Context: an optimization exercise on an open-source flow, tuned for small area, a short achievable clock period and few clock cycles per item. The choices shown serve that exercise and are no tape-out recipe.
At most, simulation tests tie the RTL to the original design; equivalence was not proved.
Some runs may be left out. An edit can pass the tests and still lose a function that they never use.
No functional check of the RTL was part of runs 2, 3, 5 and 6.
No activity file was given, so power comes from the tool's default toggle rates.

Fig. 1: run 1, signal wires by layer
Scale bar: 20 um.
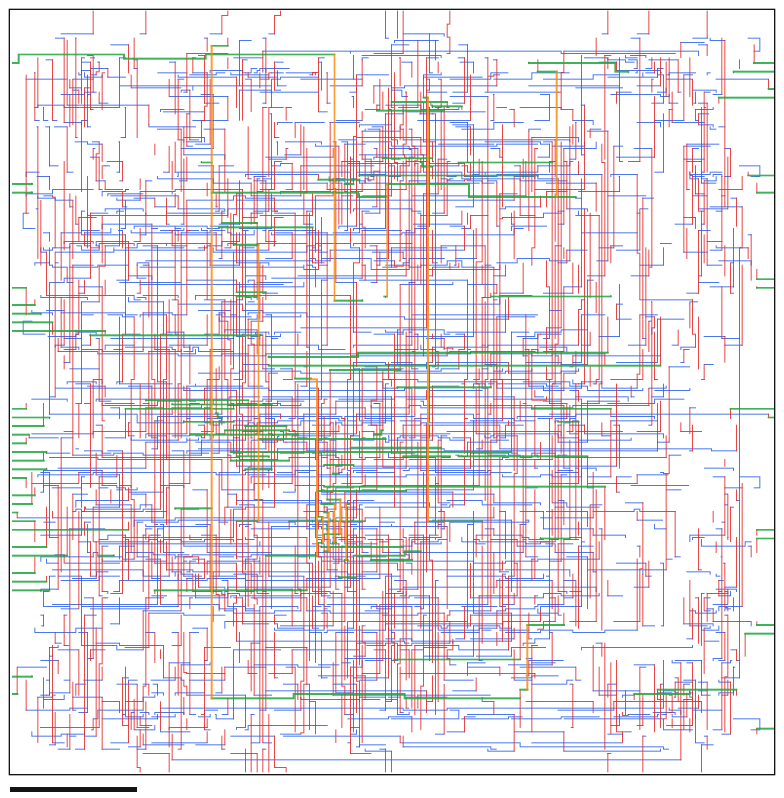
Fig. 2: run 1, port wiring
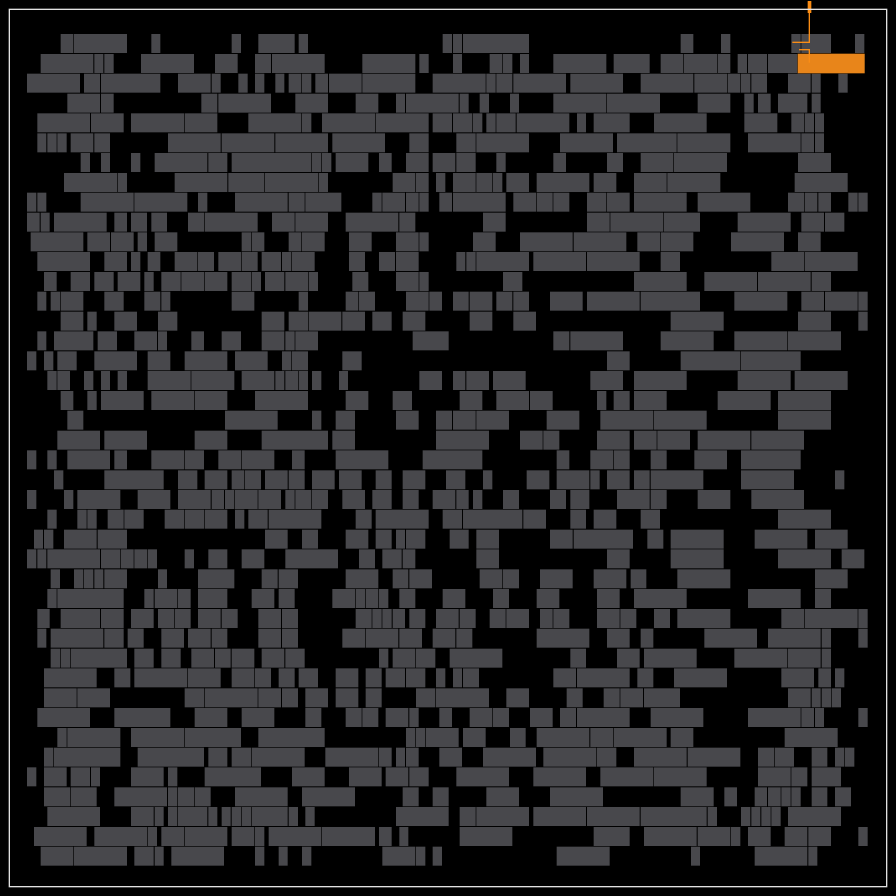
Fig. 3: run 1, sequential cells coloured by netlist name
Scale bar: 20 um.
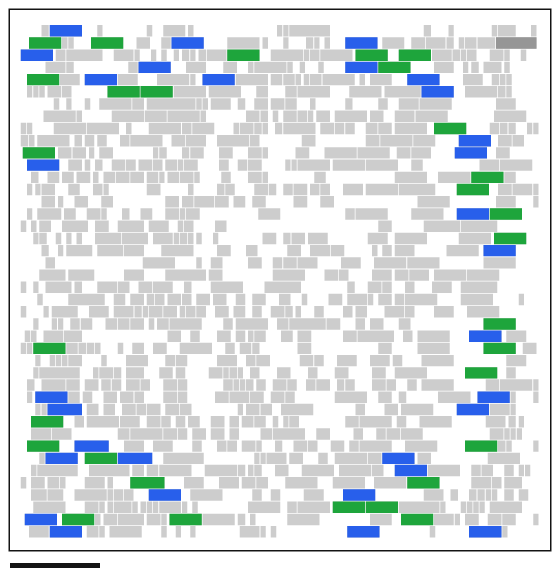
Fig. 4: run 1, met3 routing
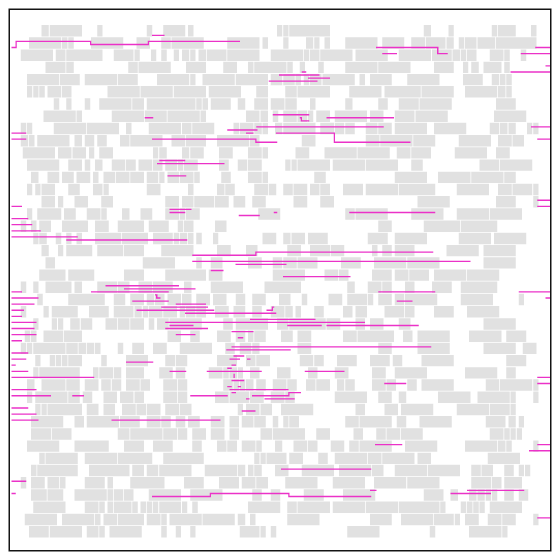
### flow/design.v
`timescale 1ns / 1ps
module seq_mult_16bit (
    input  wire         clk,
    input  wire         rst_n,
    input  wire         start,
    input  wire [15:0]  a_in,
    input  wire [15:0]  b_in,
    output wire [31:0]  p_out,
    output reg          done
);
    wire bo0;
    wire bt0;
    wire bn0;
    wire ax0_0;
    wire ax0_1;
    wire ax0_2;
    wire ax0_3;
    wire ax0_4;
    wire ax0_5;
    wire ax0_6;
    wire ax0_7;
    wire ax0_8;
    wire ax0_9;
    wire ax0_10;
    wire ax0_11;
    wire ax0_12;
    wire ax0_13;
    wire ax0_14;
    wire ax0_15;
    wire pp1;
    wire pp2;
    wire pp3;
    wire pp4;
    wire pp5;
    wire pp6;
    wire pp7;
    wire pp8;
    wire pp9;
    wire pp10;
    wire pp11;
    wire pp12;
    wire pp13;
    wire pp14;
    wire pp15;
    wire pp16;
    wire sg17;
    wire sn18;
    wire bo1;
    wire bt1;
    wire bn1;
    wire ax1_0;
    wire ax1_1;
    wire ax1_2;
    wire ax1_3;
    wire ax1_4;
    wire ax1_5;
    wire ax1_6;
    wire ax1_7;
    wire ax1_8;
    wire ax1_9;
    wire ax1_10;
    wire ax1_11;
    wire ax1_12;
    wire ax1_13;
    wire ax1_14;
    wire ax1_15;
    wire pp19;
    wire pp20;
    wire pp21;
    wire pp22;
    wire pp23;
    wire pp24;
    wire pp25;
    wire pp26;
    wire pp27;
    wire pp28;
    wire pp29;
    wire pp30;
    wire pp31;
    wire pp32;
    wire pp33;
    wire pp34;
    wire sn35;
    wire bo2;
    wire bt2;
    wire bn2;
    wire ax2_0;
    wire ax2_1;
    wire ax2_2;
    wire ax2_3;
    wire ax2_4;
    wire ax2_5;
    wire ax2_6;
    wire ax2_7;
    wire ax2_8;
    wire ax2_9;
    wire ax2_10;
    wire ax2_11;
    wire ax2_12;
    wire ax2_13;
    wire ax2_14;
    wire ax2_15;
    wire pp36;
    wire pp37;
    wire pp38;
    wire pp39;
    wire pp40;
    wire pp41;
    wire pp42;
    wire pp43;
    wire pp44;
    wire pp45;
    wire pp46;
    wire pp47;
    wire pp48;
    wire pp49;
    wire pp50;
    wire pp51;
    wire sn52;
    wire bo3;
    wire bt3;
    wire bn3;
    wire ax3_0;
    wire ax3_1;
    wire ax3_2;
    wire ax3_3;
    wire ax3_4;
    wire ax3_5;
    wire ax3_6;
    wire ax3_7;
    wire ax3_8;
    wire ax3_9;
    wire ax3_10;
    wire ax3_11;
    wire ax3_12;
    wire ax3_13;
    wire ax3_14;
    wire ax3_15;
    wire pp53;
    wire pp54;
    wire pp55;
    wire pp56;
    wire pp57;
    wire pp58;
    wire pp59;
    wire pp60;
    wire pp61;
    wire pp62;
    wire pp63;
    wire pp64;
    wire pp65;
    wire pp66;
    wire pp67;
    wire pp68;
    wire sn69;
    wire bo4;
    wire bt4;
    wire bn4;
    wire ax4_0;
    wire ax4_1;
    wire ax4_2;
    wire ax4_3;
    wire ax4_4;
    wire ax4_5;
    wire ax4_6;
    wire ax4_7;
    wire ax4_8;
    wire ax4_9;
    wire ax4_10;
    wire ax4_11;
    wire ax4_12;
    wire ax4_13;
    wire ax4_14;
    wire ax4_15;
    wire pp70;
    wire pp71;
    wire pp72;
    wire pp73;
    wire pp74;
    wire pp75;
    wire pp76;
    wire pp77;
    wire pp78;
    wire pp79;
    wire pp80;
    wire pp81;
    wire pp82;
    wire pp83;
    wire pp84;
    wire pp85;
    wire sn86;
    wire bo5;
    wire bt5;
    wire bn5;
    wire ax5_0;
    wire ax5_1;
    wire ax5_2;
    wire ax5_3;
    wire ax5_4;
    wire ax5_5;
    wire ax5_6;
    wire ax5_7;
    wire ax5_8;
    wire ax5_9;
    wire ax5_10;
    wire ax5_11;
    wire ax5_12;
    wire ax5_13;
    wire ax5_14;
    wire ax5_15;
    wire pp87;
    wire pp88;
    wire pp89;
    wire pp90;
    wire pp91;
    wire pp92;
    wire pp93;
    wire pp94;
    wire pp95;
    wire pp96;
    wire pp97;
    wire pp98;
    wire pp99;
    wire pp100;
    wire pp101;
    wire pp102;
    wire sn103;
    wire bo6;
    wire bt6;
    wire bn6;
    wire ax6_0;
    wire ax6_1;
    wire ax6_2;
    wire ax6_3;
    wire ax6_4;
    wire ax6_5;
    wire ax6_6;
    wire ax6_7;
    wire ax6_8;
    wire ax6_9;
    wire ax6_10;
    wire ax6_11;
    wire ax6_12;
    wire ax6_13;
    wire ax6_14;
    wire ax6_15;
    wire pp104;
    wire pp105;
    wire pp106;
    wire pp107;
    wire pp108;
    wire pp109;
    wire pp110;
    wire pp111;
    wire pp112;
    wire pp113;
    wire pp114;
    wire pp115;
    wire pp116;
    wire pp117;
    wire pp118;
    wire pp119;
    wire sn120;
    wire bo7;
    wire bt7;
    wire bn7;
    wire ax7_0;
    wire ax7_1;
    wire ax7_2;
    wire ax7_3;
    wire ax7_4;
    wire ax7_5;
    wire ax7_6;
    wire ax7_7;
    wire ax7_8;
    wire ax7_9;
    wire ax7_10;
    wire ax7_11;
    wire ax7_12;
    wire ax7_13;
    wire ax7_14;
    wire ax7_15;
    wire pp121;
    wire pp122;
    wire pp123;
    wire pp124;
    wire pp125;
    wire pp126;
    wire pp127;
    wire pp128;
    wire pp129;
    wire pp130;
    wire pp131;
    wire pp132;
    wire pp133;
    wire pp134;
    wire pp135;
    wire pp136;
    wire sn137;
    wire s138;
    wire c139;
    wire s140;
    wire c141;
    wire s142;
    wire c143;
    wire s144;
    wire c145;
    wire s146;
    wire c147;
    wire s148;
    wire c149;
    wire s150;
    wire c151;
    wire s152;
    wire c153;
    wire s154;
    wire c155;
    wire s156;
    wire c157;
    wire s158;
    wire c159;
    wire s160;
    wire c161;
    wire s162;
    wire c163;
    wire s164;
    wire c165;
    wire s166;
    wire c167;
    wire s168;
    wire c169;
    wire s170;
    wire c171;
    wire s172;
    wire c173;
    wire s174;
    wire c175;
    wire s176;
    wire c177;
    wire s178;
    wire c179;
    wire s180;
    wire c181;
    wire s182;
    wire c183;
    wire s184;
    wire c185;
    wire s186;
    wire c187;
    wire s188;
    wire c189;
    wire s190;
    wire c191;
    wire s192;
    wire c193;
    wire s194;
    wire c195;
    wire s196;
    wire c197;
    wire s198;
    wire c199;
    wire s200;
    wire c201;
    wire s202;
    wire c203;
    wire s204;
    wire c205;
    wire s206;
    wire c207;
    wire s208;
    wire c209;
    wire s210;
    wire c211;
    wire s212;
    wire c213;
    wire s214;
    wire c215;
    wire s216;
    wire c217;
    wire s218;
    wire c219;
    wire s220;
    wire c221;
    wire s222;
    wire c223;
    wire s224;
    wire c225;
    wire s226;
    wire c227;
    wire s228;
    wire c229;
    wire s230;
    wire c231;
    wire s232;
    wire c233;
    wire s234;
    wire c235;
    wire s236;
    wire c237;
    wire s238;
    wire c239;
    wire s240;
    wire c241;
    wire s242;
    wire c243;
    wire s244;
    wire c245;
    wire s246;
    wire c247;
    wire s248;
    wire c249;
    wire s250;
    wire c251;
    wire s252;
    wire c253;
    wire s254;
    wire c255;
    wire s256;
    wire c257;
    wire s258;
    wire c259;
    wire s260;
    wire c261;
    wire s262;
    wire c263;
    wire s264;
    wire c265;
    wire s266;
    wire c267;
    wire s268;
    wire c269;
    wire s270;
    wire c271;
    wire s272;
    wire c273;
    wire s274;
    wire c275;
    wire s276;
    wire c277;
    wire s278;
    wire c279;
    wire s280;
    wire c281;
    wire s282;
    wire c283;
    wire s284;
    wire c285;
    wire s286;
    wire c287;
    wire s288;
    wire c289;
    wire s290;
    wire c291;
    wire s292;
    wire c293;
    wire s294;
    wire c295;
    wire s296;
    wire c297;
    wire s298;
    wire c299;
    wire s300;
    wire c301;
    wire s302;
    wire c303;
    wire s304;
    wire c305;
    wire s306;
    wire c307;
    wire s308;
    wire c309;
    wire s310;
    wire c311;
    wire s312;
    wire c313;
    wire s314;
    wire c315;
    wire s316;
    wire c317;
    wire s318;
    wire c319;
    wire s320;
    wire c321;
    wire s322;
    wire c323;
    wire s324;
    wire c325;
    wire s326;
    wire c327;
    wire s328;
    wire c329;
    wire s330;
    wire c331;
    wire s332;
    wire c333;
    wire s334;
    wire c335;
    wire s336;
    wire c337;
    wire s338;
    wire c339;
    wire s340;
    wire c341;
    wire s342;
    wire c343;
    wire s344;
    wire c345;
    wire s346;
    wire c347;
    wire s348;
    wire c349;
    wire s350;
    wire c351;
    wire s352;
    wire c353;
    wire s354;
    wire c355;
    wire s356;
    wire c357;
    wire s358;
    wire c359;
    wire s360;
    wire c361;
    wire s362;
    wire c363;
    assign bo0 = b_in[0] ^ 1'b0;
    assign bt0 = (b_in[1] & ~b_in[0] & ~1'b0) | (~b_in[1] & b_in[0] & 1'b0);
    assign bn0 = b_in[1] & ~(b_in[0] & 1'b0);
    assign ax0_0 = a_in[0] ^ b_in[1];
    assign ax0_1 = a_in[1] ^ b_in[1];
    assign ax0_2 = a_in[2] ^ b_in[1];
    assign ax0_3 = a_in[3] ^ b_in[1];
    assign ax0_4 = a_in[4] ^ b_in[1];
    assign ax0_5 = a_in[5] ^ b_in[1];
    assign ax0_6 = a_in[6] ^ b_in[1];
    assign ax0_7 = a_in[7] ^ b_in[1];
    assign ax0_8 = a_in[8] ^ b_in[1];
    assign ax0_9 = a_in[9] ^ b_in[1];
    assign ax0_10 = a_in[10] ^ b_in[1];
    assign ax0_11 = a_in[11] ^ b_in[1];
    assign ax0_12 = a_in[12] ^ b_in[1];
    assign ax0_13 = a_in[13] ^ b_in[1];
    assign ax0_14 = a_in[14] ^ b_in[1];
    assign ax0_15 = a_in[15] ^ b_in[1];
    assign pp1 = ((bo0 & ax0_0) | (bt0 & b_in[1]));
    assign pp2 = ((bo0 & ax0_1) | (bt0 & ax0_0));
    assign pp3 = ((bo0 & ax0_2) | (bt0 & ax0_1));
    assign pp4 = ((bo0 & ax0_3) | (bt0 & ax0_2));
    assign pp5 = ((bo0 & ax0_4) | (bt0 & ax0_3));
    assign pp6 = ((bo0 & ax0_5) | (bt0 & ax0_4));
    assign pp7 = ((bo0 & ax0_6) | (bt0 & ax0_5));
    assign pp8 = ((bo0 & ax0_7) | (bt0 & ax0_6));
    assign pp9 = ((bo0 & ax0_8) | (bt0 & ax0_7));
    assign pp10 = ((bo0 & ax0_9) | (bt0 & ax0_8));
    assign pp11 = ((bo0 & ax0_10) | (bt0 & ax0_9));
    assign pp12 = ((bo0 & ax0_11) | (bt0 & ax0_10));
    assign pp13 = ((bo0 & ax0_12) | (bt0 & ax0_11));
    assign pp14 = ((bo0 & ax0_13) | (bt0 & ax0_12));
    assign pp15 = ((bo0 & ax0_14) | (bt0 & ax0_13));
    assign pp16 = ((bo0 & ax0_15) | (bt0 & ax0_14));
    assign sg17 = ((bo0 & ax0_15) | (bt0 & ax0_15));
    assign sn18 = ~sg17;
    assign bo1 = b_in[2] ^ b_in[1];
    assign bt1 = (b_in[3] & ~b_in[2] & ~b_in[1]) | (~b_in[3] & b_in[2] & b_in[1]);
    assign bn1 = b_in[3] & ~(b_in[2] & b_in[1]);
    assign ax1_0 = a_in[0] ^ b_in[3];
    assign ax1_1 = a_in[1] ^ b_in[3];
    assign ax1_2 = a_in[2] ^ b_in[3];
    assign ax1_3 = a_in[3] ^ b_in[3];
    assign ax1_4 = a_in[4] ^ b_in[3];
    assign ax1_5 = a_in[5] ^ b_in[3];
    assign ax1_6 = a_in[6] ^ b_in[3];
    assign ax1_7 = a_in[7] ^ b_in[3];
    assign ax1_8 = a_in[8] ^ b_in[3];
    assign ax1_9 = a_in[9] ^ b_in[3];
    assign ax1_10 = a_in[10] ^ b_in[3];
    assign ax1_11 = a_in[11] ^ b_in[3];
    assign ax1_12 = a_in[12] ^ b_in[3];
    assign ax1_13 = a_in[13] ^ b_in[3];
    assign ax1_14 = a_in[14] ^ b_in[3];
    assign ax1_15 = a_in[15] ^ b_in[3];
    assign pp19 = ((bo1 & ax1_0) | (bt1 & b_in[3]));
    assign pp20 = ((bo1 & ax1_1) | (bt1 & ax1_0));
    assign pp21 = ((bo1 & ax1_2) | (bt1 & ax1_1));
    assign pp22 = ((bo1 & ax1_3) | (bt1 & ax1_2));
    assign pp23 = ((bo1 & ax1_4) | (bt1 & ax1_3));
    assign pp24 = ((bo1 & ax1_5) | (bt1 & ax1_4));
    assign pp25 = ((bo1 & ax1_6) | (bt1 & ax1_5));
    assign pp26 = ((bo1 & ax1_7) | (bt1 & ax1_6));
    assign pp27 = ((bo1 & ax1_8) | (bt1 & ax1_7));
    assign pp28 = ((bo1 & ax1_9) | (bt1 & ax1_8));
    assign pp29 = ((bo1 & ax1_10) | (bt1 & ax1_9));
    assign pp30 = ((bo1 & ax1_11) | (bt1 & ax1_10));
    assign pp31 = ((bo1 & ax1_12) | (bt1 & ax1_11));
    assign pp32 = ((bo1 & ax1_13) | (bt1 & ax1_12));
    assign pp33 = ((bo1 & ax1_14) | (bt1 & ax1_13));
    assign pp34 = ((bo1 & ax1_15) | (bt1 & ax1_14));
    assign sn35 = ~(((bo1 & ax1_15) | (bt1 & ax1_15)));
    assign bo2 = b_in[4] ^ b_in[3];
    assign bt2 = (b_in[5] & ~b_in[4] & ~b_in[3]) | (~b_in[5] & b_in[4] & b_in[3]);
    assign bn2 = b_in[5] & ~(b_in[4] & b_in[3]);
    assign ax2_0 = a_in[0] ^ b_in[5];
    assign ax2_1 = a_in[1] ^ b_in[5];
    assign ax2_2 = a_in[2] ^ b_in[5];
    assign ax2_3 = a_in[3] ^ b_in[5];
    assign ax2_4 = a_in[4] ^ b_in[5];
    assign ax2_5 = a_in[5] ^ b_in[5];
    assign ax2_6 = a_in[6] ^ b_in[5];
    assign ax2_7 = a_in[7] ^ b_in[5];
    assign ax2_8 = a_in[8] ^ b_in[5];
    assign ax2_9 = a_in[9] ^ b_in[5];
    assign ax2_10 = a_in[10] ^ b_in[5];
    assign ax2_11 = a_in[11] ^ b_in[5];
    assign ax2_12 = a_in[12] ^ b_in[5];
    assign ax2_13 = a_in[13] ^ b_in[5];
    assign ax2_14 = a_in[14] ^ b_in[5];
    assign ax2_15 = a_in[15] ^ b_in[5];
    assign pp36 = ((bo2 & ax2_0) | (bt2 & b_in[5]));
    assign pp37 = ((bo2 & ax2_1) | (bt2 & ax2_0));
    assign pp38 = ((bo2 & ax2_2) | (bt2 & ax2_1));
    assign pp39 = ((bo2 & ax2_3) | (bt2 & ax2_2));
    assign pp40 = ((bo2 & ax2_4) | (bt2 & ax2_3));
    assign pp41 = ((bo2 & ax2_5) | (bt2 & ax2_4));
    assign pp42 = ((bo2 & ax2_6) | (bt2 & ax2_5));
    assign pp43 = ((bo2 & ax2_7) | (bt2 & ax2_6));
    assign pp44 = ((bo2 & ax2_8) | (bt2 & ax2_7));
    assign pp45 = ((bo2 & ax2_9) | (bt2 & ax2_8));
    assign pp46 = ((bo2 & ax2_10) | (bt2 & ax2_9));
    assign pp47 = ((bo2 & ax2_11) | (bt2 & ax2_10));
    assign pp48 = ((bo2 & ax2_12) | (bt2 & ax2_11));
    assign pp49 = ((bo2 & ax2_13) | (bt2 & ax2_12));
    assign pp50 = ((bo2 & ax2_14) | (bt2 & ax2_13));
    assign pp51 = ((bo2 & ax2_15) | (bt2 & ax2_14));
    assign sn52 = ~(((bo2 & ax2_15) | (bt2 & ax2_15)));
    assign bo3 = b_in[6] ^ b_in[5];
    assign bt3 = (b_in[7] & ~b_in[6] & ~b_in[5]) | (~b_in[7] & b_in[6] & b_in[5]);
    assign bn3 = b_in[7] & ~(b_in[6] & b_in[5]);
    assign ax3_0 = a_in[0] ^ b_in[7];
    assign ax3_1 = a_in[1] ^ b_in[7];
    assign ax3_2 = a_in[2] ^ b_in[7];
    assign ax3_3 = a_in[3] ^ b_in[7];
    assign ax3_4 = a_in[4] ^ b_in[7];
    assign ax3_5 = a_in[5] ^ b_in[7];
    assign ax3_6 = a_in[6] ^ b_in[7];
    assign ax3_7 = a_in[7] ^ b_in[7];
    assign ax3_8 = a_in[8] ^ b_in[7];
    assign ax3_9 = a_in[9] ^ b_in[7];
    assign ax3_10 = a_in[10] ^ b_in[7];
    assign ax3_11 = a_in[11] ^ b_in[7];
    assign ax3_12 = a_in[12] ^ b_in[7];
    assign ax3_13 = a_in[13] ^ b_in[7];
    assign ax3_14 = a_in[14] ^ b_in[7];
    assign ax3_15 = a_in[15] ^ b_in[7];
    assign pp53 = ((bo3 & ax3_0) | (bt3 & b_in[7]));
    assign pp54 = ((bo3 & ax3_1) | (bt3 & ax3_0));
    assign pp55 = ((bo3 & ax3_2) | (bt3 & ax3_1));
    assign pp56 = ((bo3 & ax3_3) | (bt3 & ax3_2));
    assign pp57 = ((bo3 & ax3_4) | (bt3 & ax3_3));
    assign pp58 = ((bo3 & ax3_5) | (bt3 & ax3_4));
    assign pp59 = ((bo3 & ax3_6) | (bt3 & ax3_5));
    assign pp60 = ((bo3 & ax3_7) | (bt3 & ax3_6));
    assign pp61 = ((bo3 & ax3_8) | (bt3 & ax3_7));
    assign pp62 = ((bo3 & ax3_9) | (bt3 & ax3_8));
    assign pp63 = ((bo3 & ax3_10) | (bt3 & ax3_9));
    assign pp64 = ((bo3 & ax3_11) | (bt3 & ax3_10));
    assign pp65 = ((bo3 & ax3_12) | (bt3 & ax3_11));
    assign pp66 = ((bo3 & ax3_13) | (bt3 & ax3_12));
    assign pp67 = ((bo3 & ax3_14) | (bt3 & ax3_13));
    assign pp68 = ((bo3 & ax3_15) | (bt3 & ax3_14));
    assign sn69 = ~(((bo3 & ax3_15) | (bt3 & ax3_15)));
    assign bo4 = b_in[8] ^ b_in[7];
    assign bt4 = (b_in[9] & ~b_in[8] & ~b_in[7]) | (~b_in[9] & b_in[8] & b_in[7]);
    assign bn4 = b_in[9] & ~(b_in[8] & b_in[7]);
    assign ax4_0 = a_in[0] ^ b_in[9];
    assign ax4_1 = a_in[1] ^ b_in[9];
    assign ax4_2 = a_in[2] ^ b_in[9];
    assign ax4_3 = a_in[3] ^ b_in[9];
    assign ax4_4 = a_in[4] ^ b_in[9];
    assign ax4_5 = a_in[5] ^ b_in[9];
    assign ax4_6 = a_in[6] ^ b_in[9];
    assign ax4_7 = a_in[7] ^ b_in[9];
    assign ax4_8 = a_in[8] ^ b_in[9];
    assign ax4_9 = a_in[9] ^ b_in[9];
    assign ax4_10 = a_in[10] ^ b_in[9];
    assign ax4_11 = a_in[11] ^ b_in[9];
    assign ax4_12 = a_in[12] ^ b_in[9];
    assign ax4_13 = a_in[13] ^ b_in[9];
    assign ax4_14 = a_in[14] ^ b_in[9];
    assign ax4_15 = a_in[15] ^ b_in[9];
    assign pp70 = ((bo4 & ax4_0) | (bt4 & b_in[9]));
    assign pp71 = ((bo4 & ax4_1) | (bt4 & ax4_0));
    assign pp72 = ((bo4 & ax4_2) | (bt4 & ax4_1));
    assign pp73 = ((bo4 & ax4_3) | (bt4 & ax4_2));
    assign pp74 = ((bo4 & ax4_4) | (bt4 & ax4_3));
    assign pp75 = ((bo4 & ax4_5) | (bt4 & ax4_4));
    assign pp76 = ((bo4 & ax4_6) | (bt4 & ax4_5));
    assign pp77 = ((bo4 & ax4_7) | (bt4 & ax4_6));
    assign pp78 = ((bo4 & ax4_8) | (bt4 & ax4_7));
    assign pp79 = ((bo4 & ax4_9) | (bt4 & ax4_8));
    assign pp80 = ((bo4 & ax4_10) | (bt4 & ax4_9));
    assign pp81 = ((bo4 & ax4_11) | (bt4 & ax4_10));
    assign pp82 = ((bo4 & ax4_12) | (bt4 & ax4_11));
    assign pp83 = ((bo4 & ax4_13) | (bt4 & ax4_12));
    assign pp84 = ((bo4 & ax4_14) | (bt4 & ax4_13));
    assign pp85 = ((bo4 & ax4_15) | (bt4 & ax4_14));
    assign sn86 = ~(((bo4 & ax4_15) | (bt4 & ax4_15)));
    assign bo5 = b_in[10] ^ b_in[9];
    assign bt5 = (b_in[11] & ~b_in[10] & ~b_in[9]) | (~b_in[11] & b_in[10] & b_in[9]);
    assign bn5 = b_in[11] & ~(b_in[10] & b_in[9]);
    assign ax5_0 = a_in[0] ^ b_in[11];
    assign ax5_1 = a_in[1] ^ b_in[11];
    assign ax5_2 = a_in[2] ^ b_in[11];
    assign ax5_3 = a_in[3] ^ b_in[11];
    assign ax5_4 = a_in[4] ^ b_in[11];
    assign ax5_5 = a_in[5] ^ b_in[11];
    assign ax5_6 = a_in[6] ^ b_in[11];
    assign ax5_7 = a_in[7] ^ b_in[11];
    assign ax5_8 = a_in[8] ^ b_in[11];
    assign ax5_9 = a_in[9] ^ b_in[11];
    assign ax5_10 = a_in[10] ^ b_in[11];
    assign ax5_11 = a_in[11] ^ b_in[11];
    assign ax5_12 = a_in[12] ^ b_in[11];
    assign ax5_13 = a_in[13] ^ b_in[11];
    assign ax5_14 = a_in[14] ^ b_in[11];
    assign ax5_15 = a_in[15] ^ b_in[11];
    assign pp87 = ((bo5 & ax5_0) | (bt5 & b_in[11]));
    assign pp88 = ((bo5 & ax5_1) | (bt5 & ax5_0));
    assign pp89 = ((bo5 & ax5_2) | (bt5 & ax5_1));
    assign pp90 = ((bo5 & ax5_3) | (bt5 & ax5_2));
    assign pp91 = ((bo5 & ax5_4) | (bt5 & ax5_3));
    assign pp92 = ((bo5 & ax5_5) | (bt5 & ax5_4));
    assign pp93 = ((bo5 & ax5_6) | (bt5 & ax5_5));
    assign pp94 = ((bo5 & ax5_7) | (bt5 & ax5_6));
    assign pp95 = ((bo5 & ax5_8) | (bt5 & ax5_7));
    assign pp96 = ((bo5 & ax5_9) | (bt5 & ax5_8));
    assign pp97 = ((bo5 & ax5_10) | (bt5 & ax5_9));
    assign pp98 = ((bo5 & ax5_11) | (bt5 & ax5_10));
    assign pp99 = ((bo5 & ax5_12) | (bt5 & ax5_11));
    assign pp100 = ((bo5 & ax5_13) | (bt5 & ax5_12));
    assign pp101 = ((bo5 & ax5_14) | (bt5 & ax5_13));
    assign pp102 = ((bo5 & ax5_15) | (bt5 & ax5_14));
    assign sn103 = ~(((bo5 & ax5_15) | (bt5 & ax5_15)));
    assign bo6 = b_in[12] ^ b_in[11];
    assign bt6 = (b_in[13] & ~b_in[12] & ~b_in[11]) | (~b_in[13] & b_in[12] & b_in[11]);
    assign bn6 = b_in[13] & ~(b_in[12] & b_in[11]);
    assign ax6_0 = a_in[0] ^ b_in[13];
    assign ax6_1 = a_in[1] ^ b_in[13];
    assign ax6_2 = a_in[2] ^ b_in[13];
    assign ax6_3 = a_in[3] ^ b_in[13];
    assign ax6_4 = a_in[4] ^ b_in[13];
    assign ax6_5 = a_in[5] ^ b_in[13];
    assign ax6_6 = a_in[6] ^ b_in[13];
    assign ax6_7 = a_in[7] ^ b_in[13];
    assign ax6_8 = a_in[8] ^ b_in[13];
    assign ax6_9 = a_in[9] ^ b_in[13];
    assign ax6_10 = a_in[10] ^ b_in[13];
    assign ax6_11 = a_in[11] ^ b_in[13];
    assign ax6_12 = a_in[12] ^ b_in[13];
    assign ax6_13 = a_in[13] ^ b_in[13];
    assign ax6_14 = a_in[14] ^ b_in[13];
    assign ax6_15 = a_in[15] ^ b_in[13];
    assign pp104 = ((bo6 & ax6_0) | (bt6 & b_in[13]));
    assign pp105 = ((bo6 & ax6_1) | (bt6 & ax6_0));
    assign pp106 = ((bo6 & ax6_2) | (bt6 & ax6_1));
    assign pp107 = ((bo6 & ax6_3) | (bt6 & ax6_2));
    assign pp108 = ((bo6 & ax6_4) | (bt6 & ax6_3));
    assign pp109 = ((bo6 & ax6_5) | (bt6 & ax6_4));
    assign pp110 = ((bo6 & ax6_6) | (bt6 & ax6_5));
    assign pp111 = ((bo6 & ax6_7) | (bt6 & ax6_6));
    assign pp112 = ((bo6 & ax6_8) | (bt6 & ax6_7));
    assign pp113 = ((bo6 & ax6_9) | (bt6 & ax6_8));
    assign pp114 = ((bo6 & ax6_10) | (bt6 & ax6_9));
    assign pp115 = ((bo6 & ax6_11) | (bt6 & ax6_10));
    assign pp116 = ((bo6 & ax6_12) | (bt6 & ax6_11));
    assign pp117 = ((bo6 & ax6_13) | (bt6 & ax6_12));
    assign pp118 = ((bo6 & ax6_14) | (bt6 & ax6_13));
    assign pp119 = ((bo6 & ax6_15) | (bt6 & ax6_14));
    assign sn120 = ~(((bo6 & ax6_15) | (bt6 & ax6_15)));
    assign bo7 = b_in[14] ^ b_in[13];
    assign bt7 = (b_in[15] & ~b_in[14] & ~b_in[13]) | (~b_in[15] & b_in[14] & b_in[13]);
    assign bn7 = b_in[15] & ~(b_in[14] & b_in[13]);
    assign ax7_0 = a_in[0] ^ b_in[15];
    assign ax7_1 = a_in[1] ^ b_in[15];
    assign ax7_2 = a_in[2] ^ b_in[15];
    assign ax7_3 = a_in[3] ^ b_in[15];
    assign ax7_4 = a_in[4] ^ b_in[15];
    assign ax7_5 = a_in[5] ^ b_in[15];
    assign ax7_6 = a_in[6] ^ b_in[15];
    assign ax7_7 = a_in[7] ^ b_in[15];
    assign ax7_8 = a_in[8] ^ b_in[15];
    assign ax7_9 = a_in[9] ^ b_in[15];
    assign ax7_10 = a_in[10] ^ b_in[15];
    assign ax7_11 = a_in[11] ^ b_in[15];
    assign ax7_12 = a_in[12] ^ b_in[15];
    assign ax7_13 = a_in[13] ^ b_in[15];
    assign ax7_14 = a_in[14] ^ b_in[15];
    assign ax7_15 = a_in[15] ^ b_in[15];
    assign pp121 = ((bo7 & ax7_0) | (bt7 & b_in[15]));
    assign pp122 = ((bo7 & ax7_1) | (bt7 & ax7_0));
    assign pp123 = ((bo7 & ax7_2) | (bt7 & ax7_1));
    assign pp124 = ((bo7 & ax7_3) | (bt7 & ax7_2));
    assign pp125 = ((bo7 & ax7_4) | (bt7 & ax7_3));
    assign pp126 = ((bo7 & ax7_5) | (bt7 & ax7_4));
    assign pp127 = ((bo7 & ax7_6) | (bt7 & ax7_5));
    assign pp128 = ((bo7 & ax7_7) | (bt7 & ax7_6));
    assign pp129 = ((bo7 & ax7_8) | (bt7 & ax7_7));
    assign pp130 = ((bo7 & ax7_9) | (bt7 & ax7_8));
    assign pp131 = ((bo7 & ax7_10) | (bt7 & ax7_9));
    assign pp132 = ((bo7 & ax7_11) | (bt7 & ax7_10));
    assign pp133 = ((bo7 & ax7_12) | (bt7 & ax7_11));
    assign pp134 = ((bo7 & ax7_13) | (bt7 & ax7_12));
    assign pp135 = ((bo7 & ax7_14) | (bt7 & ax7_13));
    assign pp136 = ((bo7 & ax7_15) | (bt7 & ax7_14));
    assign sn137 = ~(((bo7 & ax7_15) | (bt7 & ax7_15)));
    assign s138 = bn5 ^ pp11;
    assign c139 = bn5 & pp11;
    assign s140 = pp12 ^ pp28;
    assign c141 = pp12 & pp28;
    assign s142 = bn6 ^ pp104 ^ pp13;
    assign c143 = (bn6 & pp104) | (pp13 & (bn6 ^ pp104));
    assign s144 = pp29 ^ pp44;
    assign c145 = pp29 & pp44;
    assign s146 = pp105 ^ pp14 ^ pp30;
    assign c147 = (pp105 & pp14) | (pp30 & (pp105 ^ pp14));
    assign s148 = pp45 ^ pp60;
    assign c149 = pp45 & pp60;
    assign s150 = bn7 ^ pp106 ^ pp121;
    assign c151 = (bn7 & pp106) | (pp121 & (bn7 ^ pp106));
    assign s152 = pp15 ^ pp31 ^ pp46;
    assign c153 = (pp15 & pp31) | (pp46 & (pp15 ^ pp31));
    assign s154 = pp61 ^ pp76;
    assign c155 = pp61 & pp76;
    assign s156 = pp107 ^ pp122 ^ pp16;
    assign c157 = (pp107 & pp122) | (pp16 & (pp107 ^ pp122));
    assign s158 = pp32 ^ pp47 ^ pp62;
    assign c159 = (pp32 & pp47) | (pp62 & (pp32 ^ pp47));
    assign s160 = pp77 ^ pp92;
    assign c161 = pp77 & pp92;
    assign s162 = pp108 ^ pp123 ^ pp33;
    assign c163 = (pp108 & pp123) | (pp33 & (pp108 ^ pp123));
    assign s164 = pp48 ^ pp63 ^ pp78;
    assign c165 = (pp48 & pp63) | (pp78 & (pp48 ^ pp63));
    assign s166 = pp93 ^ sg17;
    assign c167 = pp93 & sg17;
    assign s168 = pp109 ^ pp124 ^ pp34;
    assign c169 = (pp109 & pp124) | (pp34 & (pp109 ^ pp124));
    assign s170 = pp49 ^ pp64 ^ pp79;
    assign c171 = (pp49 & pp64) | (pp79 & (pp49 ^ pp64));
    assign s172 = pp94 ^ sg17;
    assign c173 = pp94 & sg17;
    assign s174 = pp110 ^ pp125 ^ pp50;
    assign c175 = (pp110 & pp125) | (pp50 & (pp110 ^ pp125));
    assign s176 = pp65 ^ pp80 ^ pp95;
    assign c177 = (pp65 & pp80) | (pp95 & (pp65 ^ pp80));
    assign s178 = sn35 ^ sn18;
    assign c179 = sn35 & sn18;
    assign s180 = 1'b1 ^ pp111 ^ pp126;
    assign c181 = (1'b1 & pp111) | (pp126 & (1'b1 ^ pp111));
    assign s182 = pp51 ^ pp66 ^ pp81;
    assign c183 = (pp51 & pp66) | (pp81 & (pp51 ^ pp66));
    assign s184 = pp112 ^ pp127 ^ pp67;
    assign c185 = (pp112 & pp127) | (pp67 & (pp112 ^ pp127));
    assign s186 = 1'b1 ^ pp113;
    assign c187 = 1'b1 & pp113;
    assign s188 = bn3 ^ pp23;
    assign c189 = bn3 & pp23;
    assign s190 = pp24 ^ pp39;
    assign c191 = pp24 & pp39;
    assign s192 = bn4 ^ pp25 ^ pp40;
    assign c193 = (bn4 & pp25) | (pp40 & (bn4 ^ pp25));
    assign s194 = pp55 ^ pp70;
    assign c195 = pp55 & pp70;
    assign s196 = pp10 ^ pp26 ^ pp41;
    assign c197 = (pp10 & pp26) | (pp41 & (pp10 ^ pp26));
    assign s198 = pp56 ^ pp71;
    assign c199 = pp56 & pp71;
    assign s200 = pp27 ^ pp42 ^ pp57;
    assign c201 = (pp27 & pp42) | (pp57 & (pp27 ^ pp42));
    assign s202 = pp72 ^ pp87 ^ s138;
    assign c203 = (pp72 & pp87) | (s138 & (pp72 ^ pp87));
    assign s204 = pp43 ^ pp58 ^ pp73;
    assign c205 = (pp43 & pp58) | (pp73 & (pp43 ^ pp58));
    assign s206 = pp88 ^ c139 ^ s140;
    assign c207 = (pp88 & c139) | (s140 & (pp88 ^ c139));
    assign s208 = pp59 ^ pp74 ^ pp89;
    assign c209 = (pp59 & pp74) | (pp89 & (pp59 ^ pp74));
    assign s210 = c141 ^ s144 ^ s142;
    assign c211 = (c141 & s144) | (s142 & (c141 ^ s144));
    assign s212 = pp75 ^ pp90 ^ c145;
    assign c213 = (pp75 & pp90) | (c145 & (pp75 ^ pp90));
    assign s214 = s148 ^ c143 ^ s146;
    assign c215 = (s148 & c143) | (s146 & (s148 ^ c143));
    assign s216 = pp91 ^ c149 ^ s154;
    assign c217 = (pp91 & c149) | (s154 & (pp91 ^ c149));
    assign s218 = c147 ^ s150 ^ s152;
    assign c219 = (c147 & s150) | (s152 & (c147 ^ s150));
    assign s220 = c155 ^ s160 ^ c151;
    assign c221 = (c155 & s160) | (c151 & (c155 ^ s160));
    assign s222 = c153 ^ s156 ^ s158;
    assign c223 = (c153 & s156) | (s158 & (c153 ^ s156));
    assign s224 = c161 ^ s166 ^ c157;
    assign c225 = (c161 & s166) | (c157 & (c161 ^ s166));
    assign s226 = c159 ^ s162 ^ s164;
    assign c227 = (c159 & s162) | (s164 & (c159 ^ s162));
    assign s228 = c167 ^ s172 ^ c163;
    assign c229 = (c167 & s172) | (c163 & (c167 ^ s172));
    assign s230 = c165 ^ s168 ^ s170;
    assign c231 = (c165 & s168) | (s170 & (c165 ^ s168));
    assign s232 = c173 ^ s178 ^ c169;
    assign c233 = (c173 & s178) | (c169 & (c173 ^ s178));
    assign s234 = c171 ^ s174 ^ s176;
    assign c235 = (c171 & s174) | (s176 & (c171 ^ s174));
    assign s236 = pp96 ^ c179 ^ c175;
    assign c237 = (pp96 & c179) | (c175 & (pp96 ^ c179));
    assign s238 = c177 ^ s180 ^ s182;
    assign c239 = (c177 & s180) | (s182 & (c177 ^ s180));
    assign s240 = pp82 ^ pp97 ^ sn52;
    assign c241 = (pp82 & pp97) | (sn52 & (pp82 ^ pp97));
    assign s242 = c181 ^ c183 ^ s184;
    assign c243 = (c181 & c183) | (s184 & (c181 ^ c183));
    assign s244 = pp128 ^ pp68 ^ pp83;
    assign c245 = (pp128 & pp68) | (pp83 & (pp128 ^ pp68));
    assign s246 = pp98 ^ s186 ^ c185;
    assign c247 = (pp98 & s186) | (c185 & (pp98 ^ s186));
    assign s248 = pp114 ^ pp129 ^ pp84;
    assign c249 = (pp114 & pp129) | (pp84 & (pp114 ^ pp129));
    assign s250 = pp99 ^ sn69 ^ c187;
    assign c251 = (pp99 & sn69) | (c187 & (pp99 ^ sn69));
    assign s252 = 1'b1 ^ pp100 ^ pp115;
    assign c253 = (1'b1 & pp100) | (pp115 & (1'b1 ^ pp100));
    assign s254 = pp130 ^ pp85;
    assign c255 = pp130 & pp85;
    assign s256 = pp101 ^ pp116 ^ pp131;
    assign c257 = (pp101 & pp116) | (pp131 & (pp101 ^ pp116));
    assign s258 = 1'b1 ^ pp102;
    assign c259 = 1'b1 & pp102;
    assign s260 = bn2 ^ pp21;
    assign c261 = bn2 & pp21;
    assign s262 = pp22 ^ pp37;
    assign c263 = pp22 & pp37;
    assign s264 = pp38 ^ pp53 ^ pp7;
    assign c265 = (pp38 & pp53) | (pp7 & (pp38 ^ pp53));
    assign s266 = pp54 ^ pp8 ^ c189;
    assign c267 = (pp54 & pp8) | (c189 & (pp54 ^ pp8));
    assign s268 = pp9 ^ c191 ^ s194;
    assign c269 = (pp9 & c191) | (s194 & (pp9 ^ c191));
    assign s270 = c195 ^ s198 ^ c193;
    assign c271 = (c195 & s198) | (c193 & (c195 ^ s198));
    assign s272 = c199 ^ c197 ^ s200;
    assign c273 = (c199 & c197) | (s200 & (c199 ^ c197));
    assign s274 = c201 ^ s204 ^ c203;
    assign c275 = (c201 & s204) | (c203 & (c201 ^ s204));
    assign s276 = c205 ^ s208 ^ c207;
    assign c277 = (c205 & s208) | (c207 & (c205 ^ s208));
    assign s278 = c209 ^ s212 ^ c211;
    assign c279 = (c209 & s212) | (c211 & (c209 ^ s212));
    assign s280 = c213 ^ s216 ^ c215;
    assign c281 = (c213 & s216) | (c215 & (c213 ^ s216));
    assign s282 = c217 ^ c219 ^ s220;
    assign c283 = (c217 & c219) | (s220 & (c217 ^ c219));
    assign s284 = c221 ^ c223 ^ s224;
    assign c285 = (c221 & c223) | (s224 & (c221 ^ c223));
    assign s286 = c225 ^ c227 ^ s228;
    assign c287 = (c225 & c227) | (s228 & (c225 ^ c227));
    assign s288 = c229 ^ c231 ^ s232;
    assign c289 = (c229 & c231) | (s232 & (c229 ^ c231));
    assign s290 = c233 ^ c235 ^ s236;
    assign c291 = (c233 & c235) | (s236 & (c233 ^ c235));
    assign s292 = s240 ^ c237 ^ c239;
    assign c293 = (s240 & c237) | (c239 & (s240 ^ c237));
    assign s294 = c241 ^ s244 ^ c243;
    assign c295 = (c241 & s244) | (c243 & (c241 ^ s244));
    assign s296 = c245 ^ s248 ^ s250;
    assign c297 = (c245 & s248) | (s250 & (c245 ^ s248));
    assign s298 = s254 ^ c249 ^ s252;
    assign c299 = (s254 & c249) | (s252 & (s254 ^ c249));
    assign s300 = sn86 ^ c255 ^ c253;
    assign c301 = (sn86 & c255) | (c253 & (sn86 ^ c255));
    assign s302 = pp117 ^ pp132 ^ s258;
    assign c303 = (pp117 & pp132) | (s258 & (pp117 ^ pp132));
    assign s304 = pp118 ^ pp133 ^ sn103;
    assign c305 = (pp118 & pp133) | (sn103 & (pp118 ^ pp133));
    assign s306 = 1'b1 ^ pp119;
    assign c307 = 1'b1 & pp119;
    assign s308 = bn1 ^ pp19;
    assign c309 = bn1 & pp19;
    assign s310 = pp20 ^ pp4;
    assign c311 = pp20 & pp4;
    assign s312 = pp36 ^ pp5 ^ s260;
    assign c313 = (pp36 & pp5) | (s260 & (pp36 ^ pp5));
    assign s314 = pp6 ^ c261 ^ s262;
    assign c315 = (pp6 & c261) | (s262 & (pp6 ^ c261));
    assign s316 = c263 ^ s188 ^ s264;
    assign c317 = (c263 & s188) | (s264 & (c263 ^ s188));
    assign s318 = s190 ^ c265 ^ s266;
    assign c319 = (s190 & c265) | (s266 & (s190 ^ c265));
    assign s320 = s192 ^ c267 ^ s268;
    assign c321 = (s192 & c267) | (s268 & (s192 ^ c267));
    assign s322 = s196 ^ c269 ^ s270;
    assign c323 = (s196 & c269) | (s270 & (s196 ^ c269));
    assign s324 = s202 ^ c271 ^ s272;
    assign c325 = (s202 & c271) | (s272 & (s202 ^ c271));
    assign s326 = s206 ^ c273 ^ s274;
    assign c327 = (s206 & c273) | (s274 & (s206 ^ c273));
    assign s328 = s210 ^ c275 ^ s276;
    assign c329 = (s210 & c275) | (s276 & (s210 ^ c275));
    assign s330 = s214 ^ c277 ^ s278;
    assign c331 = (s214 & c277) | (s278 & (s214 ^ c277));
    assign s332 = s218 ^ c279 ^ s280;
    assign c333 = (s218 & c279) | (s280 & (s218 ^ c279));
    assign s334 = s222 ^ c281 ^ s282;
    assign c335 = (s222 & c281) | (s282 & (s222 ^ c281));
    assign s336 = s226 ^ c283 ^ s284;
    assign c337 = (s226 & c283) | (s284 & (s226 ^ c283));
    assign s338 = s230 ^ c285 ^ s286;
    assign c339 = (s230 & c285) | (s286 & (s230 ^ c285));
    assign s340 = s234 ^ c287 ^ s288;
    assign c341 = (s234 & c287) | (s288 & (s234 ^ c287));
    assign s342 = s238 ^ c289 ^ s290;
    assign c343 = (s238 & c289) | (s290 & (s238 ^ c289));
    assign s344 = s242 ^ c291 ^ s292;
    assign c345 = (s242 & c291) | (s292 & (s242 ^ c291));
    assign s346 = s246 ^ c293 ^ s294;
    assign c347 = (s246 & c293) | (s294 & (s246 ^ c293));
    assign s348 = c247 ^ s296 ^ c295;
    assign c349 = (c247 & s296) | (c295 & (c247 ^ s296));
    assign s350 = c251 ^ s298 ^ c297;
    assign c351 = (c251 & s298) | (c297 & (c251 ^ s298));
    assign s352 = s256 ^ c299 ^ s300;
    assign c353 = (s256 & c299) | (s300 & (s256 ^ c299));
    assign s354 = c257 ^ s302 ^ c301;
    assign c355 = (c257 & s302) | (c301 & (c257 ^ s302));
    assign s356 = c259 ^ s304 ^ c303;
    assign c357 = (c259 & s304) | (c303 & (c259 ^ s304));
    assign s358 = pp134 ^ s306 ^ c305;
    assign c359 = (pp134 & s306) | (c305 & (pp134 ^ s306));
    assign s360 = pp135 ^ sn120 ^ c307;
    assign c361 = (pp135 & sn120) | (c307 & (pp135 ^ sn120));
    assign s362 = 1'b1 ^ pp136;
    assign c363 = 1'b1 & pp136;
    reg [31:0] r0_q, r1_q;
    always @(posedge clk) begin
        r0_q[0] <= bn0;
        r1_q[0] <= pp1;
        r0_q[1] <= pp2;
        r0_q[2] <= pp3;
        r1_q[2] <= s308;
        r0_q[3] <= c309;
        r1_q[3] <= s310;
        r0_q[4] <= c311;
        r1_q[4] <= s312;
        r0_q[5] <= c313;
        r1_q[5] <= s314;
        r0_q[6] <= c315;
        r1_q[6] <= s316;
        r0_q[7] <= c317;
        r1_q[7] <= s318;
        r0_q[8] <= c319;
        r1_q[8] <= s320;
        r0_q[9] <= c321;
        r1_q[9] <= s322;
        r0_q[10] <= c323;
        r1_q[10] <= s324;
        r0_q[11] <= c325;
        r1_q[11] <= s326;
        r0_q[12] <= c327;
        r1_q[12] <= s328;
        r0_q[13] <= c329;
        r1_q[13] <= s330;
        r0_q[14] <= c331;
        r1_q[14] <= s332;
        r0_q[15] <= c333;
        r1_q[15] <= s334;
        r0_q[16] <= c335;
        r1_q[16] <= s336;
        r0_q[17] <= c337;
        r1_q[17] <= s338;
        r0_q[18] <= c339;
        r1_q[18] <= s340;
        r0_q[19] <= c341;
        r1_q[19] <= s342;
        r0_q[20] <= c343;
        r1_q[20] <= s344;
        r0_q[21] <= c345;
        r1_q[21] <= s346;
        r0_q[22] <= c347;
        r1_q[22] <= s348;
        r0_q[23] <= s350;
        r1_q[23] <= c349;
        r0_q[24] <= s352;
        r1_q[24] <= c351;
        r0_q[25] <= c353;
        r1_q[25] <= s354;
        r0_q[26] <= s356;
        r1_q[26] <= c355;
        r0_q[27] <= s358;
        r1_q[27] <= c357;
        r0_q[28] <= s360;
        r1_q[28] <= c359;
        r0_q[29] <= s362;
        r1_q[29] <= c361;
        r0_q[30] <= sn137;
        r1_q[30] <= c363;
    end
    wire hg0;
    wire hg1;
    wire hg2;
    wire hg3;
    wire hg4;
    wire hg5;
    wire hg6;
    wire hg7;
    wire hg8;
    wire hg9;
    wire hg10;
    wire hg11;
    wire hg12;
    wire hg13;
    wire hg14;
    wire hg15;
    wire hg16;
    wire hg17;
    wire hg18;
    wire hg19;
    wire hg20;
    wire hg21;
    wire hg22;
    wire hg23;
    wire hg24;
    wire hg25;
    wire hg26;
    wire hg27;
    wire hg28;
    wire hg29;
    wire hg30;
    wire hg31;
    wire hp0;
    wire hp1;
    wire hp2;
    wire hp3;
    wire hp4;
    wire hp5;
    wire hp6;
    wire hp7;
    wire hp8;
    wire hp9;
    wire hp10;
    wire hp11;
    wire hp12;
    wire hp13;
    wire hp14;
    wire hp15;
    wire hp16;
    wire hp17;
    wire hp18;
    wire hp19;
    wire hp20;
    wire hp21;
    wire hp22;
    wire hp23;
    wire hp24;
    wire hp25;
    wire hp26;
    wire hp27;
    wire hp28;
    wire hp29;
    wire hp30;
    wire hp31;
    wire hG1;
    wire hP1;
    wire hG2;
    wire hP2;
    wire hG3;
    wire hP3;
    wire hG4;
    wire hP4;
    wire hG5;
    wire hP5;
    wire hG6;
    wire hP6;
    wire hG7;
    wire hP7;
    wire hG8;
    wire hP8;
    wire hG9;
    wire hP9;
    wire hG10;
    wire hP10;
    wire hG11;
    wire hP11;
    wire hG12;
    wire hP12;
    wire hG13;
    wire hP13;
    wire hG14;
    wire hP14;
    wire hG15;
    wire hP15;
    wire hG16;
    wire hP16;
    wire hG17;
    wire hP17;
    wire hG18;
    wire hP18;
    wire hG19;
    wire hP19;
    wire hG20;
    wire hP20;
    wire hG21;
    wire hP21;
    wire hG22;
    wire hP22;
    wire hG23;
    wire hP23;
    wire hG24;
    wire hP24;
    wire hG25;
    wire hP25;
    wire hG26;
    wire hP26;
    wire hG27;
    wire hP27;
    wire hG28;
    wire hP28;
    wire hG29;
    wire hP29;
    wire hG30;
    wire hP30;
    wire hG31;
    wire hP31;
    wire hG32;
    wire hP32;
    wire hG33;
    wire hP33;
    wire hG34;
    wire hP34;
    wire hG35;
    wire hP35;
    wire hG36;
    wire hP36;
    wire hG37;
    wire hP37;
    wire hG38;
    wire hP38;
    wire hG39;
    wire hP39;
    wire hG40;
    wire hP40;
    wire hG41;
    wire hP41;
    wire hG42;
    wire hP42;
    wire hG43;
    wire hP43;
    wire hG44;
    wire hP44;
    wire hG45;
    wire hP45;
    wire hG46;
    wire hP46;
    wire hG47;
    wire hP47;
    wire hG48;
    wire hP48;
    wire hG49;
    wire hP49;
    wire hG50;
    wire hP50;
    wire hG51;
    wire hP51;
    wire hG52;
    wire hP52;
    wire hG53;
    wire hP53;
    wire hG54;
    wire hP54;
    wire hG55;
    wire hP55;
    wire hG56;
    wire hP56;
    wire hG57;
    wire hP57;
    wire hs0;
    wire hs1;
    wire hs2;
    wire hs3;
    wire hs4;
    wire hs5;
    wire hs6;
    wire hs7;
    wire hs8;
    wire hs9;
    wire hs10;
    wire hs11;
    wire hs12;
    wire hs13;
    wire hs14;
    wire hs15;
    wire hs16;
    wire hs17;
    wire hs18;
    wire hs19;
    wire hs20;
    wire hs21;
    wire hs22;
    wire hs23;
    wire hs24;
    wire hs25;
    wire hs26;
    wire hs27;
    wire hs28;
    wire hs29;
    wire hs30;
    wire hs31;
    assign hg0 = r0_q[0] & r1_q[0];
    assign hp0 = r0_q[0] ^ r1_q[0];
    assign hg1 = r0_q[1] & 1'b0;
    assign hp1 = r0_q[1] ^ 1'b0;
    assign hg2 = r0_q[2] & r1_q[2];
    assign hp2 = r0_q[2] ^ r1_q[2];
    assign hg3 = r0_q[3] & r1_q[3];
    assign hp3 = r0_q[3] ^ r1_q[3];
    assign hg4 = r0_q[4] & r1_q[4];
    assign hp4 = r0_q[4] ^ r1_q[4];
    assign hg5 = r0_q[5] & r1_q[5];
    assign hp5 = r0_q[5] ^ r1_q[5];
    assign hg6 = r0_q[6] & r1_q[6];
    assign hp6 = r0_q[6] ^ r1_q[6];
    assign hg7 = r0_q[7] & r1_q[7];
    assign hp7 = r0_q[7] ^ r1_q[7];
    assign hg8 = r0_q[8] & r1_q[8];
    assign hp8 = r0_q[8] ^ r1_q[8];
    assign hg9 = r0_q[9] & r1_q[9];
    assign hp9 = r0_q[9] ^ r1_q[9];
    assign hg10 = r0_q[10] & r1_q[10];
    assign hp10 = r0_q[10] ^ r1_q[10];
    assign hg11 = r0_q[11] & r1_q[11];
    assign hp11 = r0_q[11] ^ r1_q[11];
    assign hg12 = r0_q[12] & r1_q[12];
    assign hp12 = r0_q[12] ^ r1_q[12];
    assign hg13 = r0_q[13] & r1_q[13];
    assign hp13 = r0_q[13] ^ r1_q[13];
    assign hg14 = r0_q[14] & r1_q[14];
    assign hp14 = r0_q[14] ^ r1_q[14];
    assign hg15 = r0_q[15] & r1_q[15];
    assign hp15 = r0_q[15] ^ r1_q[15];
    assign hg16 = r0_q[16] & r1_q[16];
    assign hp16 = r0_q[16] ^ r1_q[16];
    assign hg17 = r0_q[17] & r1_q[17];
    assign hp17 = r0_q[17] ^ r1_q[17];
    assign hg18 = r0_q[18] & r1_q[18];
    assign hp18 = r0_q[18] ^ r1_q[18];
    assign hg19 = r0_q[19] & r1_q[19];
    assign hp19 = r0_q[19] ^ r1_q[19];
    assign hg20 = r0_q[20] & r1_q[20];
    assign hp20 = r0_q[20] ^ r1_q[20];
    assign hg21 = r0_q[21] & r1_q[21];
    assign hp21 = r0_q[21] ^ r1_q[21];
    assign hg22 = r0_q[22] & r1_q[22];
    assign hp22 = r0_q[22] ^ r1_q[22];
    assign hg23 = r0_q[23] & r1_q[23];
    assign hp23 = r0_q[23] ^ r1_q[23];
    assign hg24 = r0_q[24] & r1_q[24];
    assign hp24 = r0_q[24] ^ r1_q[24];
    assign hg25 = r0_q[25] & r1_q[25];
    assign hp25 = r0_q[25] ^ r1_q[25];
    assign hg26 = r0_q[26] & r1_q[26];
    assign hp26 = r0_q[26] ^ r1_q[26];
    assign hg27 = r0_q[27] & r1_q[27];
    assign hp27 = r0_q[27] ^ r1_q[27];
    assign hg28 = r0_q[28] & r1_q[28];
    assign hp28 = r0_q[28] ^ r1_q[28];
    assign hg29 = r0_q[29] & r1_q[29];
    assign hp29 = r0_q[29] ^ r1_q[29];
    assign hg30 = r0_q[30] & r1_q[30];
    assign hp30 = r0_q[30] ^ r1_q[30];
    assign hg31 = 1'b1 & 1'b0;
    assign hp31 = 1'b1 ^ 1'b0;
    assign hG1 = hg1 | (hp1 & hg0);
    assign hP1 = hp1 & hp0;
    assign hG2 = hg3 | (hp3 & hg2);
    assign hP2 = hp3 & hp2;
    assign hG3 = hg5 | (hp5 & hg4);
    assign hP3 = hp5 & hp4;
    assign hG4 = hg7 | (hp7 & hg6);
    assign hP4 = hp7 & hp6;
    assign hG5 = hg9 | (hp9 & hg8);
    assign hP5 = hp9 & hp8;
    assign hG6 = hg11 | (hp11 & hg10);
    assign hP6 = hp11 & hp10;
    assign hG7 = hg13 | (hp13 & hg12);
    assign hP7 = hp13 & hp12;
    assign hG8 = hg15 | (hp15 & hg14);
    assign hP8 = hp15 & hp14;
    assign hG9 = hg17 | (hp17 & hg16);
    assign hP9 = hp17 & hp16;
    assign hG10 = hg19 | (hp19 & hg18);
    assign hP10 = hp19 & hp18;
    assign hG11 = hg21 | (hp21 & hg20);
    assign hP11 = hp21 & hp20;
    assign hG12 = hg23 | (hp23 & hg22);
    assign hP12 = hp23 & hp22;
    assign hG13 = hg25 | (hp25 & hg24);
    assign hP13 = hp25 & hp24;
    assign hG14 = hg27 | (hp27 & hg26);
    assign hP14 = hp27 & hp26;
    assign hG15 = hg29 | (hp29 & hg28);
    assign hP15 = hp29 & hp28;
    assign hG16 = hg31 | (hp31 & hg30);
    assign hP16 = hp31 & hp30;
    assign hG17 = hG2 | (hP2 & hG1);
    assign hP17 = hP2 & hP1;
    assign hG18 = hG4 | (hP4 & hG3);
    assign hP18 = hP4 & hP3;
    assign hG19 = hG6 | (hP6 & hG5);
    assign hP19 = hP6 & hP5;
    assign hG20 = hG8 | (hP8 & hG7);
    assign hP20 = hP8 & hP7;
    assign hG21 = hG10 | (hP10 & hG9);
    assign hP21 = hP10 & hP9;
    assign hG22 = hG12 | (hP12 & hG11);
    assign hP22 = hP12 & hP11;
    assign hG23 = hG14 | (hP14 & hG13);
    assign hP23 = hP14 & hP13;
    assign hG24 = hG16 | (hP16 & hG15);
    assign hP24 = hP16 & hP15;
    assign hG25 = hG18 | (hP18 & hG17);
    assign hP25 = hP18 & hP17;
    assign hG26 = hG20 | (hP20 & hG19);
    assign hP26 = hP20 & hP19;
    assign hG27 = hG22 | (hP22 & hG21);
    assign hP27 = hP22 & hP21;
    assign hG28 = hG24 | (hP24 & hG23);
    assign hP28 = hP24 & hP23;
    assign hG29 = hG26 | (hP26 & hG25);
    assign hP29 = hP26 & hP25;
    assign hG30 = hG28 | (hP28 & hG27);
    assign hP30 = hP28 & hP27;
    assign hG31 = hG30 | (hP30 & hG29);
    assign hP31 = hP30 & hP29;
    assign hG32 = hG27 | (hP27 & hG29);
    assign hP32 = hP27 & hP29;
    assign hG33 = hG19 | (hP19 & hG25);
    assign hP33 = hP19 & hP25;
    assign hG34 = hG21 | (hP21 & hG29);
    assign hP34 = hP21 & hP29;
    assign hG35 = hG23 | (hP23 & hG32);
    assign hP35 = hP23 & hP32;
    assign hG36 = hG3 | (hP3 & hG17);
    assign hP36 = hP3 & hP17;
    assign hG37 = hG5 | (hP5 & hG25);
    assign hP37 = hP5 & hP25;
    assign hG38 = hG7 | (hP7 & hG33);
    assign hP38 = hP7 & hP33;
    assign hG39 = hG9 | (hP9 & hG29);
    assign hP39 = hP9 & hP29;
    assign hG40 = hG11 | (hP11 & hG34);
    assign hP40 = hP11 & hP34;
    assign hG41 = hG13 | (hP13 & hG32);
    assign hP41 = hP13 & hP32;
    assign hG42 = hG15 | (hP15 & hG35);
    assign hP42 = hP15 & hP35;
    assign hG43 = hg2 | (hp2 & hG1);
    assign hP43 = hp2 & hP1;
    assign hG44 = hg4 | (hp4 & hG17);
    assign hP44 = hp4 & hP17;
    assign hG45 = hg6 | (hp6 & hG36);
    assign hP45 = hp6 & hP36;
    assign hG46 = hg8 | (hp8 & hG25);
    assign hP46 = hp8 & hP25;
    assign hG47 = hg10 | (hp10 & hG37);
    assign hP47 = hp10 & hP37;
    assign hG48 = hg12 | (hp12 & hG33);
    assign hP48 = hp12 & hP33;
    assign hG49 = hg14 | (hp14 & hG38);
    assign hP49 = hp14 & hP38;
    assign hG50 = hg16 | (hp16 & hG29);
    assign hP50 = hp16 & hP29;
    assign hG51 = hg18 | (hp18 & hG39);
    assign hP51 = hp18 & hP39;
    assign hG52 = hg20 | (hp20 & hG34);
    assign hP52 = hp20 & hP34;
    assign hG53 = hg22 | (hp22 & hG40);
    assign hP53 = hp22 & hP40;
    assign hG54 = hg24 | (hp24 & hG32);
    assign hP54 = hp24 & hP32;
    assign hG55 = hg26 | (hp26 & hG41);
    assign hP55 = hp26 & hP41;
    assign hG56 = hg28 | (hp28 & hG35);
    assign hP56 = hp28 & hP35;
    assign hG57 = hg30 | (hp30 & hG42);
    assign hP57 = hp30 & hP42;
    assign hs0 = hp0;
    assign hs1 = hp1 ^ hg0;
    assign hs2 = hp2 ^ hG1;
    assign hs3 = hp3 ^ hG43;
    assign hs4 = hp4 ^ hG17;
    assign hs5 = hp5 ^ hG44;
    assign hs6 = hp6 ^ hG36;
    assign hs7 = hp7 ^ hG45;
    assign hs8 = hp8 ^ hG25;
    assign hs9 = hp9 ^ hG46;
    assign hs10 = hp10 ^ hG37;
    assign hs11 = hp11 ^ hG47;
    assign hs12 = hp12 ^ hG33;
    assign hs13 = hp13 ^ hG48;
    assign hs14 = hp14 ^ hG38;
    assign hs15 = hp15 ^ hG49;
    assign hs16 = hp16 ^ hG29;
    assign hs17 = hp17 ^ hG50;
    assign hs18 = hp18 ^ hG39;
    assign hs19 = hp19 ^ hG51;
    assign hs20 = hp20 ^ hG34;
    assign hs21 = hp21 ^ hG52;
    assign hs22 = hp22 ^ hG40;
    assign hs23 = hp23 ^ hG53;
    assign hs24 = hp24 ^ hG32;
    assign hs25 = hp25 ^ hG54;
    assign hs26 = hp26 ^ hG41;
    assign hs27 = hp27 ^ hG55;
    assign hs28 = hp28 ^ hG35;
    assign hs29 = hp29 ^ hG56;
    assign hs30 = hp30 ^ hG42;
    assign hs31 = hp31 ^ hG57;
    assign p_out = {hs31, hs30, hs29, hs28, hs27, hs26, hs25, hs24, hs23, hs22, hs21, hs20, hs19, hs18, hs17, hs16, hs15, hs14, hs13, hs12, hs11, hs10, hs9, hs8, hs7, hs6, hs5, hs4, hs3, hs2, hs1, hs0};
    always @(posedge clk or negedge rst_n) begin
        if (!rst_n) done <= 1'b0;
        else        done <= start;
    end
endmodule
### flow/flow/run.sh
#!/bin/bash
set -euo pipefail
cd "$(dirname "$0")/.."
GRT_SETUP_MARGIN=0.6
bash standard.sh \
  "BUFFER_PORTS_ARGS=-buffer_cell sky130_fd_sc_hd__buf_1" \
  "SYNTH_ARGS=-noabc" \
  cts > flow_make_cts.log 2>&1
bash standard.sh \
  "BUFFER_PORTS_ARGS=-buffer_cell sky130_fd_sc_hd__buf_1" \
  "SYNTH_ARGS=-noabc" \
  "SETUP_SLACK_MARGIN=$GRT_SETUP_MARGIN" \
  finish > flow_make.log 2>&1
### flow/standard.sh
#!/bin/bash
# synth_recipe.tcl (not shown) runs the flow's synth.tcl, then flattens the netlist and writes it again
# the make line also repeats each setting of config.mk as NAME=value (left out here)
make -C /OpenROAD-flow-scripts/flow DESIGN_CONFIG=/design/flow/config.mk WORK_HOME=/design/flow/orfs CLKGATE_MAP_FILE= SYNTH_SCRIPT=/design/flow/synth_recipe.tcl "${@:-finish}"
### flow/config.mk
export PLATFORM = sky130hd
export DESIGN_NAME = seq_mult_16bit
export DESIGN_NICKNAME = seq_mult_16bit
export VERILOG_FILES = /design/flow/design.v
export SDC_FILE = /design/flow/constraint.sdc
export NUM_CORES = 4
export LEC_CHECK = 0
export ABC_AREA = 1
export CAP_MARGIN = 20
export CORE_MARGIN = 2
export CORE_UTILIZATION = 55
export CTS_BUF_LIST = sky130_fd_sc_hd__clkbuf_4 sky130_fd_sc_hd__clkbuf_8
export CTS_CLUSTER_DIAMETER = 100
export CTS_CLUSTER_SIZE = 32
export SETUP_SLACK_MARGIN = 1.0
export SLEW_MARGIN = 20
### flow/constraint.sdc
create_clock -name core_clock -period 4.5 [get_ports {clk}]
set_input_delay 0.9000 -clock core_clock [delete_from_list [all_inputs] [get_ports {clk}]]
set_output_delay 0.9000 -clock core_clock [all_outputs]
set_load 0.01 [all_outputs]
==> impl_results.md, run 1 <==
- # DRC: 0
- Filler cell count: 1129
- Crit-path max FO: 16
- Commonest register cell after synthesis: sky130_fd_sc_hd__dfxtp_1
- Floorplan die area: 14450 um^2
- Filler-free cell count of the finished design: 992
- Mapped Area: 7428 um^2
- Flop+latch power: 960 uW
- Drt pass-1 iters: 5
- Cell family with most CP delay: adder cells
- Highest metal layer used by the detailed router: met4
- Tot Pwr: 4.715 mW
- Vias in the first global route: 5938
- Antenna cells: 0
- Post-synthesis adder-cell area fraction: 37.63%
- Post-Place Worst Slack: 468.0 ps
- Critical Path Max Stage Delay: 530 ps
- Met2 wire length: 8905 um
- WL met1: 8609 um
- Fmax: 282.7 MHz
- Biggest Area Class: multi-input gates
- RSZ-0062 raised after global routing: no
- Largest registers: r0_q (31), r1_q (30), done (1)
- Count of buffers added by post-CTS timing repair for setup: 16
- Relative contribution of sequential cells to total power: 20.4%
- Placed cell count: 960
- # Max-Cap Violations: 0
- Minimum period implied by the final worst setup slack: 3537 ps
- Power group with the highest consumption: combinational logic
- Initial core utilization: 56.32%
- Commonest non-fill, non-tap cells in the layout: 94 x sky130_fd_sc_hd__fa_1, 93 x sky130_fd_sc_hd__xnor2_1, 82 x sky130_fd_sc_hd__o22ai_1, 62 x sky130_fd_sc_hd__buf_1, 57 x sky130_fd_sc_hd__dfxtp_1
- Final standard cell utilization of the core: 63.54%
- Slowest cell on the critical path: sky130_fd_sc_hd__fa_1
- Routed length per instance: 19.17 um
- Routing usage on met2: 45.70%
- Violation count after the first detailed-routing iteration: 367
- Register with the most flip-flops: r0_q
- Post-synthesis net count: 961
- Routed vias/inst: 5.587
- Critical path endpoint category: register
- Fraction of met1 tracks used by global routing: 38.46%
- Outcome: finished clean
- Most Frequent Cell on Critical Path: sky130_fd_sc_hd__fa_1
- Fraction of the mapped netlist area in simple logic gates: 6.518%
- Switching share of power: 46.91%
- Rows: 42
- Portion of total power attributed to the clock network: 11.3%
- Final cell area excluding filler cells: 8381 um^2
- CTS buffer count: 9
- Arrival @ worst endpoint: 3790 ps
- Internal power component: 2.503 mW
- Level count of the clock H-tree: 3
- Worst Slack Setup Final: 963.2 ps
- Multiplexer share of the synthesized area: 0%
- Final GP Congestion: 0.9570
- Main combinational cell family by area after synthesis: adder cells
- Total overflow reported by the global router: 0
- Slew @ Worst Pin: 816.1 ps
- Placed cell areas: 7865 um^2
- Class of the most critical hold timing path: in -> async
- Area of the multi-input gates: 5798 um^2
- Portion of the post-synthesis area used by sequential elements: 16.78%
- Final count of hold timing violations: 0
- Async set-reset flop share out of synthesis: 1.613%
- Tap cell count: 176
- Busiest metal layer after global routing: met2
- Reg clk slew, reported paths: 70 ps
- Synthesized area per cell: 9.710 um^2
- XOR/XNOR Fraction of Synth Area: 16.74%
- Element type at the critical path start: primary input
- Multi-input gate share of total cell area: 69.18%
- CTS sink cnt: 62
- Startpoint-to-endpoint class of the critical path: in -> reg
- Clock-cell share of area: 2.493%
- Static power due to leakage: 3.543 nW
- Die span in x: 120.2 um
- WL met3: 1140 um
- Post-synthesis compound-gate area fraction: 12.41%
- Number of buffers other than clock buffers in the final layout: 114
- FF+latch count, synth: 62
Testbench counts for the RTL of run 1, summed over its fixed seeds: cycles 2,400, items 2,400.
Notes on Fig. 1 above:
- green: metal 3 (wire length 1140 um)
- blue: metal 1 (wire length 8610 um)
- red: metal 2 (wire length 8910 um)
- orange: metal 4 (wire length 359 um)
routed wire length: 19010 um
global routing usage summed across all routing layers: 28.10%
total number of vias: 5542

Notes on Fig. 2 above:
- orange: start (bits 1; direction input; edge top; end cells 1; wire 9.60 um)
I/O pin count: 68
Port Buffers: 67

Notes on Fig. 3 above:
- blue: r0_q (sequential cells 31; where spread over the die)
- green: r1_q (sequential cells 30; where spread over the die)
sequential cell area: 1251 um^2
fraction of area in registers: 14.93%

Notes on Fig. 4 above:
- main direction: horizontal
- share of all routed wire: 6.0%
grt met3 use: 5.283%

## run 1: worst paths after layout
check	startpoint	end	cells after the start
max	b_in[5]	r1_q[20]	9
min	rst_n	done	1
max in group asynchronous	rst_n	done	1
min in group core_clock	start	done	1
## run 1: synth_stat cells, types with 7 or more instances
cell type	instances	area, um^2
sky130_fd_sc_hd__buf_4	45	337.8
sky130_fd_sc_hd__o22ai_1	99	619.3
sky130_fd_sc_hd__dfxtp_1	61	1221
sky130_fd_sc_hd__xnor2_1	103	902.1
sky130_fd_sc_hd__fa_1	104	2082
sky130_fd_sc_hd__o21ai_0	20	100.1
sky130_fd_sc_hd__xor2_1	39	341.6
sky130_fd_sc_hd__nand2_2	7	43.79
sky130_fd_sc_hd__nor2_1	18	67.56
sky130_fd_sc_hd__buf_2	25	125.1
sky130_fd_sc_hd__ha_1	57	713.2
sky130_fd_sc_hd__a21oi_1	13	65.06
sky130_fd_sc_hd__nand3_1	16	80.08
sky130_fd_sc_hd__nand2_1	55	206.5
sky130_fd_sc_hd__a22oi_1	8	60.06
sky130_fd_sc_hd__inv_1	56	210.2
sky130_fd_sc_hd__clkbuf_1	9	33.78
Fig. 5: run 1, static IR drop
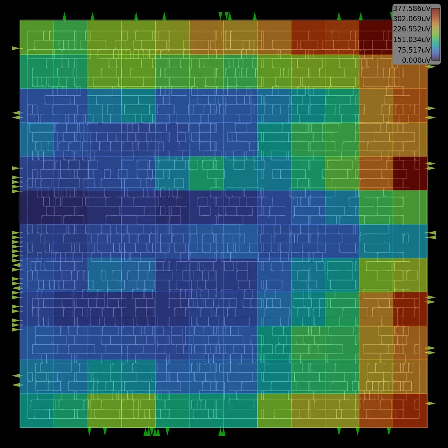

## Run 2: what changed since run 1
--- a/flow/design.v
+++ b/flow/design.v
@@ -526,4 +526,4 @@
     assign bo0 = b_in[0] ^ 1'b0;
-    assign bt0 = (b_in[1] & ~b_in[0] & ~1'b0) | (~b_in[1] & b_in[0] & 1'b0);
-    assign bn0 = b_in[1] & ~(b_in[0] & 1'b0);
+    assign bt0 = ~bo0 & (b_in[1] ^ b_in[0]);
+    assign bn0 = b_in[1] & (bo0 | bt0);
     assign ax0_0 = a_in[0] ^ b_in[1];
@@ -563,4 +563,4 @@
     assign bo1 = b_in[2] ^ b_in[1];
-    assign bt1 = (b_in[3] & ~b_in[2] & ~b_in[1]) | (~b_in[3] & b_in[2] & b_in[1]);
-    assign bn1 = b_in[3] & ~(b_in[2] & b_in[1]);
+    assign bt1 = ~bo1 & (b_in[3] ^ b_in[2]);
+    assign bn1 = b_in[3] & (bo1 | bt1);
     assign ax1_0 = a_in[0] ^ b_in[3];
@@ -599,4 +599,4 @@
     assign bo2 = b_in[4] ^ b_in[3];
-    assign bt2 = (b_in[5] & ~b_in[4] & ~b_in[3]) | (~b_in[5] & b_in[4] & b_in[3]);
-    assign bn2 = b_in[5] & ~(b_in[4] & b_in[3]);
+    assign bt2 = ~bo2 & (b_in[5] ^ b_in[4]);
+    assign bn2 = b_in[5] & (bo2 | bt2);
     assign ax2_0 = a_in[0] ^ b_in[5];
@@ -635,4 +635,4 @@
     assign bo3 = b_in[6] ^ b_in[5];
-    assign bt3 = (b_in[7] & ~b_in[6] & ~b_in[5]) | (~b_in[7] & b_in[6] & b_in[5]);
-    assign bn3 = b_in[7] & ~(b_in[6] & b_in[5]);
+    assign bt3 = ~bo3 & (b_in[7] ^ b_in[6]);
+    assign bn3 = b_in[7] & (bo3 | bt3);
     assign ax3_0 = a_in[0] ^ b_in[7];
@@ -671,4 +671,4 @@
     assign bo4 = b_in[8] ^ b_in[7];
-    assign bt4 = (b_in[9] & ~b_in[8] & ~b_in[7]) | (~b_in[9] & b_in[8] & b_in[7]);
-    assign bn4 = b_in[9] & ~(b_in[8] & b_in[7]);
+    assign bt4 = ~bo4 & (b_in[9] ^ b_in[8]);
+    assign bn4 = b_in[9] & (bo4 | bt4);
     assign ax4_0 = a_in[0] ^ b_in[9];
@@ -707,4 +707,4 @@
     assign bo5 = b_in[10] ^ b_in[9];
-    assign bt5 = (b_in[11] & ~b_in[10] & ~b_in[9]) | (~b_in[11] & b_in[10] & b_in[9]);
-    assign bn5 = b_in[11] & ~(b_in[10] & b_in[9]);
+    assign bt5 = ~bo5 & (b_in[11] ^ b_in[10]);
+    assign bn5 = b_in[11] & (bo5 | bt5);
     assign ax5_0 = a_in[0] ^ b_in[11];
@@ -743,4 +743,4 @@
     assign bo6 = b_in[12] ^ b_in[11];
-    assign bt6 = (b_in[13] & ~b_in[12] & ~b_in[11]) | (~b_in[13] & b_in[12] & b_in[11]);
-    assign bn6 = b_in[13] & ~(b_in[12] & b_in[11]);
+    assign bt6 = ~bo6 & (b_in[13] ^ b_in[12]);
+    assign bn6 = b_in[13] & (bo6 | bt6);
     assign ax6_0 = a_in[0] ^ b_in[13];
@@ -779,4 +779,4 @@
     assign bo7 = b_in[14] ^ b_in[13];
-    assign bt7 = (b_in[15] & ~b_in[14] & ~b_in[13]) | (~b_in[15] & b_in[14] & b_in[13]);
-    assign bn7 = b_in[15] & ~(b_in[14] & b_in[13]);
+    assign bt7 = ~bo7 & (b_in[15] ^ b_in[14]);
+    assign bn7 = b_in[15] & (bo7 | bt7);
     assign ax7_0 = a_in[0] ^ b_in[15];
==> flow/flow/run.sh (replaced) <==
#!/bin/bash
set -euo pipefail
cd "$(dirname "$0")/.."
GRT_SETUP_MARGIN=0.8
bash standard.sh \
  "BUFFER_PORTS_ARGS=-buffer_cell sky130_fd_sc_hd__buf_2" \
  "SYNTH_ARGS=-noabc" \
  cts > flow_make_cts.log 2>&1
bash standard.sh \
  "BUFFER_PORTS_ARGS=-buffer_cell sky130_fd_sc_hd__buf_2" \
  "SYNTH_ARGS=-noabc" \
  "SETUP_SLACK_MARGIN=$GRT_SETUP_MARGIN" \
  finish > flow_make.log 2>&1
--- a/flow/config.mk
+++ b/flow/config.mk
@@ -14,3 +14,3 @@
 export CTS_CLUSTER_SIZE = 32
-export SETUP_SLACK_MARGIN = 1.0
+export SETUP_SLACK_MARGIN = 1.2
 export SLEW_MARGIN = 20
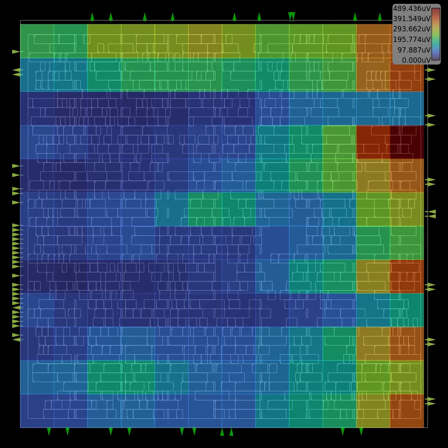
Fig. 6. Static IR drop (run 2).
total power divided by cell area: 579.3 nW/um^2
net switching component of the power: 2.326 mW
internal power component: 2.843 mW

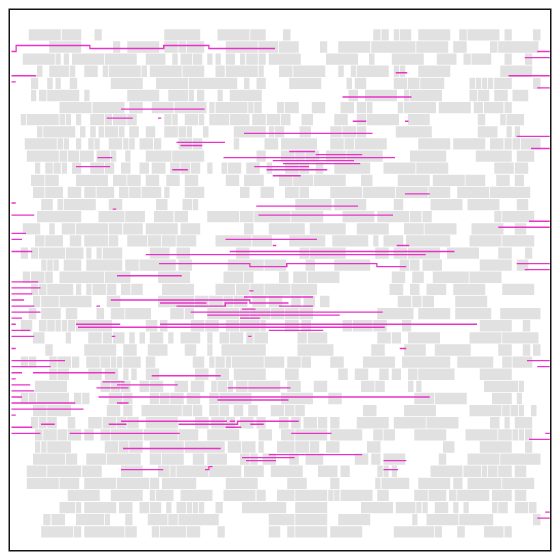
Fig. 7. Met3 routing (run 2).
- main direction: horizontal
- wire length on this layer: 1430 um
grt met3 use: 6.908%
routed wire length: 19240 um
total number of vias: 5579

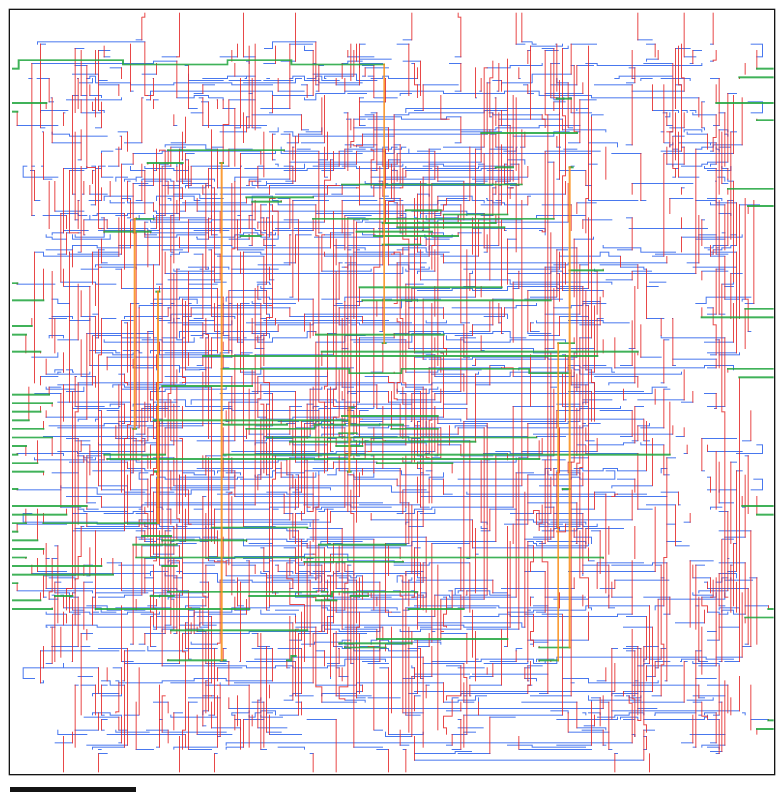
Fig. 8. Signal wires by layer (run 2).
Scale bar: 20 um.
- orange: metal 4 (wire length 330 um)
- blue: metal 1 (wire length 8880 um)
- red: metal 2 (wire length 8590 um)
- green: metal 3 (wire length 1430 um)
routed length per instance: 19.28 um
global routing usage summed across all routing layers: 28.25%

==> run 2 against run 1 <==
  * Synthesized cell count increased by 1.4%
  * Still clean
  * Highest routed layer unchanged
  * Power increased by 9.6%
  * Sequential power increased by 3.4%
  * First-iteration DRC count increased by 1.1%
  * Global-route usage increased by 0.15 points
==> impl_results.md, run 2 <==
- Outcome: finished clean
- Tot Pwr: 5.168 mW
- # DRC: 0
- XOR/XNOR Fraction of Synth Area: 17.50%
- Placed cell areas: 7869 um^2
- Sequential cell count of the final layout: 62
- Critical path endpoint category: output pin
- Vias in the first global route: 5989
- Switching share of power: 45.00%
- Portion of total power attributed to the clock network: 10.6%
- Commonest non-fill, non-tap cells in the layout: 109 x sky130_fd_sc_hd__xnor2_1, 93 x sky130_fd_sc_hd__o22ai_1, 75 x sky130_fd_sc_hd__fa_1, 58 x sky130_fd_sc_hd__inv_1, 57 x sky130_fd_sc_hd__buf_2
- Register with the most flip-flops: r0_q
- Crit-path max FO: 3
- Slew @ Worst Pin: 544.1 ps
- Final cell area excluding filler cells: 8921 um^2
- Die span in x: 121.2 um
- Drt pass-1 iters: 5
- Fraction of the mapped netlist area in simple logic gates: 6.511%
- Main combinational cell family by area after synthesis: adder cells
- Area share of the largest cell type after synthesis: 27.57%
- Routed vias/inst: 5.590
- Mapped Area: 7552 um^2
- Portion of the post-synthesis area used by sequential elements: 16.50%
- Worst Slack Setup Final: 999.9 ps
- Fraction of met1 tracks used by global routing: 39.45%
- Post-synthesis net count: 967
- Post-synthesis adder-cell area fraction: 36.18%
- Area of the multi-input gates: 6163 um^2
- Filler cell count: 1065
- Tap cell count: 176
- Fmax: 285.7 MHz
- Final GP Congestion: 0.9288
- Synth cell count leaders: 116 x sky130_fd_sc_hd__xnor2_1, 114 x sky130_fd_sc_hd__o22ai_1, 104 x sky130_fd_sc_hd__fa_1
- Minimum period implied by the final worst setup slack: 3500 ps
- Post-Place Worst Slack: 304.2 ps
- Busiest metal layer after global routing: met2
- Cell taking the most area after synthesis: sky130_fd_sc_hd__fa_1
- Class of the most critical hold timing path: in -> async
- Initial core utilization: 56.58%
- Most frequent cell after synthesis: sky130_fd_sc_hd__xnor2_1
- Final standard cell utilization of the core: 66.84%
- FF+latch count, synth: 62
- Rows: 42
- # Max-Cap Violations: 0
- CTS buffer count: 9
- Met2 wire length: 8594 um
- Routing usage on met2: 43.75%
- Antenna cells: 0
- Post-synthesis compound-gate area fraction: 12.09%
- Reg clk slew, reported paths: 70 ps
- Placed cell count: 951
- Sequential cell area: 1256 um^2
- Level count of the clock H-tree: 3
- Commonest register cell after synthesis: sky130_fd_sc_hd__dfxtp_1
- Clock-cell share of area: 2.370%
- RSZ-0062 raised after global routing: no
- Floorplan die area: 14680 um^2
- Port Buffers: 67
- Fraction of area in registers: 14.08%
- WL met1: 8883 um
- CTS sink cnt: 62
- WL met3: 1433 um
- Number of buffers other than clock buffers in the final layout: 113
- Power group with the highest consumption: combinational logic
- Violation count after the first detailed-routing iteration: 371
- Element type at the critical path start: register
run 2: path summary, 6_finish.rpt:
check / to / slack [ps] / cells past startpoint / from
setup / recovery: p_out[30] / 1000 / 15 / r1_q[5]
hold / removal: done / 280 / 1 / rst_n
max in group asynchronous: done / 4130 / 1 / rst_n
min in group core_clock: done / 630 / 1 / start
run 2: worst max-delay path: stages, from the launching register on:
cell and delay (ps):
sky130_fd_sc_hd__dfxtp_2 330, sky130_fd_sc_hd__ha_4 240, sky130_fd_sc_hd__nand2_2 60, sky130_fd_sc_hd__nand2_2 80
sky130_fd_sc_hd__a21oi_4 240, sky130_fd_sc_hd__nand2_4 90, sky130_fd_sc_hd__nand2_4 90, sky130_fd_sc_hd__nand2_4 70
sky130_fd_sc_hd__nand2_4 80, sky130_fd_sc_hd__nand2_4 70, sky130_fd_sc_hd__nand2_2 80, sky130_fd_sc_hd__nand2_2 70
sky130_fd_sc_hd__nand2_1 80, sky130_fd_sc_hd__nand2_1 60, sky130_fd_sc_hd__fa_1 480, sky130_fd_sc_hd__buf_2 130
run 2: what timing repair did:
item,4_1_cts,5_1_grt
setup endpoints to repair,47,0
resized for setup,117,0
setup buffers,31,0
## Run 3: what changed since run 2
--- a/flow/flow/run.sh
+++ b/flow/flow/run.sh
@@ -3,3 +3,3 @@
 cd "$(dirname "$0")/.."
-GRT_SETUP_MARGIN=0.8
+GRT_SETUP_MARGIN=0.6
 bash standard.sh \
--- a/flow/config.mk
+++ b/flow/config.mk
@@ -14,3 +14,3 @@
 export CTS_CLUSTER_SIZE = 32
-export SETUP_SLACK_MARGIN = 1.2
+export SETUP_SLACK_MARGIN = 1.0
 export SLEW_MARGIN = 20
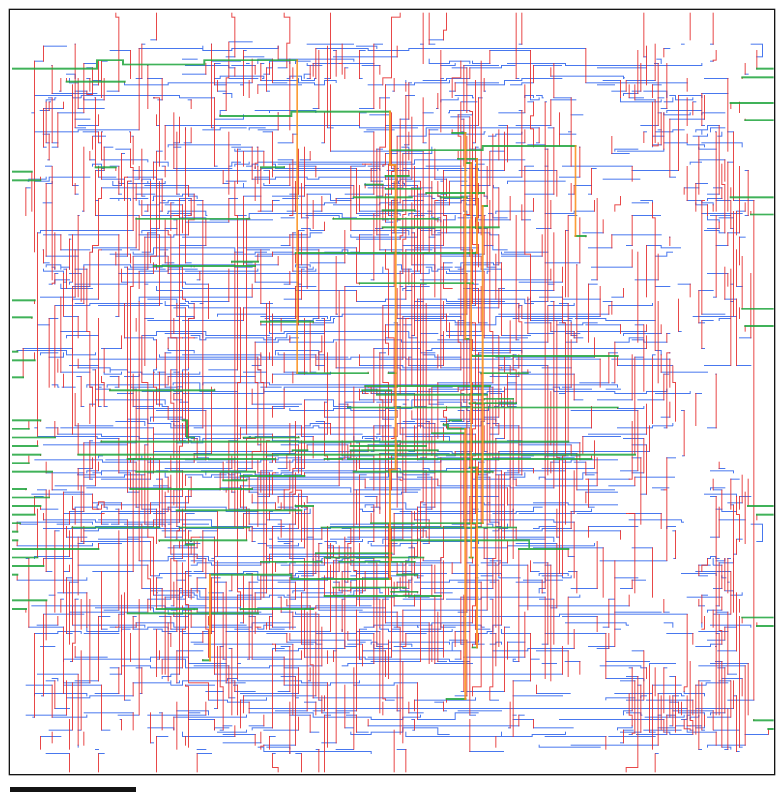
Fig. 9. Signal wires by layer (run 3).
Scale bar: 20 um.
- green: metal 3 (wire length 1260 um)
- blue: metal 1 (wire length 8560 um)
- red: metal 2 (wire length 8390 um)
- orange: metal 4 (wire length 385 um)
routed wire length: 18590 um
total number of vias: 5503

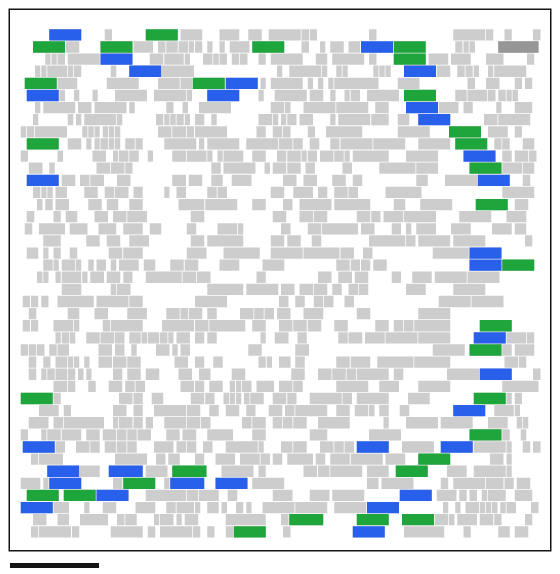
Fig. 10. Sequential cells coloured by netlist name (run 3).
Scale bar: 20 um.
- blue: r0_q (sequential cells 31; where spread over the die)
- green: r1_q (sequential cells 30; where spread over the die)
- not coloured: 1
fraction of area in registers: 15.17%
final standard cell utilization of the core: 61.80%
Flop+latch power: 967 uW

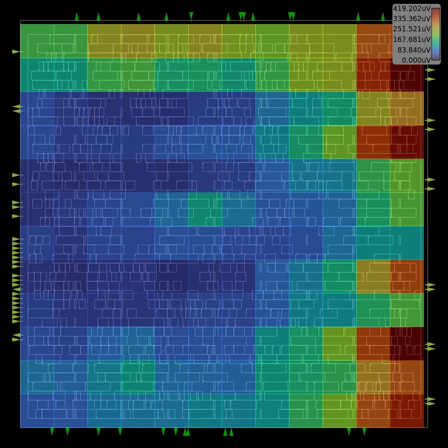
Fig. 11. Static IR drop (run 3).
internal power component: 2.573 mW
Tot Pwr: 4.773 mW

==> run 3 against run 2 <==
  * Final cell count fell by 1.6%
  * Sequential share of layout area grew 1.1 points
  * Largest power group unchanged
  * Combinational power is 7.4% lower
  * Fmax down 1.9%
  * Critical endpoint is now r1_q[16]
  * Die area did not move
  * Clock power down 19%
  * Still clean
==> impl_results.md, run 3 <==
- Area share of the largest cell type after synthesis: 27.57%
- Vias in the first global route: 5617
- Startpoint-to-endpoint class of the critical path: in -> reg
- Static power due to leakage: 3.609 nW
- Post-cts hold buffer count: 0
- Final cell area excluding filler cells: 8249 um^2
- Worst vdd rail ir drop: 0.3229 mV
- Chain of cells forming the critical path: buf_2 -> xor2_1 -> nand2_4 -> o22ai_1 -> fa_1 -> fa_2 -> fa_1 -> fa_1
- # Max-Cap Violations: 0
- Synth cell count leaders: 116 x sky130_fd_sc_hd__xnor2_1, 114 x sky130_fd_sc_hd__o22ai_1, 104 x sky130_fd_sc_hd__fa_1
- Clock buffer depth: 2
- Final net count: 992
- Net switching component of the power: 2.200 mW
- Total of cells resized after clock tree synthesis: 40
- Vert. Die Dim: 121.2 um
- Largest registers: r0_q (31), r1_q (30), done (1)
- Commonest non-fill, non-tap cells in the layout: 115 x sky130_fd_sc_hd__xnor2_1, 100 x sky130_fd_sc_hd__o22ai_1, 85 x sky130_fd_sc_hd__fa_1, 66 x sky130_fd_sc_hd__buf_2, 64 x sky130_fd_sc_hd__inv_1
- Total power divided by cell area: 578.7 nW/um^2
- Number of synthesized flops with an enable pin: 0
- Violation count after the first detailed-routing iteration: 346
- Number of cells produced by synthesis: 776
- Antenna cells: 0
- Fmax: 280.2 MHz
- Slew @ Worst Pin: 662.7 ps
- Rows: 42
- Outcome: finished clean
- Async set-reset flop share out of synthesis: 1.613%
- Global routing usage summed across all routing layers: 26.78%
- CTS buffer count: 9
- Number of buffer and inverter stages on the critical path: 1
- CTS tree: yes
- Initial core utilization: 56.58%
- Global-route wire length before repair: 29490 um
- Count of buffers added by post-CTS timing repair for setup: 10
- Cell taking the most area after synthesis: sky130_fd_sc_hd__fa_1
- Commonest register cell after synthesis: sky130_fd_sc_hd__dfxtp_1
- Data required time at the worst endpoint: 4740 ps
- Mapped Area: 7552 um^2
- Level count of the clock H-tree: 3
- Filler-free cell count of the finished design: 982
- Minimum period implied by the final worst setup slack: 3569 ps
- Switching share of power: 46.10%
- Placed cell count: 956
- Power group with the highest consumption: combinational logic
- Termination of the worst setup path: r1_q[16]
- Relative contribution of sequential cells to total power: 20.3%
- Drt pass-1 iters: 4
- Total overflow reported by the global router: 0
- I/O pin count: 68
- Arrival @ worst endpoint: 3810 ps
- Most Frequent Cell on Critical Path: sky130_fd_sc_hd__fa_1
- Crit-path max FO: 17
- Slowest cell on the critical path: sky130_fd_sc_hd__fa_1
- Synthesized area per cell: 9.732 um^2
- Final GP Congestion: 0.9457
- Combinational cell fraction of total power: 70.5%
- Logic depth of the worst path, buffers included: 8
- Critical Path Max Stage Delay: 530 ps
- Element type at the critical path start: primary input
- RSZ-0062 raised after global routing: no
- Setup TNS: 0 ps
- Placed cell areas: 7816 um^2
- Largest net degree at the start of global routing: 19
- Normalized max-slew margin: 55.35%
- Routed length per instance: 18.93 um
- Reg clk slew, reported paths: 60 ps
- Class of the most critical hold timing path: in -> async
- Routed vias/inst: 5.604
- P&R area growth vs syn: 9.228%
- Startpoint of the most critical setup path: b_in[6]
- CTS sink cnt: 62
- Top area cells in the synthesized netlist: sky130_fd_sc_hd__fa_1 28%, sky130_fd_sc_hd__dfxtp_1 16%, sky130_fd_sc_hd__xnor2_1 13%
- Portion of the post-synthesis area used by sequential elements: 16.50%
- Final count of hold timing violations: 0
- Largest register FFs: 31
- Clock group total power: 441 uW
- Most frequent cell after synthesis: sky130_fd_sc_hd__xnor2_1
- FF+latch count, synth: 62
- Die span in x: 121.2 um
- Post-synthesis net count: 967
- Period utilisation layout: 79.31%
- Number of max-slew violations in the final report: 0
- Critical path endpoint category: register
- Floorplan die area: 14680 um^2
- Cell family with most CP delay: adder cells
- Port Buffers: 67
- Portion of total power attributed to the clock network: 9.2%
- Number of setup violations in the final report: 0
- # DRC: 0
- Register with the most flip-flops: r0_q
[run 3: stage by stage]
stage / hold slack (ps) / utilization (%) / worst slack [ps] / power [mW]
finish: 292.3 / 61.80 / 931.1 / 4.773
global route: 275.2 / 61.80 / 842.3 / 5.325
CTS: 269.3 / 61.80 / 968.9 / 4.835
detailed placement: 675.3 / 58.56 / 403.3 / 4.185
global placement: 674.6 / 58.56 / 413.0 / 4.067
floorplan: 604.4 / - / 898.2 / 3.767
[run 3: cells by family after synthesis]
| logic type | synth area share, % |
|---|---|
| and+or+nand+nor | 6.511 |
| buffers and inverters | 11.22 |
| AOI/OAI and AO/OA | 12.09 |
| xor gates and xnor gates | 17.50 |
| DFF | 16.50 |
| adders and majority gates | 36.18 |
[run 3: final cells by class]
type	count	area, um^2
fill	1195	5099
timing repair buffer	97	570.5
inverter	68	255.2
clock buffer	14	161.4
tap	176	220.2
clock inverter	2	10.01
multi-input combinational	563	5781
sequential	62	1251
[run 3: layer usage]
metal,up-vias,GRT usage (%),share of wire [%],routed length [um]
li1,2592,-,-,-
met1,2697,37.37,46,8559
met2,191,42.28,45,8385
met3,23,5.216,6.8,1263
met4,0,8.261,2.1,385
met5,-,0,0,0
## Run 4: what changed since run 3
--- a/flow/design.v
+++ b/flow/design.v
@@ -526,4 +526,4 @@
     assign bo0 = b_in[0] ^ 1'b0;
-    assign bt0 = ~bo0 & (b_in[1] ^ b_in[0]);
-    assign bn0 = b_in[1] & (bo0 | bt0);
+    assign bt0 = (b_in[1] & ~b_in[0] & ~1'b0) | (~b_in[1] & b_in[0] & 1'b0);
+    assign bn0 = b_in[1] & ~(b_in[0] & 1'b0);
     assign ax0_0 = a_in[0] ^ b_in[1];
@@ -563,4 +563,4 @@
     assign bo1 = b_in[2] ^ b_in[1];
-    assign bt1 = ~bo1 & (b_in[3] ^ b_in[2]);
-    assign bn1 = b_in[3] & (bo1 | bt1);
+    assign bt1 = (b_in[3] & ~b_in[2] & ~b_in[1]) | (~b_in[3] & b_in[2] & b_in[1]);
+    assign bn1 = b_in[3] & ~(b_in[2] & b_in[1]);
     assign ax1_0 = a_in[0] ^ b_in[3];
@@ -599,4 +599,4 @@
     assign bo2 = b_in[4] ^ b_in[3];
-    assign bt2 = ~bo2 & (b_in[5] ^ b_in[4]);
-    assign bn2 = b_in[5] & (bo2 | bt2);
+    assign bt2 = (b_in[5] & ~b_in[4] & ~b_in[3]) | (~b_in[5] & b_in[4] & b_in[3]);
+    assign bn2 = b_in[5] & ~(b_in[4] & b_in[3]);
     assign ax2_0 = a_in[0] ^ b_in[5];
@@ -635,4 +635,4 @@
     assign bo3 = b_in[6] ^ b_in[5];
-    assign bt3 = ~bo3 & (b_in[7] ^ b_in[6]);
-    assign bn3 = b_in[7] & (bo3 | bt3);
+    assign bt3 = (b_in[7] & ~b_in[6] & ~b_in[5]) | (~b_in[7] & b_in[6] & b_in[5]);
+    assign bn3 = b_in[7] & ~(b_in[6] & b_in[5]);
     assign ax3_0 = a_in[0] ^ b_in[7];
@@ -671,4 +671,4 @@
     assign bo4 = b_in[8] ^ b_in[7];
-    assign bt4 = ~bo4 & (b_in[9] ^ b_in[8]);
-    assign bn4 = b_in[9] & (bo4 | bt4);
+    assign bt4 = (b_in[9] & ~b_in[8] & ~b_in[7]) | (~b_in[9] & b_in[8] & b_in[7]);
+    assign bn4 = b_in[9] & ~(b_in[8] & b_in[7]);
     assign ax4_0 = a_in[0] ^ b_in[9];
@@ -707,4 +707,4 @@
     assign bo5 = b_in[10] ^ b_in[9];
-    assign bt5 = ~bo5 & (b_in[11] ^ b_in[10]);
-    assign bn5 = b_in[11] & (bo5 | bt5);
+    assign bt5 = (b_in[11] & ~b_in[10] & ~b_in[9]) | (~b_in[11] & b_in[10] & b_in[9]);
+    assign bn5 = b_in[11] & ~(b_in[10] & b_in[9]);
     assign ax5_0 = a_in[0] ^ b_in[11];
@@ -743,4 +743,4 @@
     assign bo6 = b_in[12] ^ b_in[11];
-    assign bt6 = ~bo6 & (b_in[13] ^ b_in[12]);
-    assign bn6 = b_in[13] & (bo6 | bt6);
+    assign bt6 = (b_in[13] & ~b_in[12] & ~b_in[11]) | (~b_in[13] & b_in[12] & b_in[11]);
+    assign bn6 = b_in[13] & ~(b_in[12] & b_in[11]);
     assign ax6_0 = a_in[0] ^ b_in[13];
@@ -779,4 +779,4 @@
     assign bo7 = b_in[14] ^ b_in[13];
-    assign bt7 = ~bo7 & (b_in[15] ^ b_in[14]);
-    assign bn7 = b_in[15] & (bo7 | bt7);
+    assign bt7 = (b_in[15] & ~b_in[14] & ~b_in[13]) | (~b_in[15] & b_in[14] & b_in[13]);
+    assign bn7 = b_in[15] & ~(b_in[14] & b_in[13]);
     assign ax7_0 = a_in[0] ^ b_in[15];
==> flow/flow/run.sh (replaced) <==
#!/bin/bash
set -euo pipefail
cd "$(dirname "$0")/.."
GRT_SETUP_MARGIN=0.6
RES=orfs/results/${FLOW_PLATFORM:-sky130hd}/seq_mult_16bit/base
VARS=("BUFFER_PORTS_ARGS=-buffer_cell sky130_fd_sc_hd__buf_2" "SYNTH_ARGS=-noabc")
bash standard.sh "${VARS[@]}" synth > flow_make_synth.log 2>&1
cp "$RES/1_2_yosys.v" "$RES/1_2_yosys.pre_fapin.v"
python3 flow/fapin.py "$RES/1_2_yosys.v" > fapin.log 2>&1
rm -f "$RES/1_synth.odb"
bash standard.sh "${VARS[@]}" cts > flow_make_cts.log 2>&1
bash standard.sh "${VARS[@]}" "SETUP_SLACK_MARGIN=$GRT_SETUP_MARGIN" \
  finish > flow_make.log 2>&1
==> flow/flow/fapin.py (new file) <==
#!/usr/bin/env python3
"""fapin.py NETLIST: in a mapped sky130hd netlist, reconnect the three inputs
of every full-adder cell (fa_*) so that the input that arrives last (by a
simple delay model) drives CIN, the fastest input to SUM.  A full adder's
outputs are symmetric in A, B and CIN, so the function is unchanged.
Rewrites NETLIST in place and prints how many cells it changed."""
import re
import sys

path = sys.argv[1]
txt = open(path).read()
inst_re = re.compile(r'(sky130_fd_sc_hd__(\w+))\s+(\S+)\s*\((.*?)\);', re.S)
pin_re = re.compile(r'\.(\w+)\(([^()]*)\)')
OUT = {'X', 'Y', 'Q', 'Q_N', 'SUM', 'COUT', 'HI', 'LO'}
insts = []
drv = {}
for m in inst_re.finditer(txt):
    typ, name, body = m.group(2), m.group(3), m.group(4)
    pins = {p: n.strip() for p, n in pin_re.findall(body)}
    insts.append((m, typ, name, pins))
    for p, n in pins.items():
        if p in OUT:
            drv[n] = len(insts) - 1

FA_D = {'A': 0.50, 'B': 0.50, 'CIN': 0.44}
memo = {}


def delay(typ):
    if typ.startswith(('inv', 'clkinv')):
        return 0.08
    if typ.startswith(('buf', 'clkbuf')):
        return 0.15
    if typ.startswith('ha'):
        return 0.30
    return 0.20


def arr(net):
    if net in memo:
        return memo[net]
    memo[net] = 0.0
    if net not in drv:
        a = 1.1                      # input port through its buffer
    else:
        m, typ, name, pins = insts[drv[net]]
        if typ.startswith(('df', 'sdf')):
            a = 0.35
        else:
            ins = [arr(n) for p, n in pins.items() if p not in OUT and n]
            if typ.startswith('fa'):
                s = sorted(ins)
                a = max(s[0] + FA_D['A'], s[1] + FA_D['B'], s[2] + FA_D['CIN'])
            else:
                a = (max(ins) if ins else 0.0) + delay(typ)
    memo[net] = a
    return a


sys.setrecursionlimit(100000)
changed = 0
out = []
last = 0
for m, typ, name, pins in insts:
    if not typ.startswith('fa_'):
        continue
    nets = [pins['A'], pins['B'], pins['CIN']]
    order = sorted(nets, key=arr)
    new = {'A': order[1], 'B': order[0], 'CIN': order[2]}
    if new == {'A': pins['A'], 'B': pins['B'], 'CIN': pins['CIN']}:
        continue
    body = m.group(4)
    for p in ('A', 'B', 'CIN'):
        body = re.sub(r'\.%s\([^()]*\)' % p, '.%s(@@%s@@)' % (p, p), body, count=1)
    for p in ('A', 'B', 'CIN'):
        body = body.replace('@@%s@@' % p, new[p] + (' ' if new[p].startswith('\\') else ''))
    out.append(txt[last:m.start(4)])
    out.append(body)
    last = m.end(4)
    changed += 1
out.append(txt[last:])
open(path, 'w').write(''.join(out))
print(f"fapin: reconnected {changed} of {sum(1 for i in insts if i[1].startswith('fa_'))} full adders")
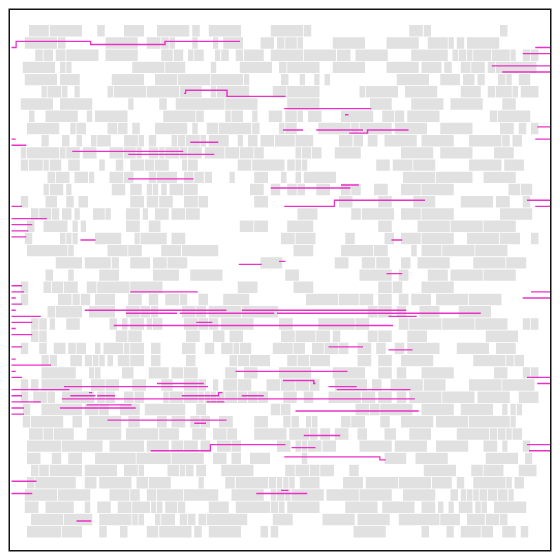
Fig. 12. Met3 routing (run 4).
- longest straight run: 78.2 um
- nets with wire on the layer: 84
- share of all routed wire: 5.6%
- wire length on this layer: 1030 um
- main direction: horizontal
grt met3 use: 5.708%
routed wire length: 18450 um
total number of vias: 5387

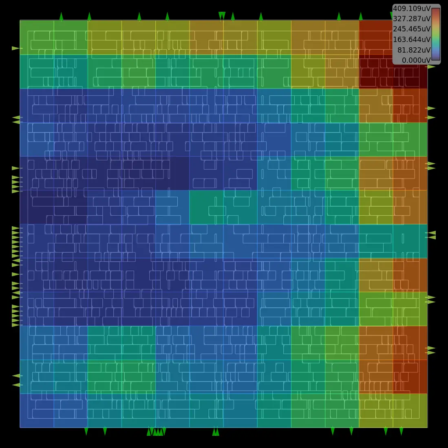
Fig. 13. Static IR drop (run 4).
total power divided by cell area: 578.8 nW/um^2
net switching component of the power: 2.197 mW
Tot Pwr: 4.830 mW
internal power component: 2.633 mW

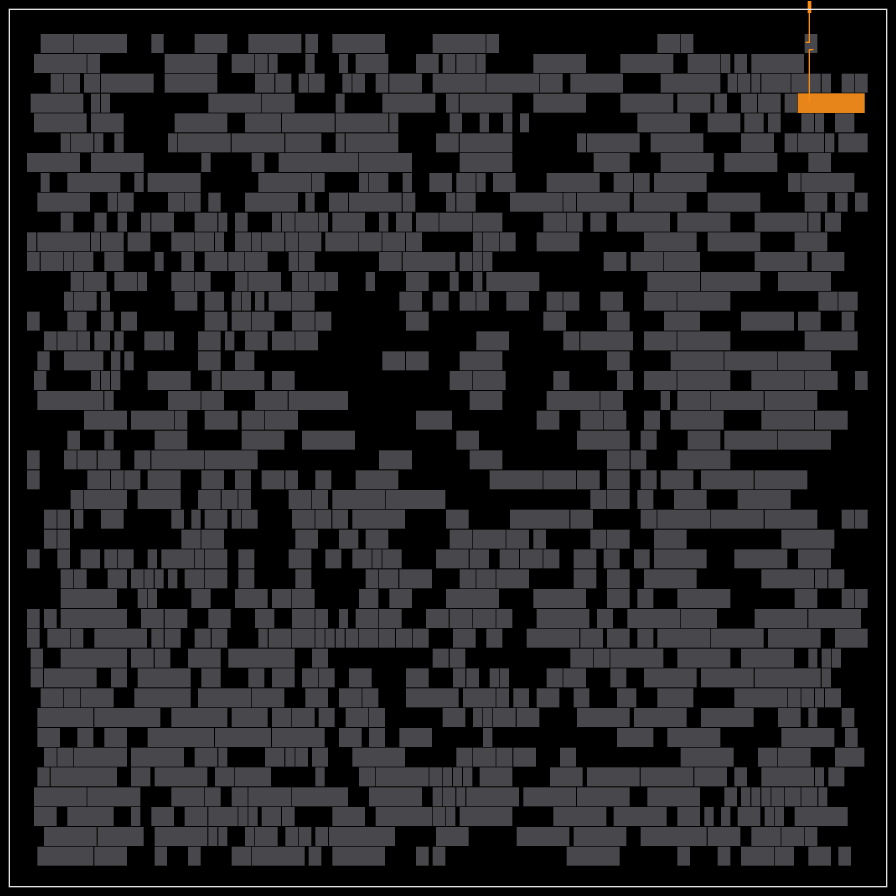
Fig. 14. Port wiring (run 4).
- orange: start (bits 1; direction input; edge top; end cells 1; wire 12.3 um)

==> run 4 against run 3 <==
  * Clock-buffer cell count fell by 1
  * Die area fell by 1.6%
  * Worst hold slack got worse by 4.2 ps
  * Sequential power barely moved
  * Non-clock buffer count fell by 1
  * Critical path depth did not move
  * First-iteration DRC count fell by 24%
  * Clock power rose by 18%
  * Via count fell by 2.1%
  * Area after synthesis fell by 1.6%
  * Global-route usage rose by 0.92 points
  * Final area rose by 1.2%
  * Largest power group unchanged
==> impl_results.md, run 4 <==
- Tightest hold margin: 288.0 ps
- Post-Place Worst Slack: 329.7 ps
- Total overflow reported by the global router: 0
- Async set-reset flop share out of synthesis: 1.613%
- Area share of the largest cell type after synthesis: 28.03%
- CTS sink cnt: 62
- Commonest register cell after synthesis: sky130_fd_sc_hd__dfxtp_1
- Cell taking the most area after synthesis: sky130_fd_sc_hd__fa_1
- Worst vdd rail ir drop: 0.3637 mV
- CTS buffer count: 9
- Top area cells in the synthesized netlist: sky130_fd_sc_hd__fa_1 28%, sky130_fd_sc_hd__dfxtp_1 16%, sky130_fd_sc_hd__xnor2_1 12%
- Portion of the post-synthesis area used by sequential elements: 16.78%
- Highest metal layer used by the detailed router: met4
- Antenna cells: 0
- Final standard cell utilization of the core: 63.27%
- P&R area growth vs syn: 12.35%
- Reg clk slew, reported paths: 70 ps
- Drt pass-1 iters: 5
- Final count of hold timing violations: 0
- Most Frequent Cell on Critical Path: sky130_fd_sc_hd__fa_1
- Fmax: 280.2 MHz
- Arrival @ worst endpoint: 3880 ps
- Sequential cell area: 1256 um^2
- Violation count after the first detailed-routing iteration: 262
- Die span in x: 120.2 um
- Number of clock buffers in the layout: 13
- Startpoint of the most critical setup path: b_in[13]
- # DRC: 0
- Commonest non-fill, non-tap cells in the layout: 99 x sky130_fd_sc_hd__fa_1, 94 x sky130_fd_sc_hd__xnor2_1, 83 x sky130_fd_sc_hd__o22ai_1, 66 x sky130_fd_sc_hd__buf_2, 53 x sky130_fd_sc_hd__dfxtp_1
- Global routing usage summed across all routing layers: 27.70%
- WL met3: 1033 um
- Element type at the critical path start: primary input
- Global-route wire length before repair: 30350 um
- Total of cells resized after clock tree synthesis: 50
- Post-synthesis net count: 961
- Largest registers: r0_q (31), r1_q (30), done (1)
- Period utilisation layout: 79.30%
- Number of max-slew violations in the final report: 0
- FF+latch count, synth: 62
- Level count of the clock H-tree: 3
- Static power due to leakage: 3.632 nW
- # Max-Cap Violations: 0
- Busiest metal layer after global routing: met2
- Termination of the worst setup path: r1_q[21]
- Routed vias/inst: 5.531
- Crit-path max FO: 10
- Tap cell count: 176
- Routed length per instance: 18.94 um
- Clock-cell share of area: 2.504%
- Startpoint-to-endpoint class of the critical path: in -> reg
- Area of the multi-input gates: 5836 um^2
- Critical Path Max Stage Delay: 540 ps
- RSZ-0062 raised after global routing: no
- I/O pin count: 68
- Slew @ Worst Pin: 656.0 ps
- Setup TNS: 0 ps
- Post-cts hold buffer count: 0
- Placed cell areas: 7755 um^2
- Chain of cells forming the critical path: buf_4 -> ha_2 -> clkinv_4 -> o21ai_0 -> fa_1 -> fa_1 -> fa_1 -> fa_1
- CTS tree: yes
- Synthesized area per cell: 9.710 um^2
- Largest net degree at the start of global routing: 18
- Filler-free cell count of the finished design: 974
- Fraction of met1 tracks used by global routing: 39.42%
- Outcome: finished clean
- Fraction of area in registers: 15.05%
- Number of cells produced by synthesis: 765
Testbench counts for the RTL of run 4, summed over its fixed seeds: cycles 2,400, items 2,400.
==> run 4: cell count changes after synthesis, moves of 7 or more <==
| cell | delta |
|---|---|
| sky130_fd_sc_hd__a22oi_1 | +8 |
| sky130_fd_sc_hd__o22ai_1 | -15 |
| sky130_fd_sc_hd__o21ai_0 | +7 |
| sky130_fd_sc_hd__buf_6 | -15 |
| sky130_fd_sc_hd__xnor2_1 | -13 |
| sky130_fd_sc_hd__inv_1 | -9 |
| sky130_fd_sc_hd__buf_4 | +7 |
==> run 4: cells by family (layout without fill, tap and decap cells) <==
| family | count (synthesis) | count (layout) | share of synthesized area [%] |
|---|---|---|---|
| AOI/OAI and AO/OA | 151 | 151 | 12.41 |
| and+or+nand+nor | 106 | 106 | 6.518 |
| xor gates and xnor gates | 142 | 142 | 16.74 |
| adders and majority gates | 161 | 161 | 37.63 |
| DFF | 62 | 62 | 16.78 |
| buffers and inverters | 143 | 176 | 9.921 |
==> run 4: report_power, final <==
part / switching (mW) / internal, mW / total, mW
clock: 0.224 / 0.297 / 0.521
sequential: 0.154 / 0.816 / 0.970
combinational: 1.82 / 1.52 / 3.34
--- run 5: outline of the changes from run 4 ---
flow/design.v: 1530 -> 1448 lines; modules unchanged: 0
  seq_mult_16bit: edited, 1529 -> 1447 lines
==> flow/flow/run.sh (replaced) <==
#!/bin/bash
set -euo pipefail
cd "$(dirname "$0")/.."
GRT_SETUP_MARGIN=0.6
bash standard.sh \
  "BUFFER_PORTS_ARGS=-buffer_cell sky130_fd_sc_hd__buf_2" \
  "SYNTH_ARGS=-noabc" \
  cts > flow_make_cts.log 2>&1
bash standard.sh \
  "BUFFER_PORTS_ARGS=-buffer_cell sky130_fd_sc_hd__buf_2" \
  "SYNTH_ARGS=-noabc" \
  "SETUP_SLACK_MARGIN=$GRT_SETUP_MARGIN" \
  finish > flow_make.log 2>&1
removed: flow/flow/fapin.py
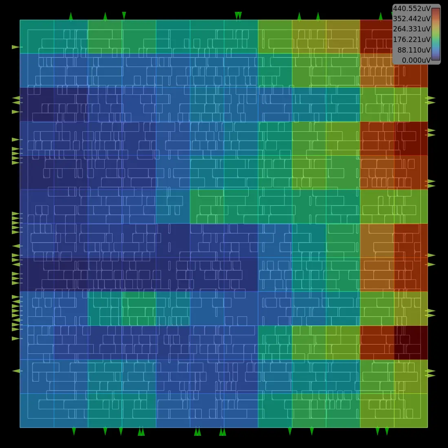
Fig. 15. Static IR drop (run 5).
Tot Pwr: 5.020 mW
total power divided by cell area: 620.8 nW/um^2
internal power component: 2.737 mW

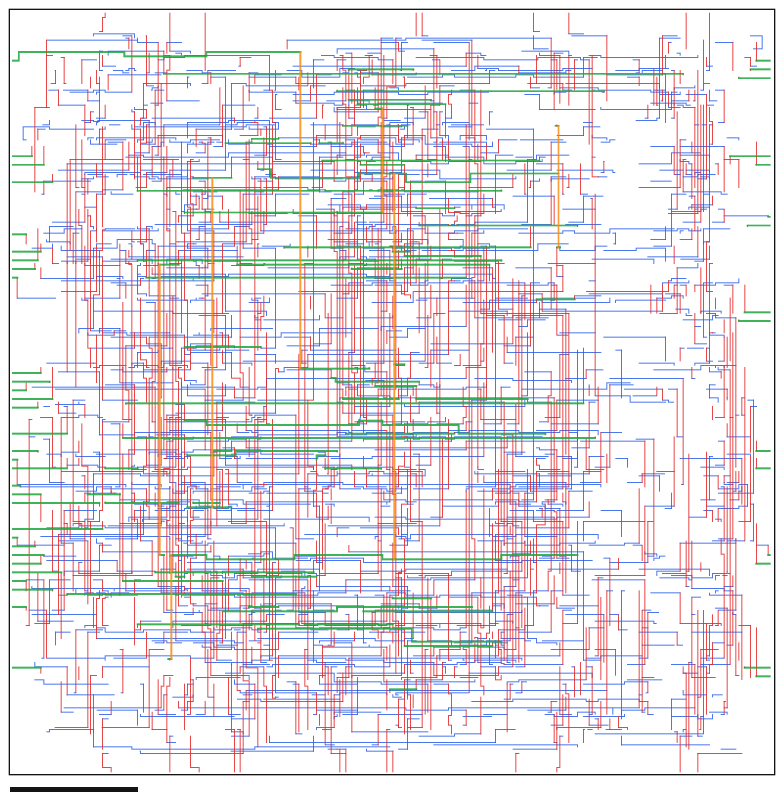
Fig. 16. Signal wires by layer (run 5).
Scale bar: 20 um.
- green: metal 3 (wire length 1550 um)
- blue: metal 1 (wire length 8400 um)
- orange: metal 4 (wire length 259 um)
- red: metal 2 (wire length 8140 um)
routed wire length: 18350 um
total number of vias: 5293
routed length per instance: 19.25 um

==> run 5 against run 4 <==
  * Still clean
  * Die area shrank 0.65%
  * Routed wire length decreased by 0.56%
  * Area after synthesis shrank 0.67%
  * Via count is 1.7% lower
  * Final cell count shrank 2.2%
  * Sequential power fell by 2.8%
  * Power grew 3.9%
  * Flip-flop and latch count decreased by 2
  * First-iteration DRC count grew 18%
  * Core utilization decreased by 2.0 points
  * Non-clock buffer count decreased by 11
  * Critical path type is now reg -> out
  * Largest cell class unchanged
==> impl_results.md, run 5 <==
- Async set-reset flop share out of synthesis: 1.667%
- Critical Path Max Stage Delay: 480 ps
- Most Frequent Cell on Critical Path: sky130_fd_sc_hd__nand2_4
- Comb group: 3.56 mW
- Element type at the critical path start: register
- Post-synthesis compound-gate area fraction: 12.53%
- Busiest metal layer after global routing: met2
- Fraction of the mapped netlist area in simple logic gates: 6.597%
- Post-synthesis net count: 945
- Sequential cell count of the final layout: 60
- Slowest cell on the critical path: sky130_fd_sc_hd__fa_1
- Drt pass-1 iters: 5
- Critical path endpoint category: output pin
- Initial core utilization: 55.94%
- WL met1: 8398 um
- Synthesized area per cell: 9.825 um^2
- Final GP Congestion: 1.002
- Period utilisation layout: 82.89%
- Post-cts hold buffer count: 0
- Placed cell areas: 7671 um^2
- Number of max-slew violations in the final report: 0
- Relative contribution of sequential cells to total power: 18.8%
- Cell family with most CP delay: adder cells
- Met2 wire length: 8144 um
- CTS sink cnt: 60
- Area share of the largest cell type after synthesis: 28.76%
- Biggest Area Class: multi-input gates
- Arrival @ worst endpoint: 2830 ps
- Routing usage on met2: 41.96%
- Chain of cells forming the critical path: fa_2 -> fa_2 -> nand2_2 -> nand2_4 -> nand3_4 -> nand2_4 -> nand2_4 -> nand2_4 -> nand2_4 -> nand2_4 -> nand2_2 -> nand2_2 -> fa_1 -> buf_2
- Outcome: finished clean
- Global routing usage summed across all routing layers: 27.50%
- Reg clk slew, reported paths: 70 ps
- Setup TNS: 0 ps
- RSZ-0062 raised after global routing: no
- Number of buffers other than clock buffers in the final layout: 85
- Slew @ Worst Pin: 512.2 ps
- Final net count: 966
- FF+latch count, synth: 60
- Antenna cells: 0
- Net switching component of the power: 2.283 mW
- WL met3: 1546 um
- Clock-cell share of area: 2.553%
- Commonest register cell after synthesis: sky130_fd_sc_hd__dfxtp_1
- Tap cell count: 176
- Filler cell count: 1151
- Synth cell count leaders: 106 x sky130_fd_sc_hd__fa_1, 103 x sky130_fd_sc_hd__xnor2_1, 98 x sky130_fd_sc_hd__o22ai_1
- Port Buffers: 67
- Final count of hold timing violations: 0
- Switching share of power: 45.48%
- Normalized max-slew margin: 65.49%
- Final standard cell utilization of the core: 61.31%
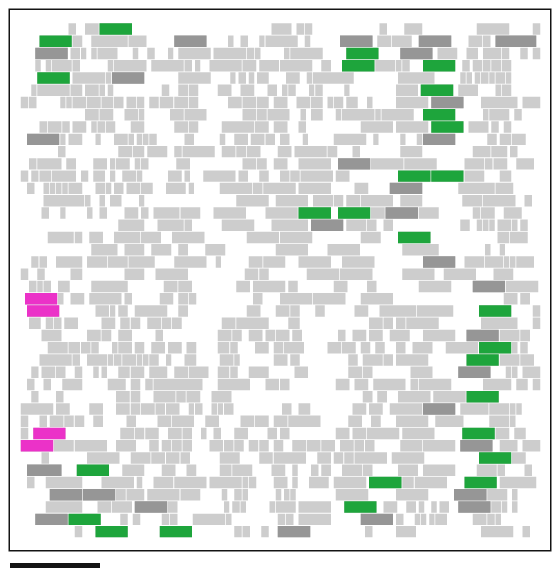
Fig. 17. Sequential cells coloured by netlist name (run 5).
Scale bar: 20 um.
- magenta: lo_q (sequential cells 4)
- green: r1_q (sequential cells 27; where spread over the die)
sequential cell area: 1207 um^2
Flop+latch power: 943 uW

-- run 5: cell count changes after synthesis, moves of 3 or more --
| cell | delta |
|---|---|
| sky130_fd_sc_hd__nand3_1 | -8 |
| sky130_fd_sc_hd__buf_4 | -3 |
| sky130_fd_sc_hd__buf_2 | -5 |
| sky130_fd_sc_hd__inv_2 | +10 |
| sky130_fd_sc_hd__inv_1 | -8 |
| sky130_fd_sc_hd__nand2_2 | +8 |
| sky130_fd_sc_hd__nand2_1 | -6 |
| sky130_fd_sc_hd__buf_6 | +5 |
| sky130_fd_sc_hd__ha_1 | -4 |
-- run 5: per-stage QoR --
| step | setup WS (ps) | total power, mW | std cells |
|---|---|---|---|
| 6_report | 769.8 | 5.020 | 953 |
| 5_1_grt | 618.7 | 5.523 | 953 |
| 4_1_cts | 703.8 | 5.069 | 953 |
| 3_5_place_dp | 402.2 | 4.206 | 931 |
| 3_3_place_gp | 458.8 | 4.069 | 931 |
| 2_1_floorplan | 985.9 | 3.739 | 751 |
-- run 5: worst paths after layout --
kind	startpoint	endpoint	cells past startpoint
min in group core_clock	start	done	1
min	rst_n	done	1
max	lc_q	p_out[30]	14
max in group asynchronous	rst_n	done	1
## Run 6: large edit since run 5, in outline
flow/design.v: 1448 -> 1438 lines; modules unchanged: 0
  seq_mult_16bit: edited, 1447 -> 1437 lines
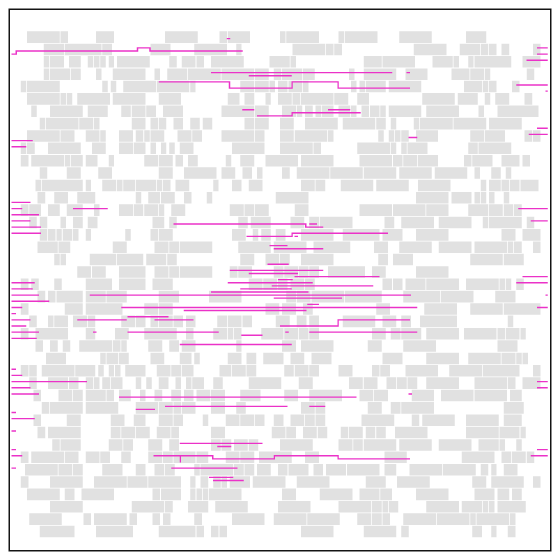
Fig. 18. Met3 routing (run 6).
- main direction: horizontal
- wire length on this layer: 1080 um
- longest straight run: 70.4 um
- share of all routed wire: 6.1%
grt met3 use: 4.215%
routed wire length: 17840 um
total number of vias: 5172

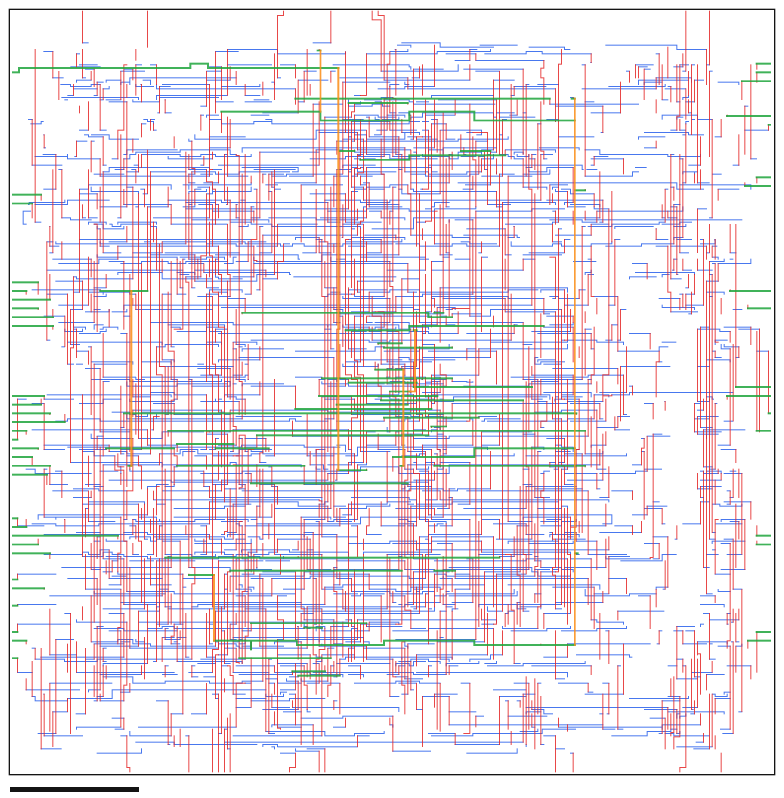
Fig. 19. Signal wires by layer (run 6).
Scale bar: 20 um.
- red: metal 2 (wire length 7970 um)
- blue: metal 1 (wire length 8570 um)
- green: metal 3 (wire length 1080 um)
- orange: metal 4 (wire length 220 um)
routed length per instance: 19.14 um
global routing usage summed across all routing layers: 26.64%

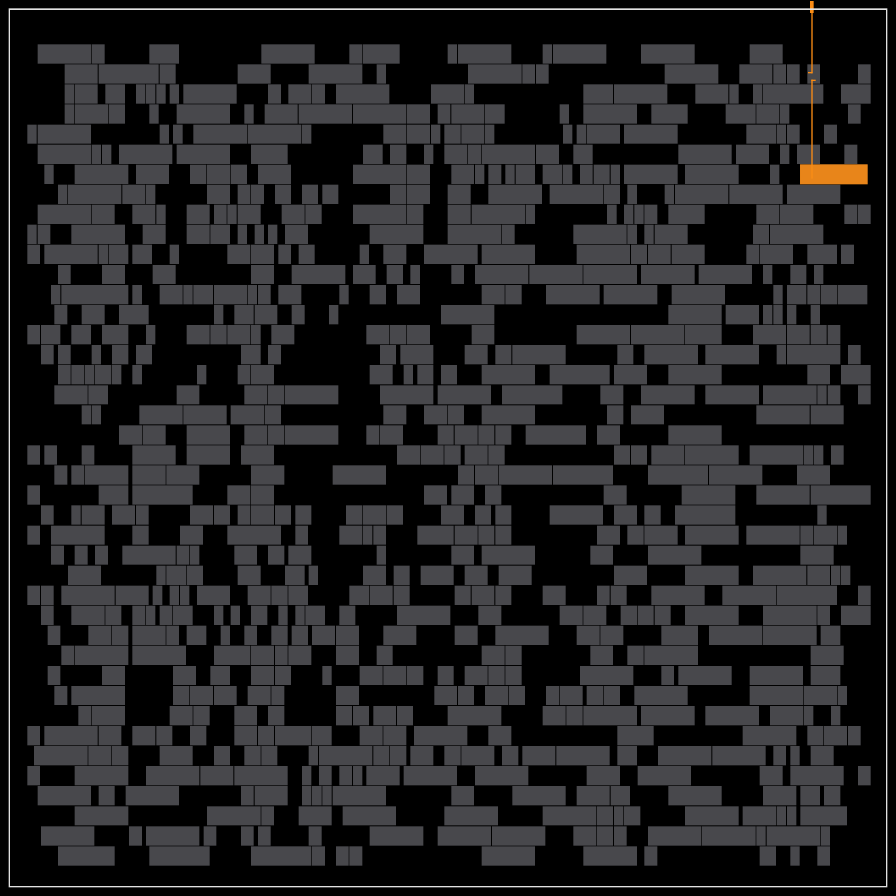
Fig. 20. Port wiring (run 6).
- orange: start (bits 1; direction input; edge top; end cells 1; wire 22.5 um)

==> run 6 against run 5 <==
  * Still clean on timing, DRC and antenna
  * Sequential power is 2.5% lower
  * Flip-flop and latch count is 2 lower
  * Worst hold slack worse by 9.7 ps
  * Sequential share of layout area hardly changed
  * Area after synthesis is 1.7% lower
  * Largest power group unchanged
==> impl_results.md, run 6 <==
- Outcome: finished clean
- Multi-In Gates: 543
- Worst vdd rail ir drop: 0.2498 mV
- Minimum period implied by the final worst setup slack: 3768 ps
- Relative contribution of sequential cells to total power: 19.8%
- P&R area growth vs syn: 7.917%
- Period utilisation layout: 83.72%
- Largest registers: r0_q (25), r1_q (25), lo_q (6)
- Startpoint of the most critical setup path: lc_q
- Tot Pwr: 4.630 mW
- Cell family with most CP delay: adder cells
- Normalized max-slew margin: 64.61%
- CTS sink cnt: 58
- Clock-cell share of area: 2.237%
- Area of the multi-input gates: 5544 um^2
- Sequential cell area: 1167 um^2
- Vert. Die Dim: 118.8 um
- Port Buffers: 67
- Power group with the highest consumption: combinational logic
- Most frequent cell after synthesis: sky130_fd_sc_hd__fa_1
- Number of max-slew violations in the final report: 0
- Tightest hold margin: 289.4 ps
- Sequential cell count of the final layout: 58
- Number of clock buffers in the layout: 11
- Final net count: 948
- I/O pin count: 68
- # Max-Cap Violations: 0
- Clock group total power: 453 uW
- Total power divided by cell area: 591.4 nW/um^2
- Final GP Congestion: 0.9454
- Clock buffer depth: 2
- Chain of cells forming the critical path: fa_2 -> fa_2 -> nand2_2 -> nand2_2 -> nand3_4 -> nand2_4 -> nand2_4 -> nand2_4 -> nand2_4 -> nand2_4 -> nand2_2 -> nand2_2 -> fa_1 -> buf_2
- Number of setup violations in the final report: 0
- Filler cell count: 1121
- Async set-reset flop share out of synthesis: 1.724%
- Global-route wire length before repair: 28560 um
- Initial core utilization: 56.79%
- Reg clk slew, reported paths: 70 ps
- NonClk Buf Share: 5.929%
- Biggest Area Class: multi-input gates
- Portion of total power attributed to the clock network: 9.8%
- Placed cell areas: 7510 um^2
- Post-synthesis net count: 930
- Worst Slack Setup Final: 732.4 ps
- Drt pass-1 iters: 4
- # DRC: 0
- Vias in the first global route: 5292
- Level count of the clock H-tree: 3
- Number of buffer and inverter stages on the critical path: 1
- Static power due to leakage: 3.379 nW
- Commonest register cell after synthesis: sky130_fd_sc_hd__dfxtp_1
- Number of cells produced by synthesis: 737
- Number of synthesized flops with an enable pin: 0
- Switching share of power: 46.29%
- Internal power component: 2.487 mW
## run 6: cell types whose count changed after synthesis, moves of 3 or more
cell                      before  now
sky130_fd_sc_hd__inv_1        48   41
sky130_fd_sc_hd__nor2_2        2    5
sky130_fd_sc_hd__a21oi_1      12    9
sky130_fd_sc_hd__inv_2        14   19
sky130_fd_sc_hd__nand2_2      15   11
sky130_fd_sc_hd__o21ai_0      22   15
sky130_fd_sc_hd__o21ai_1       4    8
## run 6: cell families (layout without fill, tap and decap cells)
| group | after synthesis | count (layout) | share of synthesized area [%] |
|---|---|---|---|
| flip-flops | 58 | 58 | 16.07 |
| AND/OR/NAND/NOR | 99 | 99 | 6.192 |
| AO/OA/AOI/OAI | 147 | 147 | 12.71 |
| buffers and inverters | 136 | 159 | 9.917 |
| adder cells (fa/ha/maj) | 158 | 158 | 38.32 |
| XOR/XNOR | 139 | 139 | 16.78 |
## run 6: per-layer routing
layer | part of all wire, % | track usage [%]
met1 | 48 | 39.34
met2 | 45 | 41.16
met4 | 1.2 | 6.473
met5 | 0 | 0
met3 | 6.1 | 4.215

-- re-timing with driven ports --
No port has a modelled driver above. Below, the same layouts with a new extraction and two added sets of constraints. Step 1: set_driving_cell puts a clkbuf_16 on clk and a buf_2 on each other input, an assumption about the parent block. Step 2 adds t to the input delays and takes it off the output delays; t is the mean of the earliest and latest rising clock arrival at the registers after step 1. Input paths then give back, and output paths get back, about the clock's delay inside the block. Three values: ideal ports, drivers, drivers and shift; two values: the first two.
| run | t (ns) | setup WS [ns] | clock arrival spread, ns | worst data-port slew with drivers (ns) | pins driven straight from the clock port |
|---|---|---|---|---|---|
| run 1 | 0.409 | 0.963 / 0.952 / 0.543 | 0.008 / 0.009 | 0.06 | 1 |
| run 2 | 0.402 | 1.000 / 0.963 / 0.716 | 0.010 / 0.010 | 0.06 | 1 |
| run 3 | 0.401 | 0.931 / 0.936 / 0.547 | 0.007 / 0.006 | 0.03 | 1 |
| run 4 | 0.397 | 0.932 / 0.940 / 0.543 | 0.009 / 0.010 | 0.04 | 1 |
| run 5 | 0.398 | 0.770 / 0.734 / 0.591 | 0.013 / 0.013 | 0.04 | 1 |
| run 6 | 0.410 | 0.732 / 0.692 / 0.591 | 0.011 / 0.011 | 0.04 | 1 |
After both steps every run listed still meets setup and hold. For run 1, which loses most, drivers alone change the setup slack by -0.011 ns; drivers and shift together by -0.420 ns.
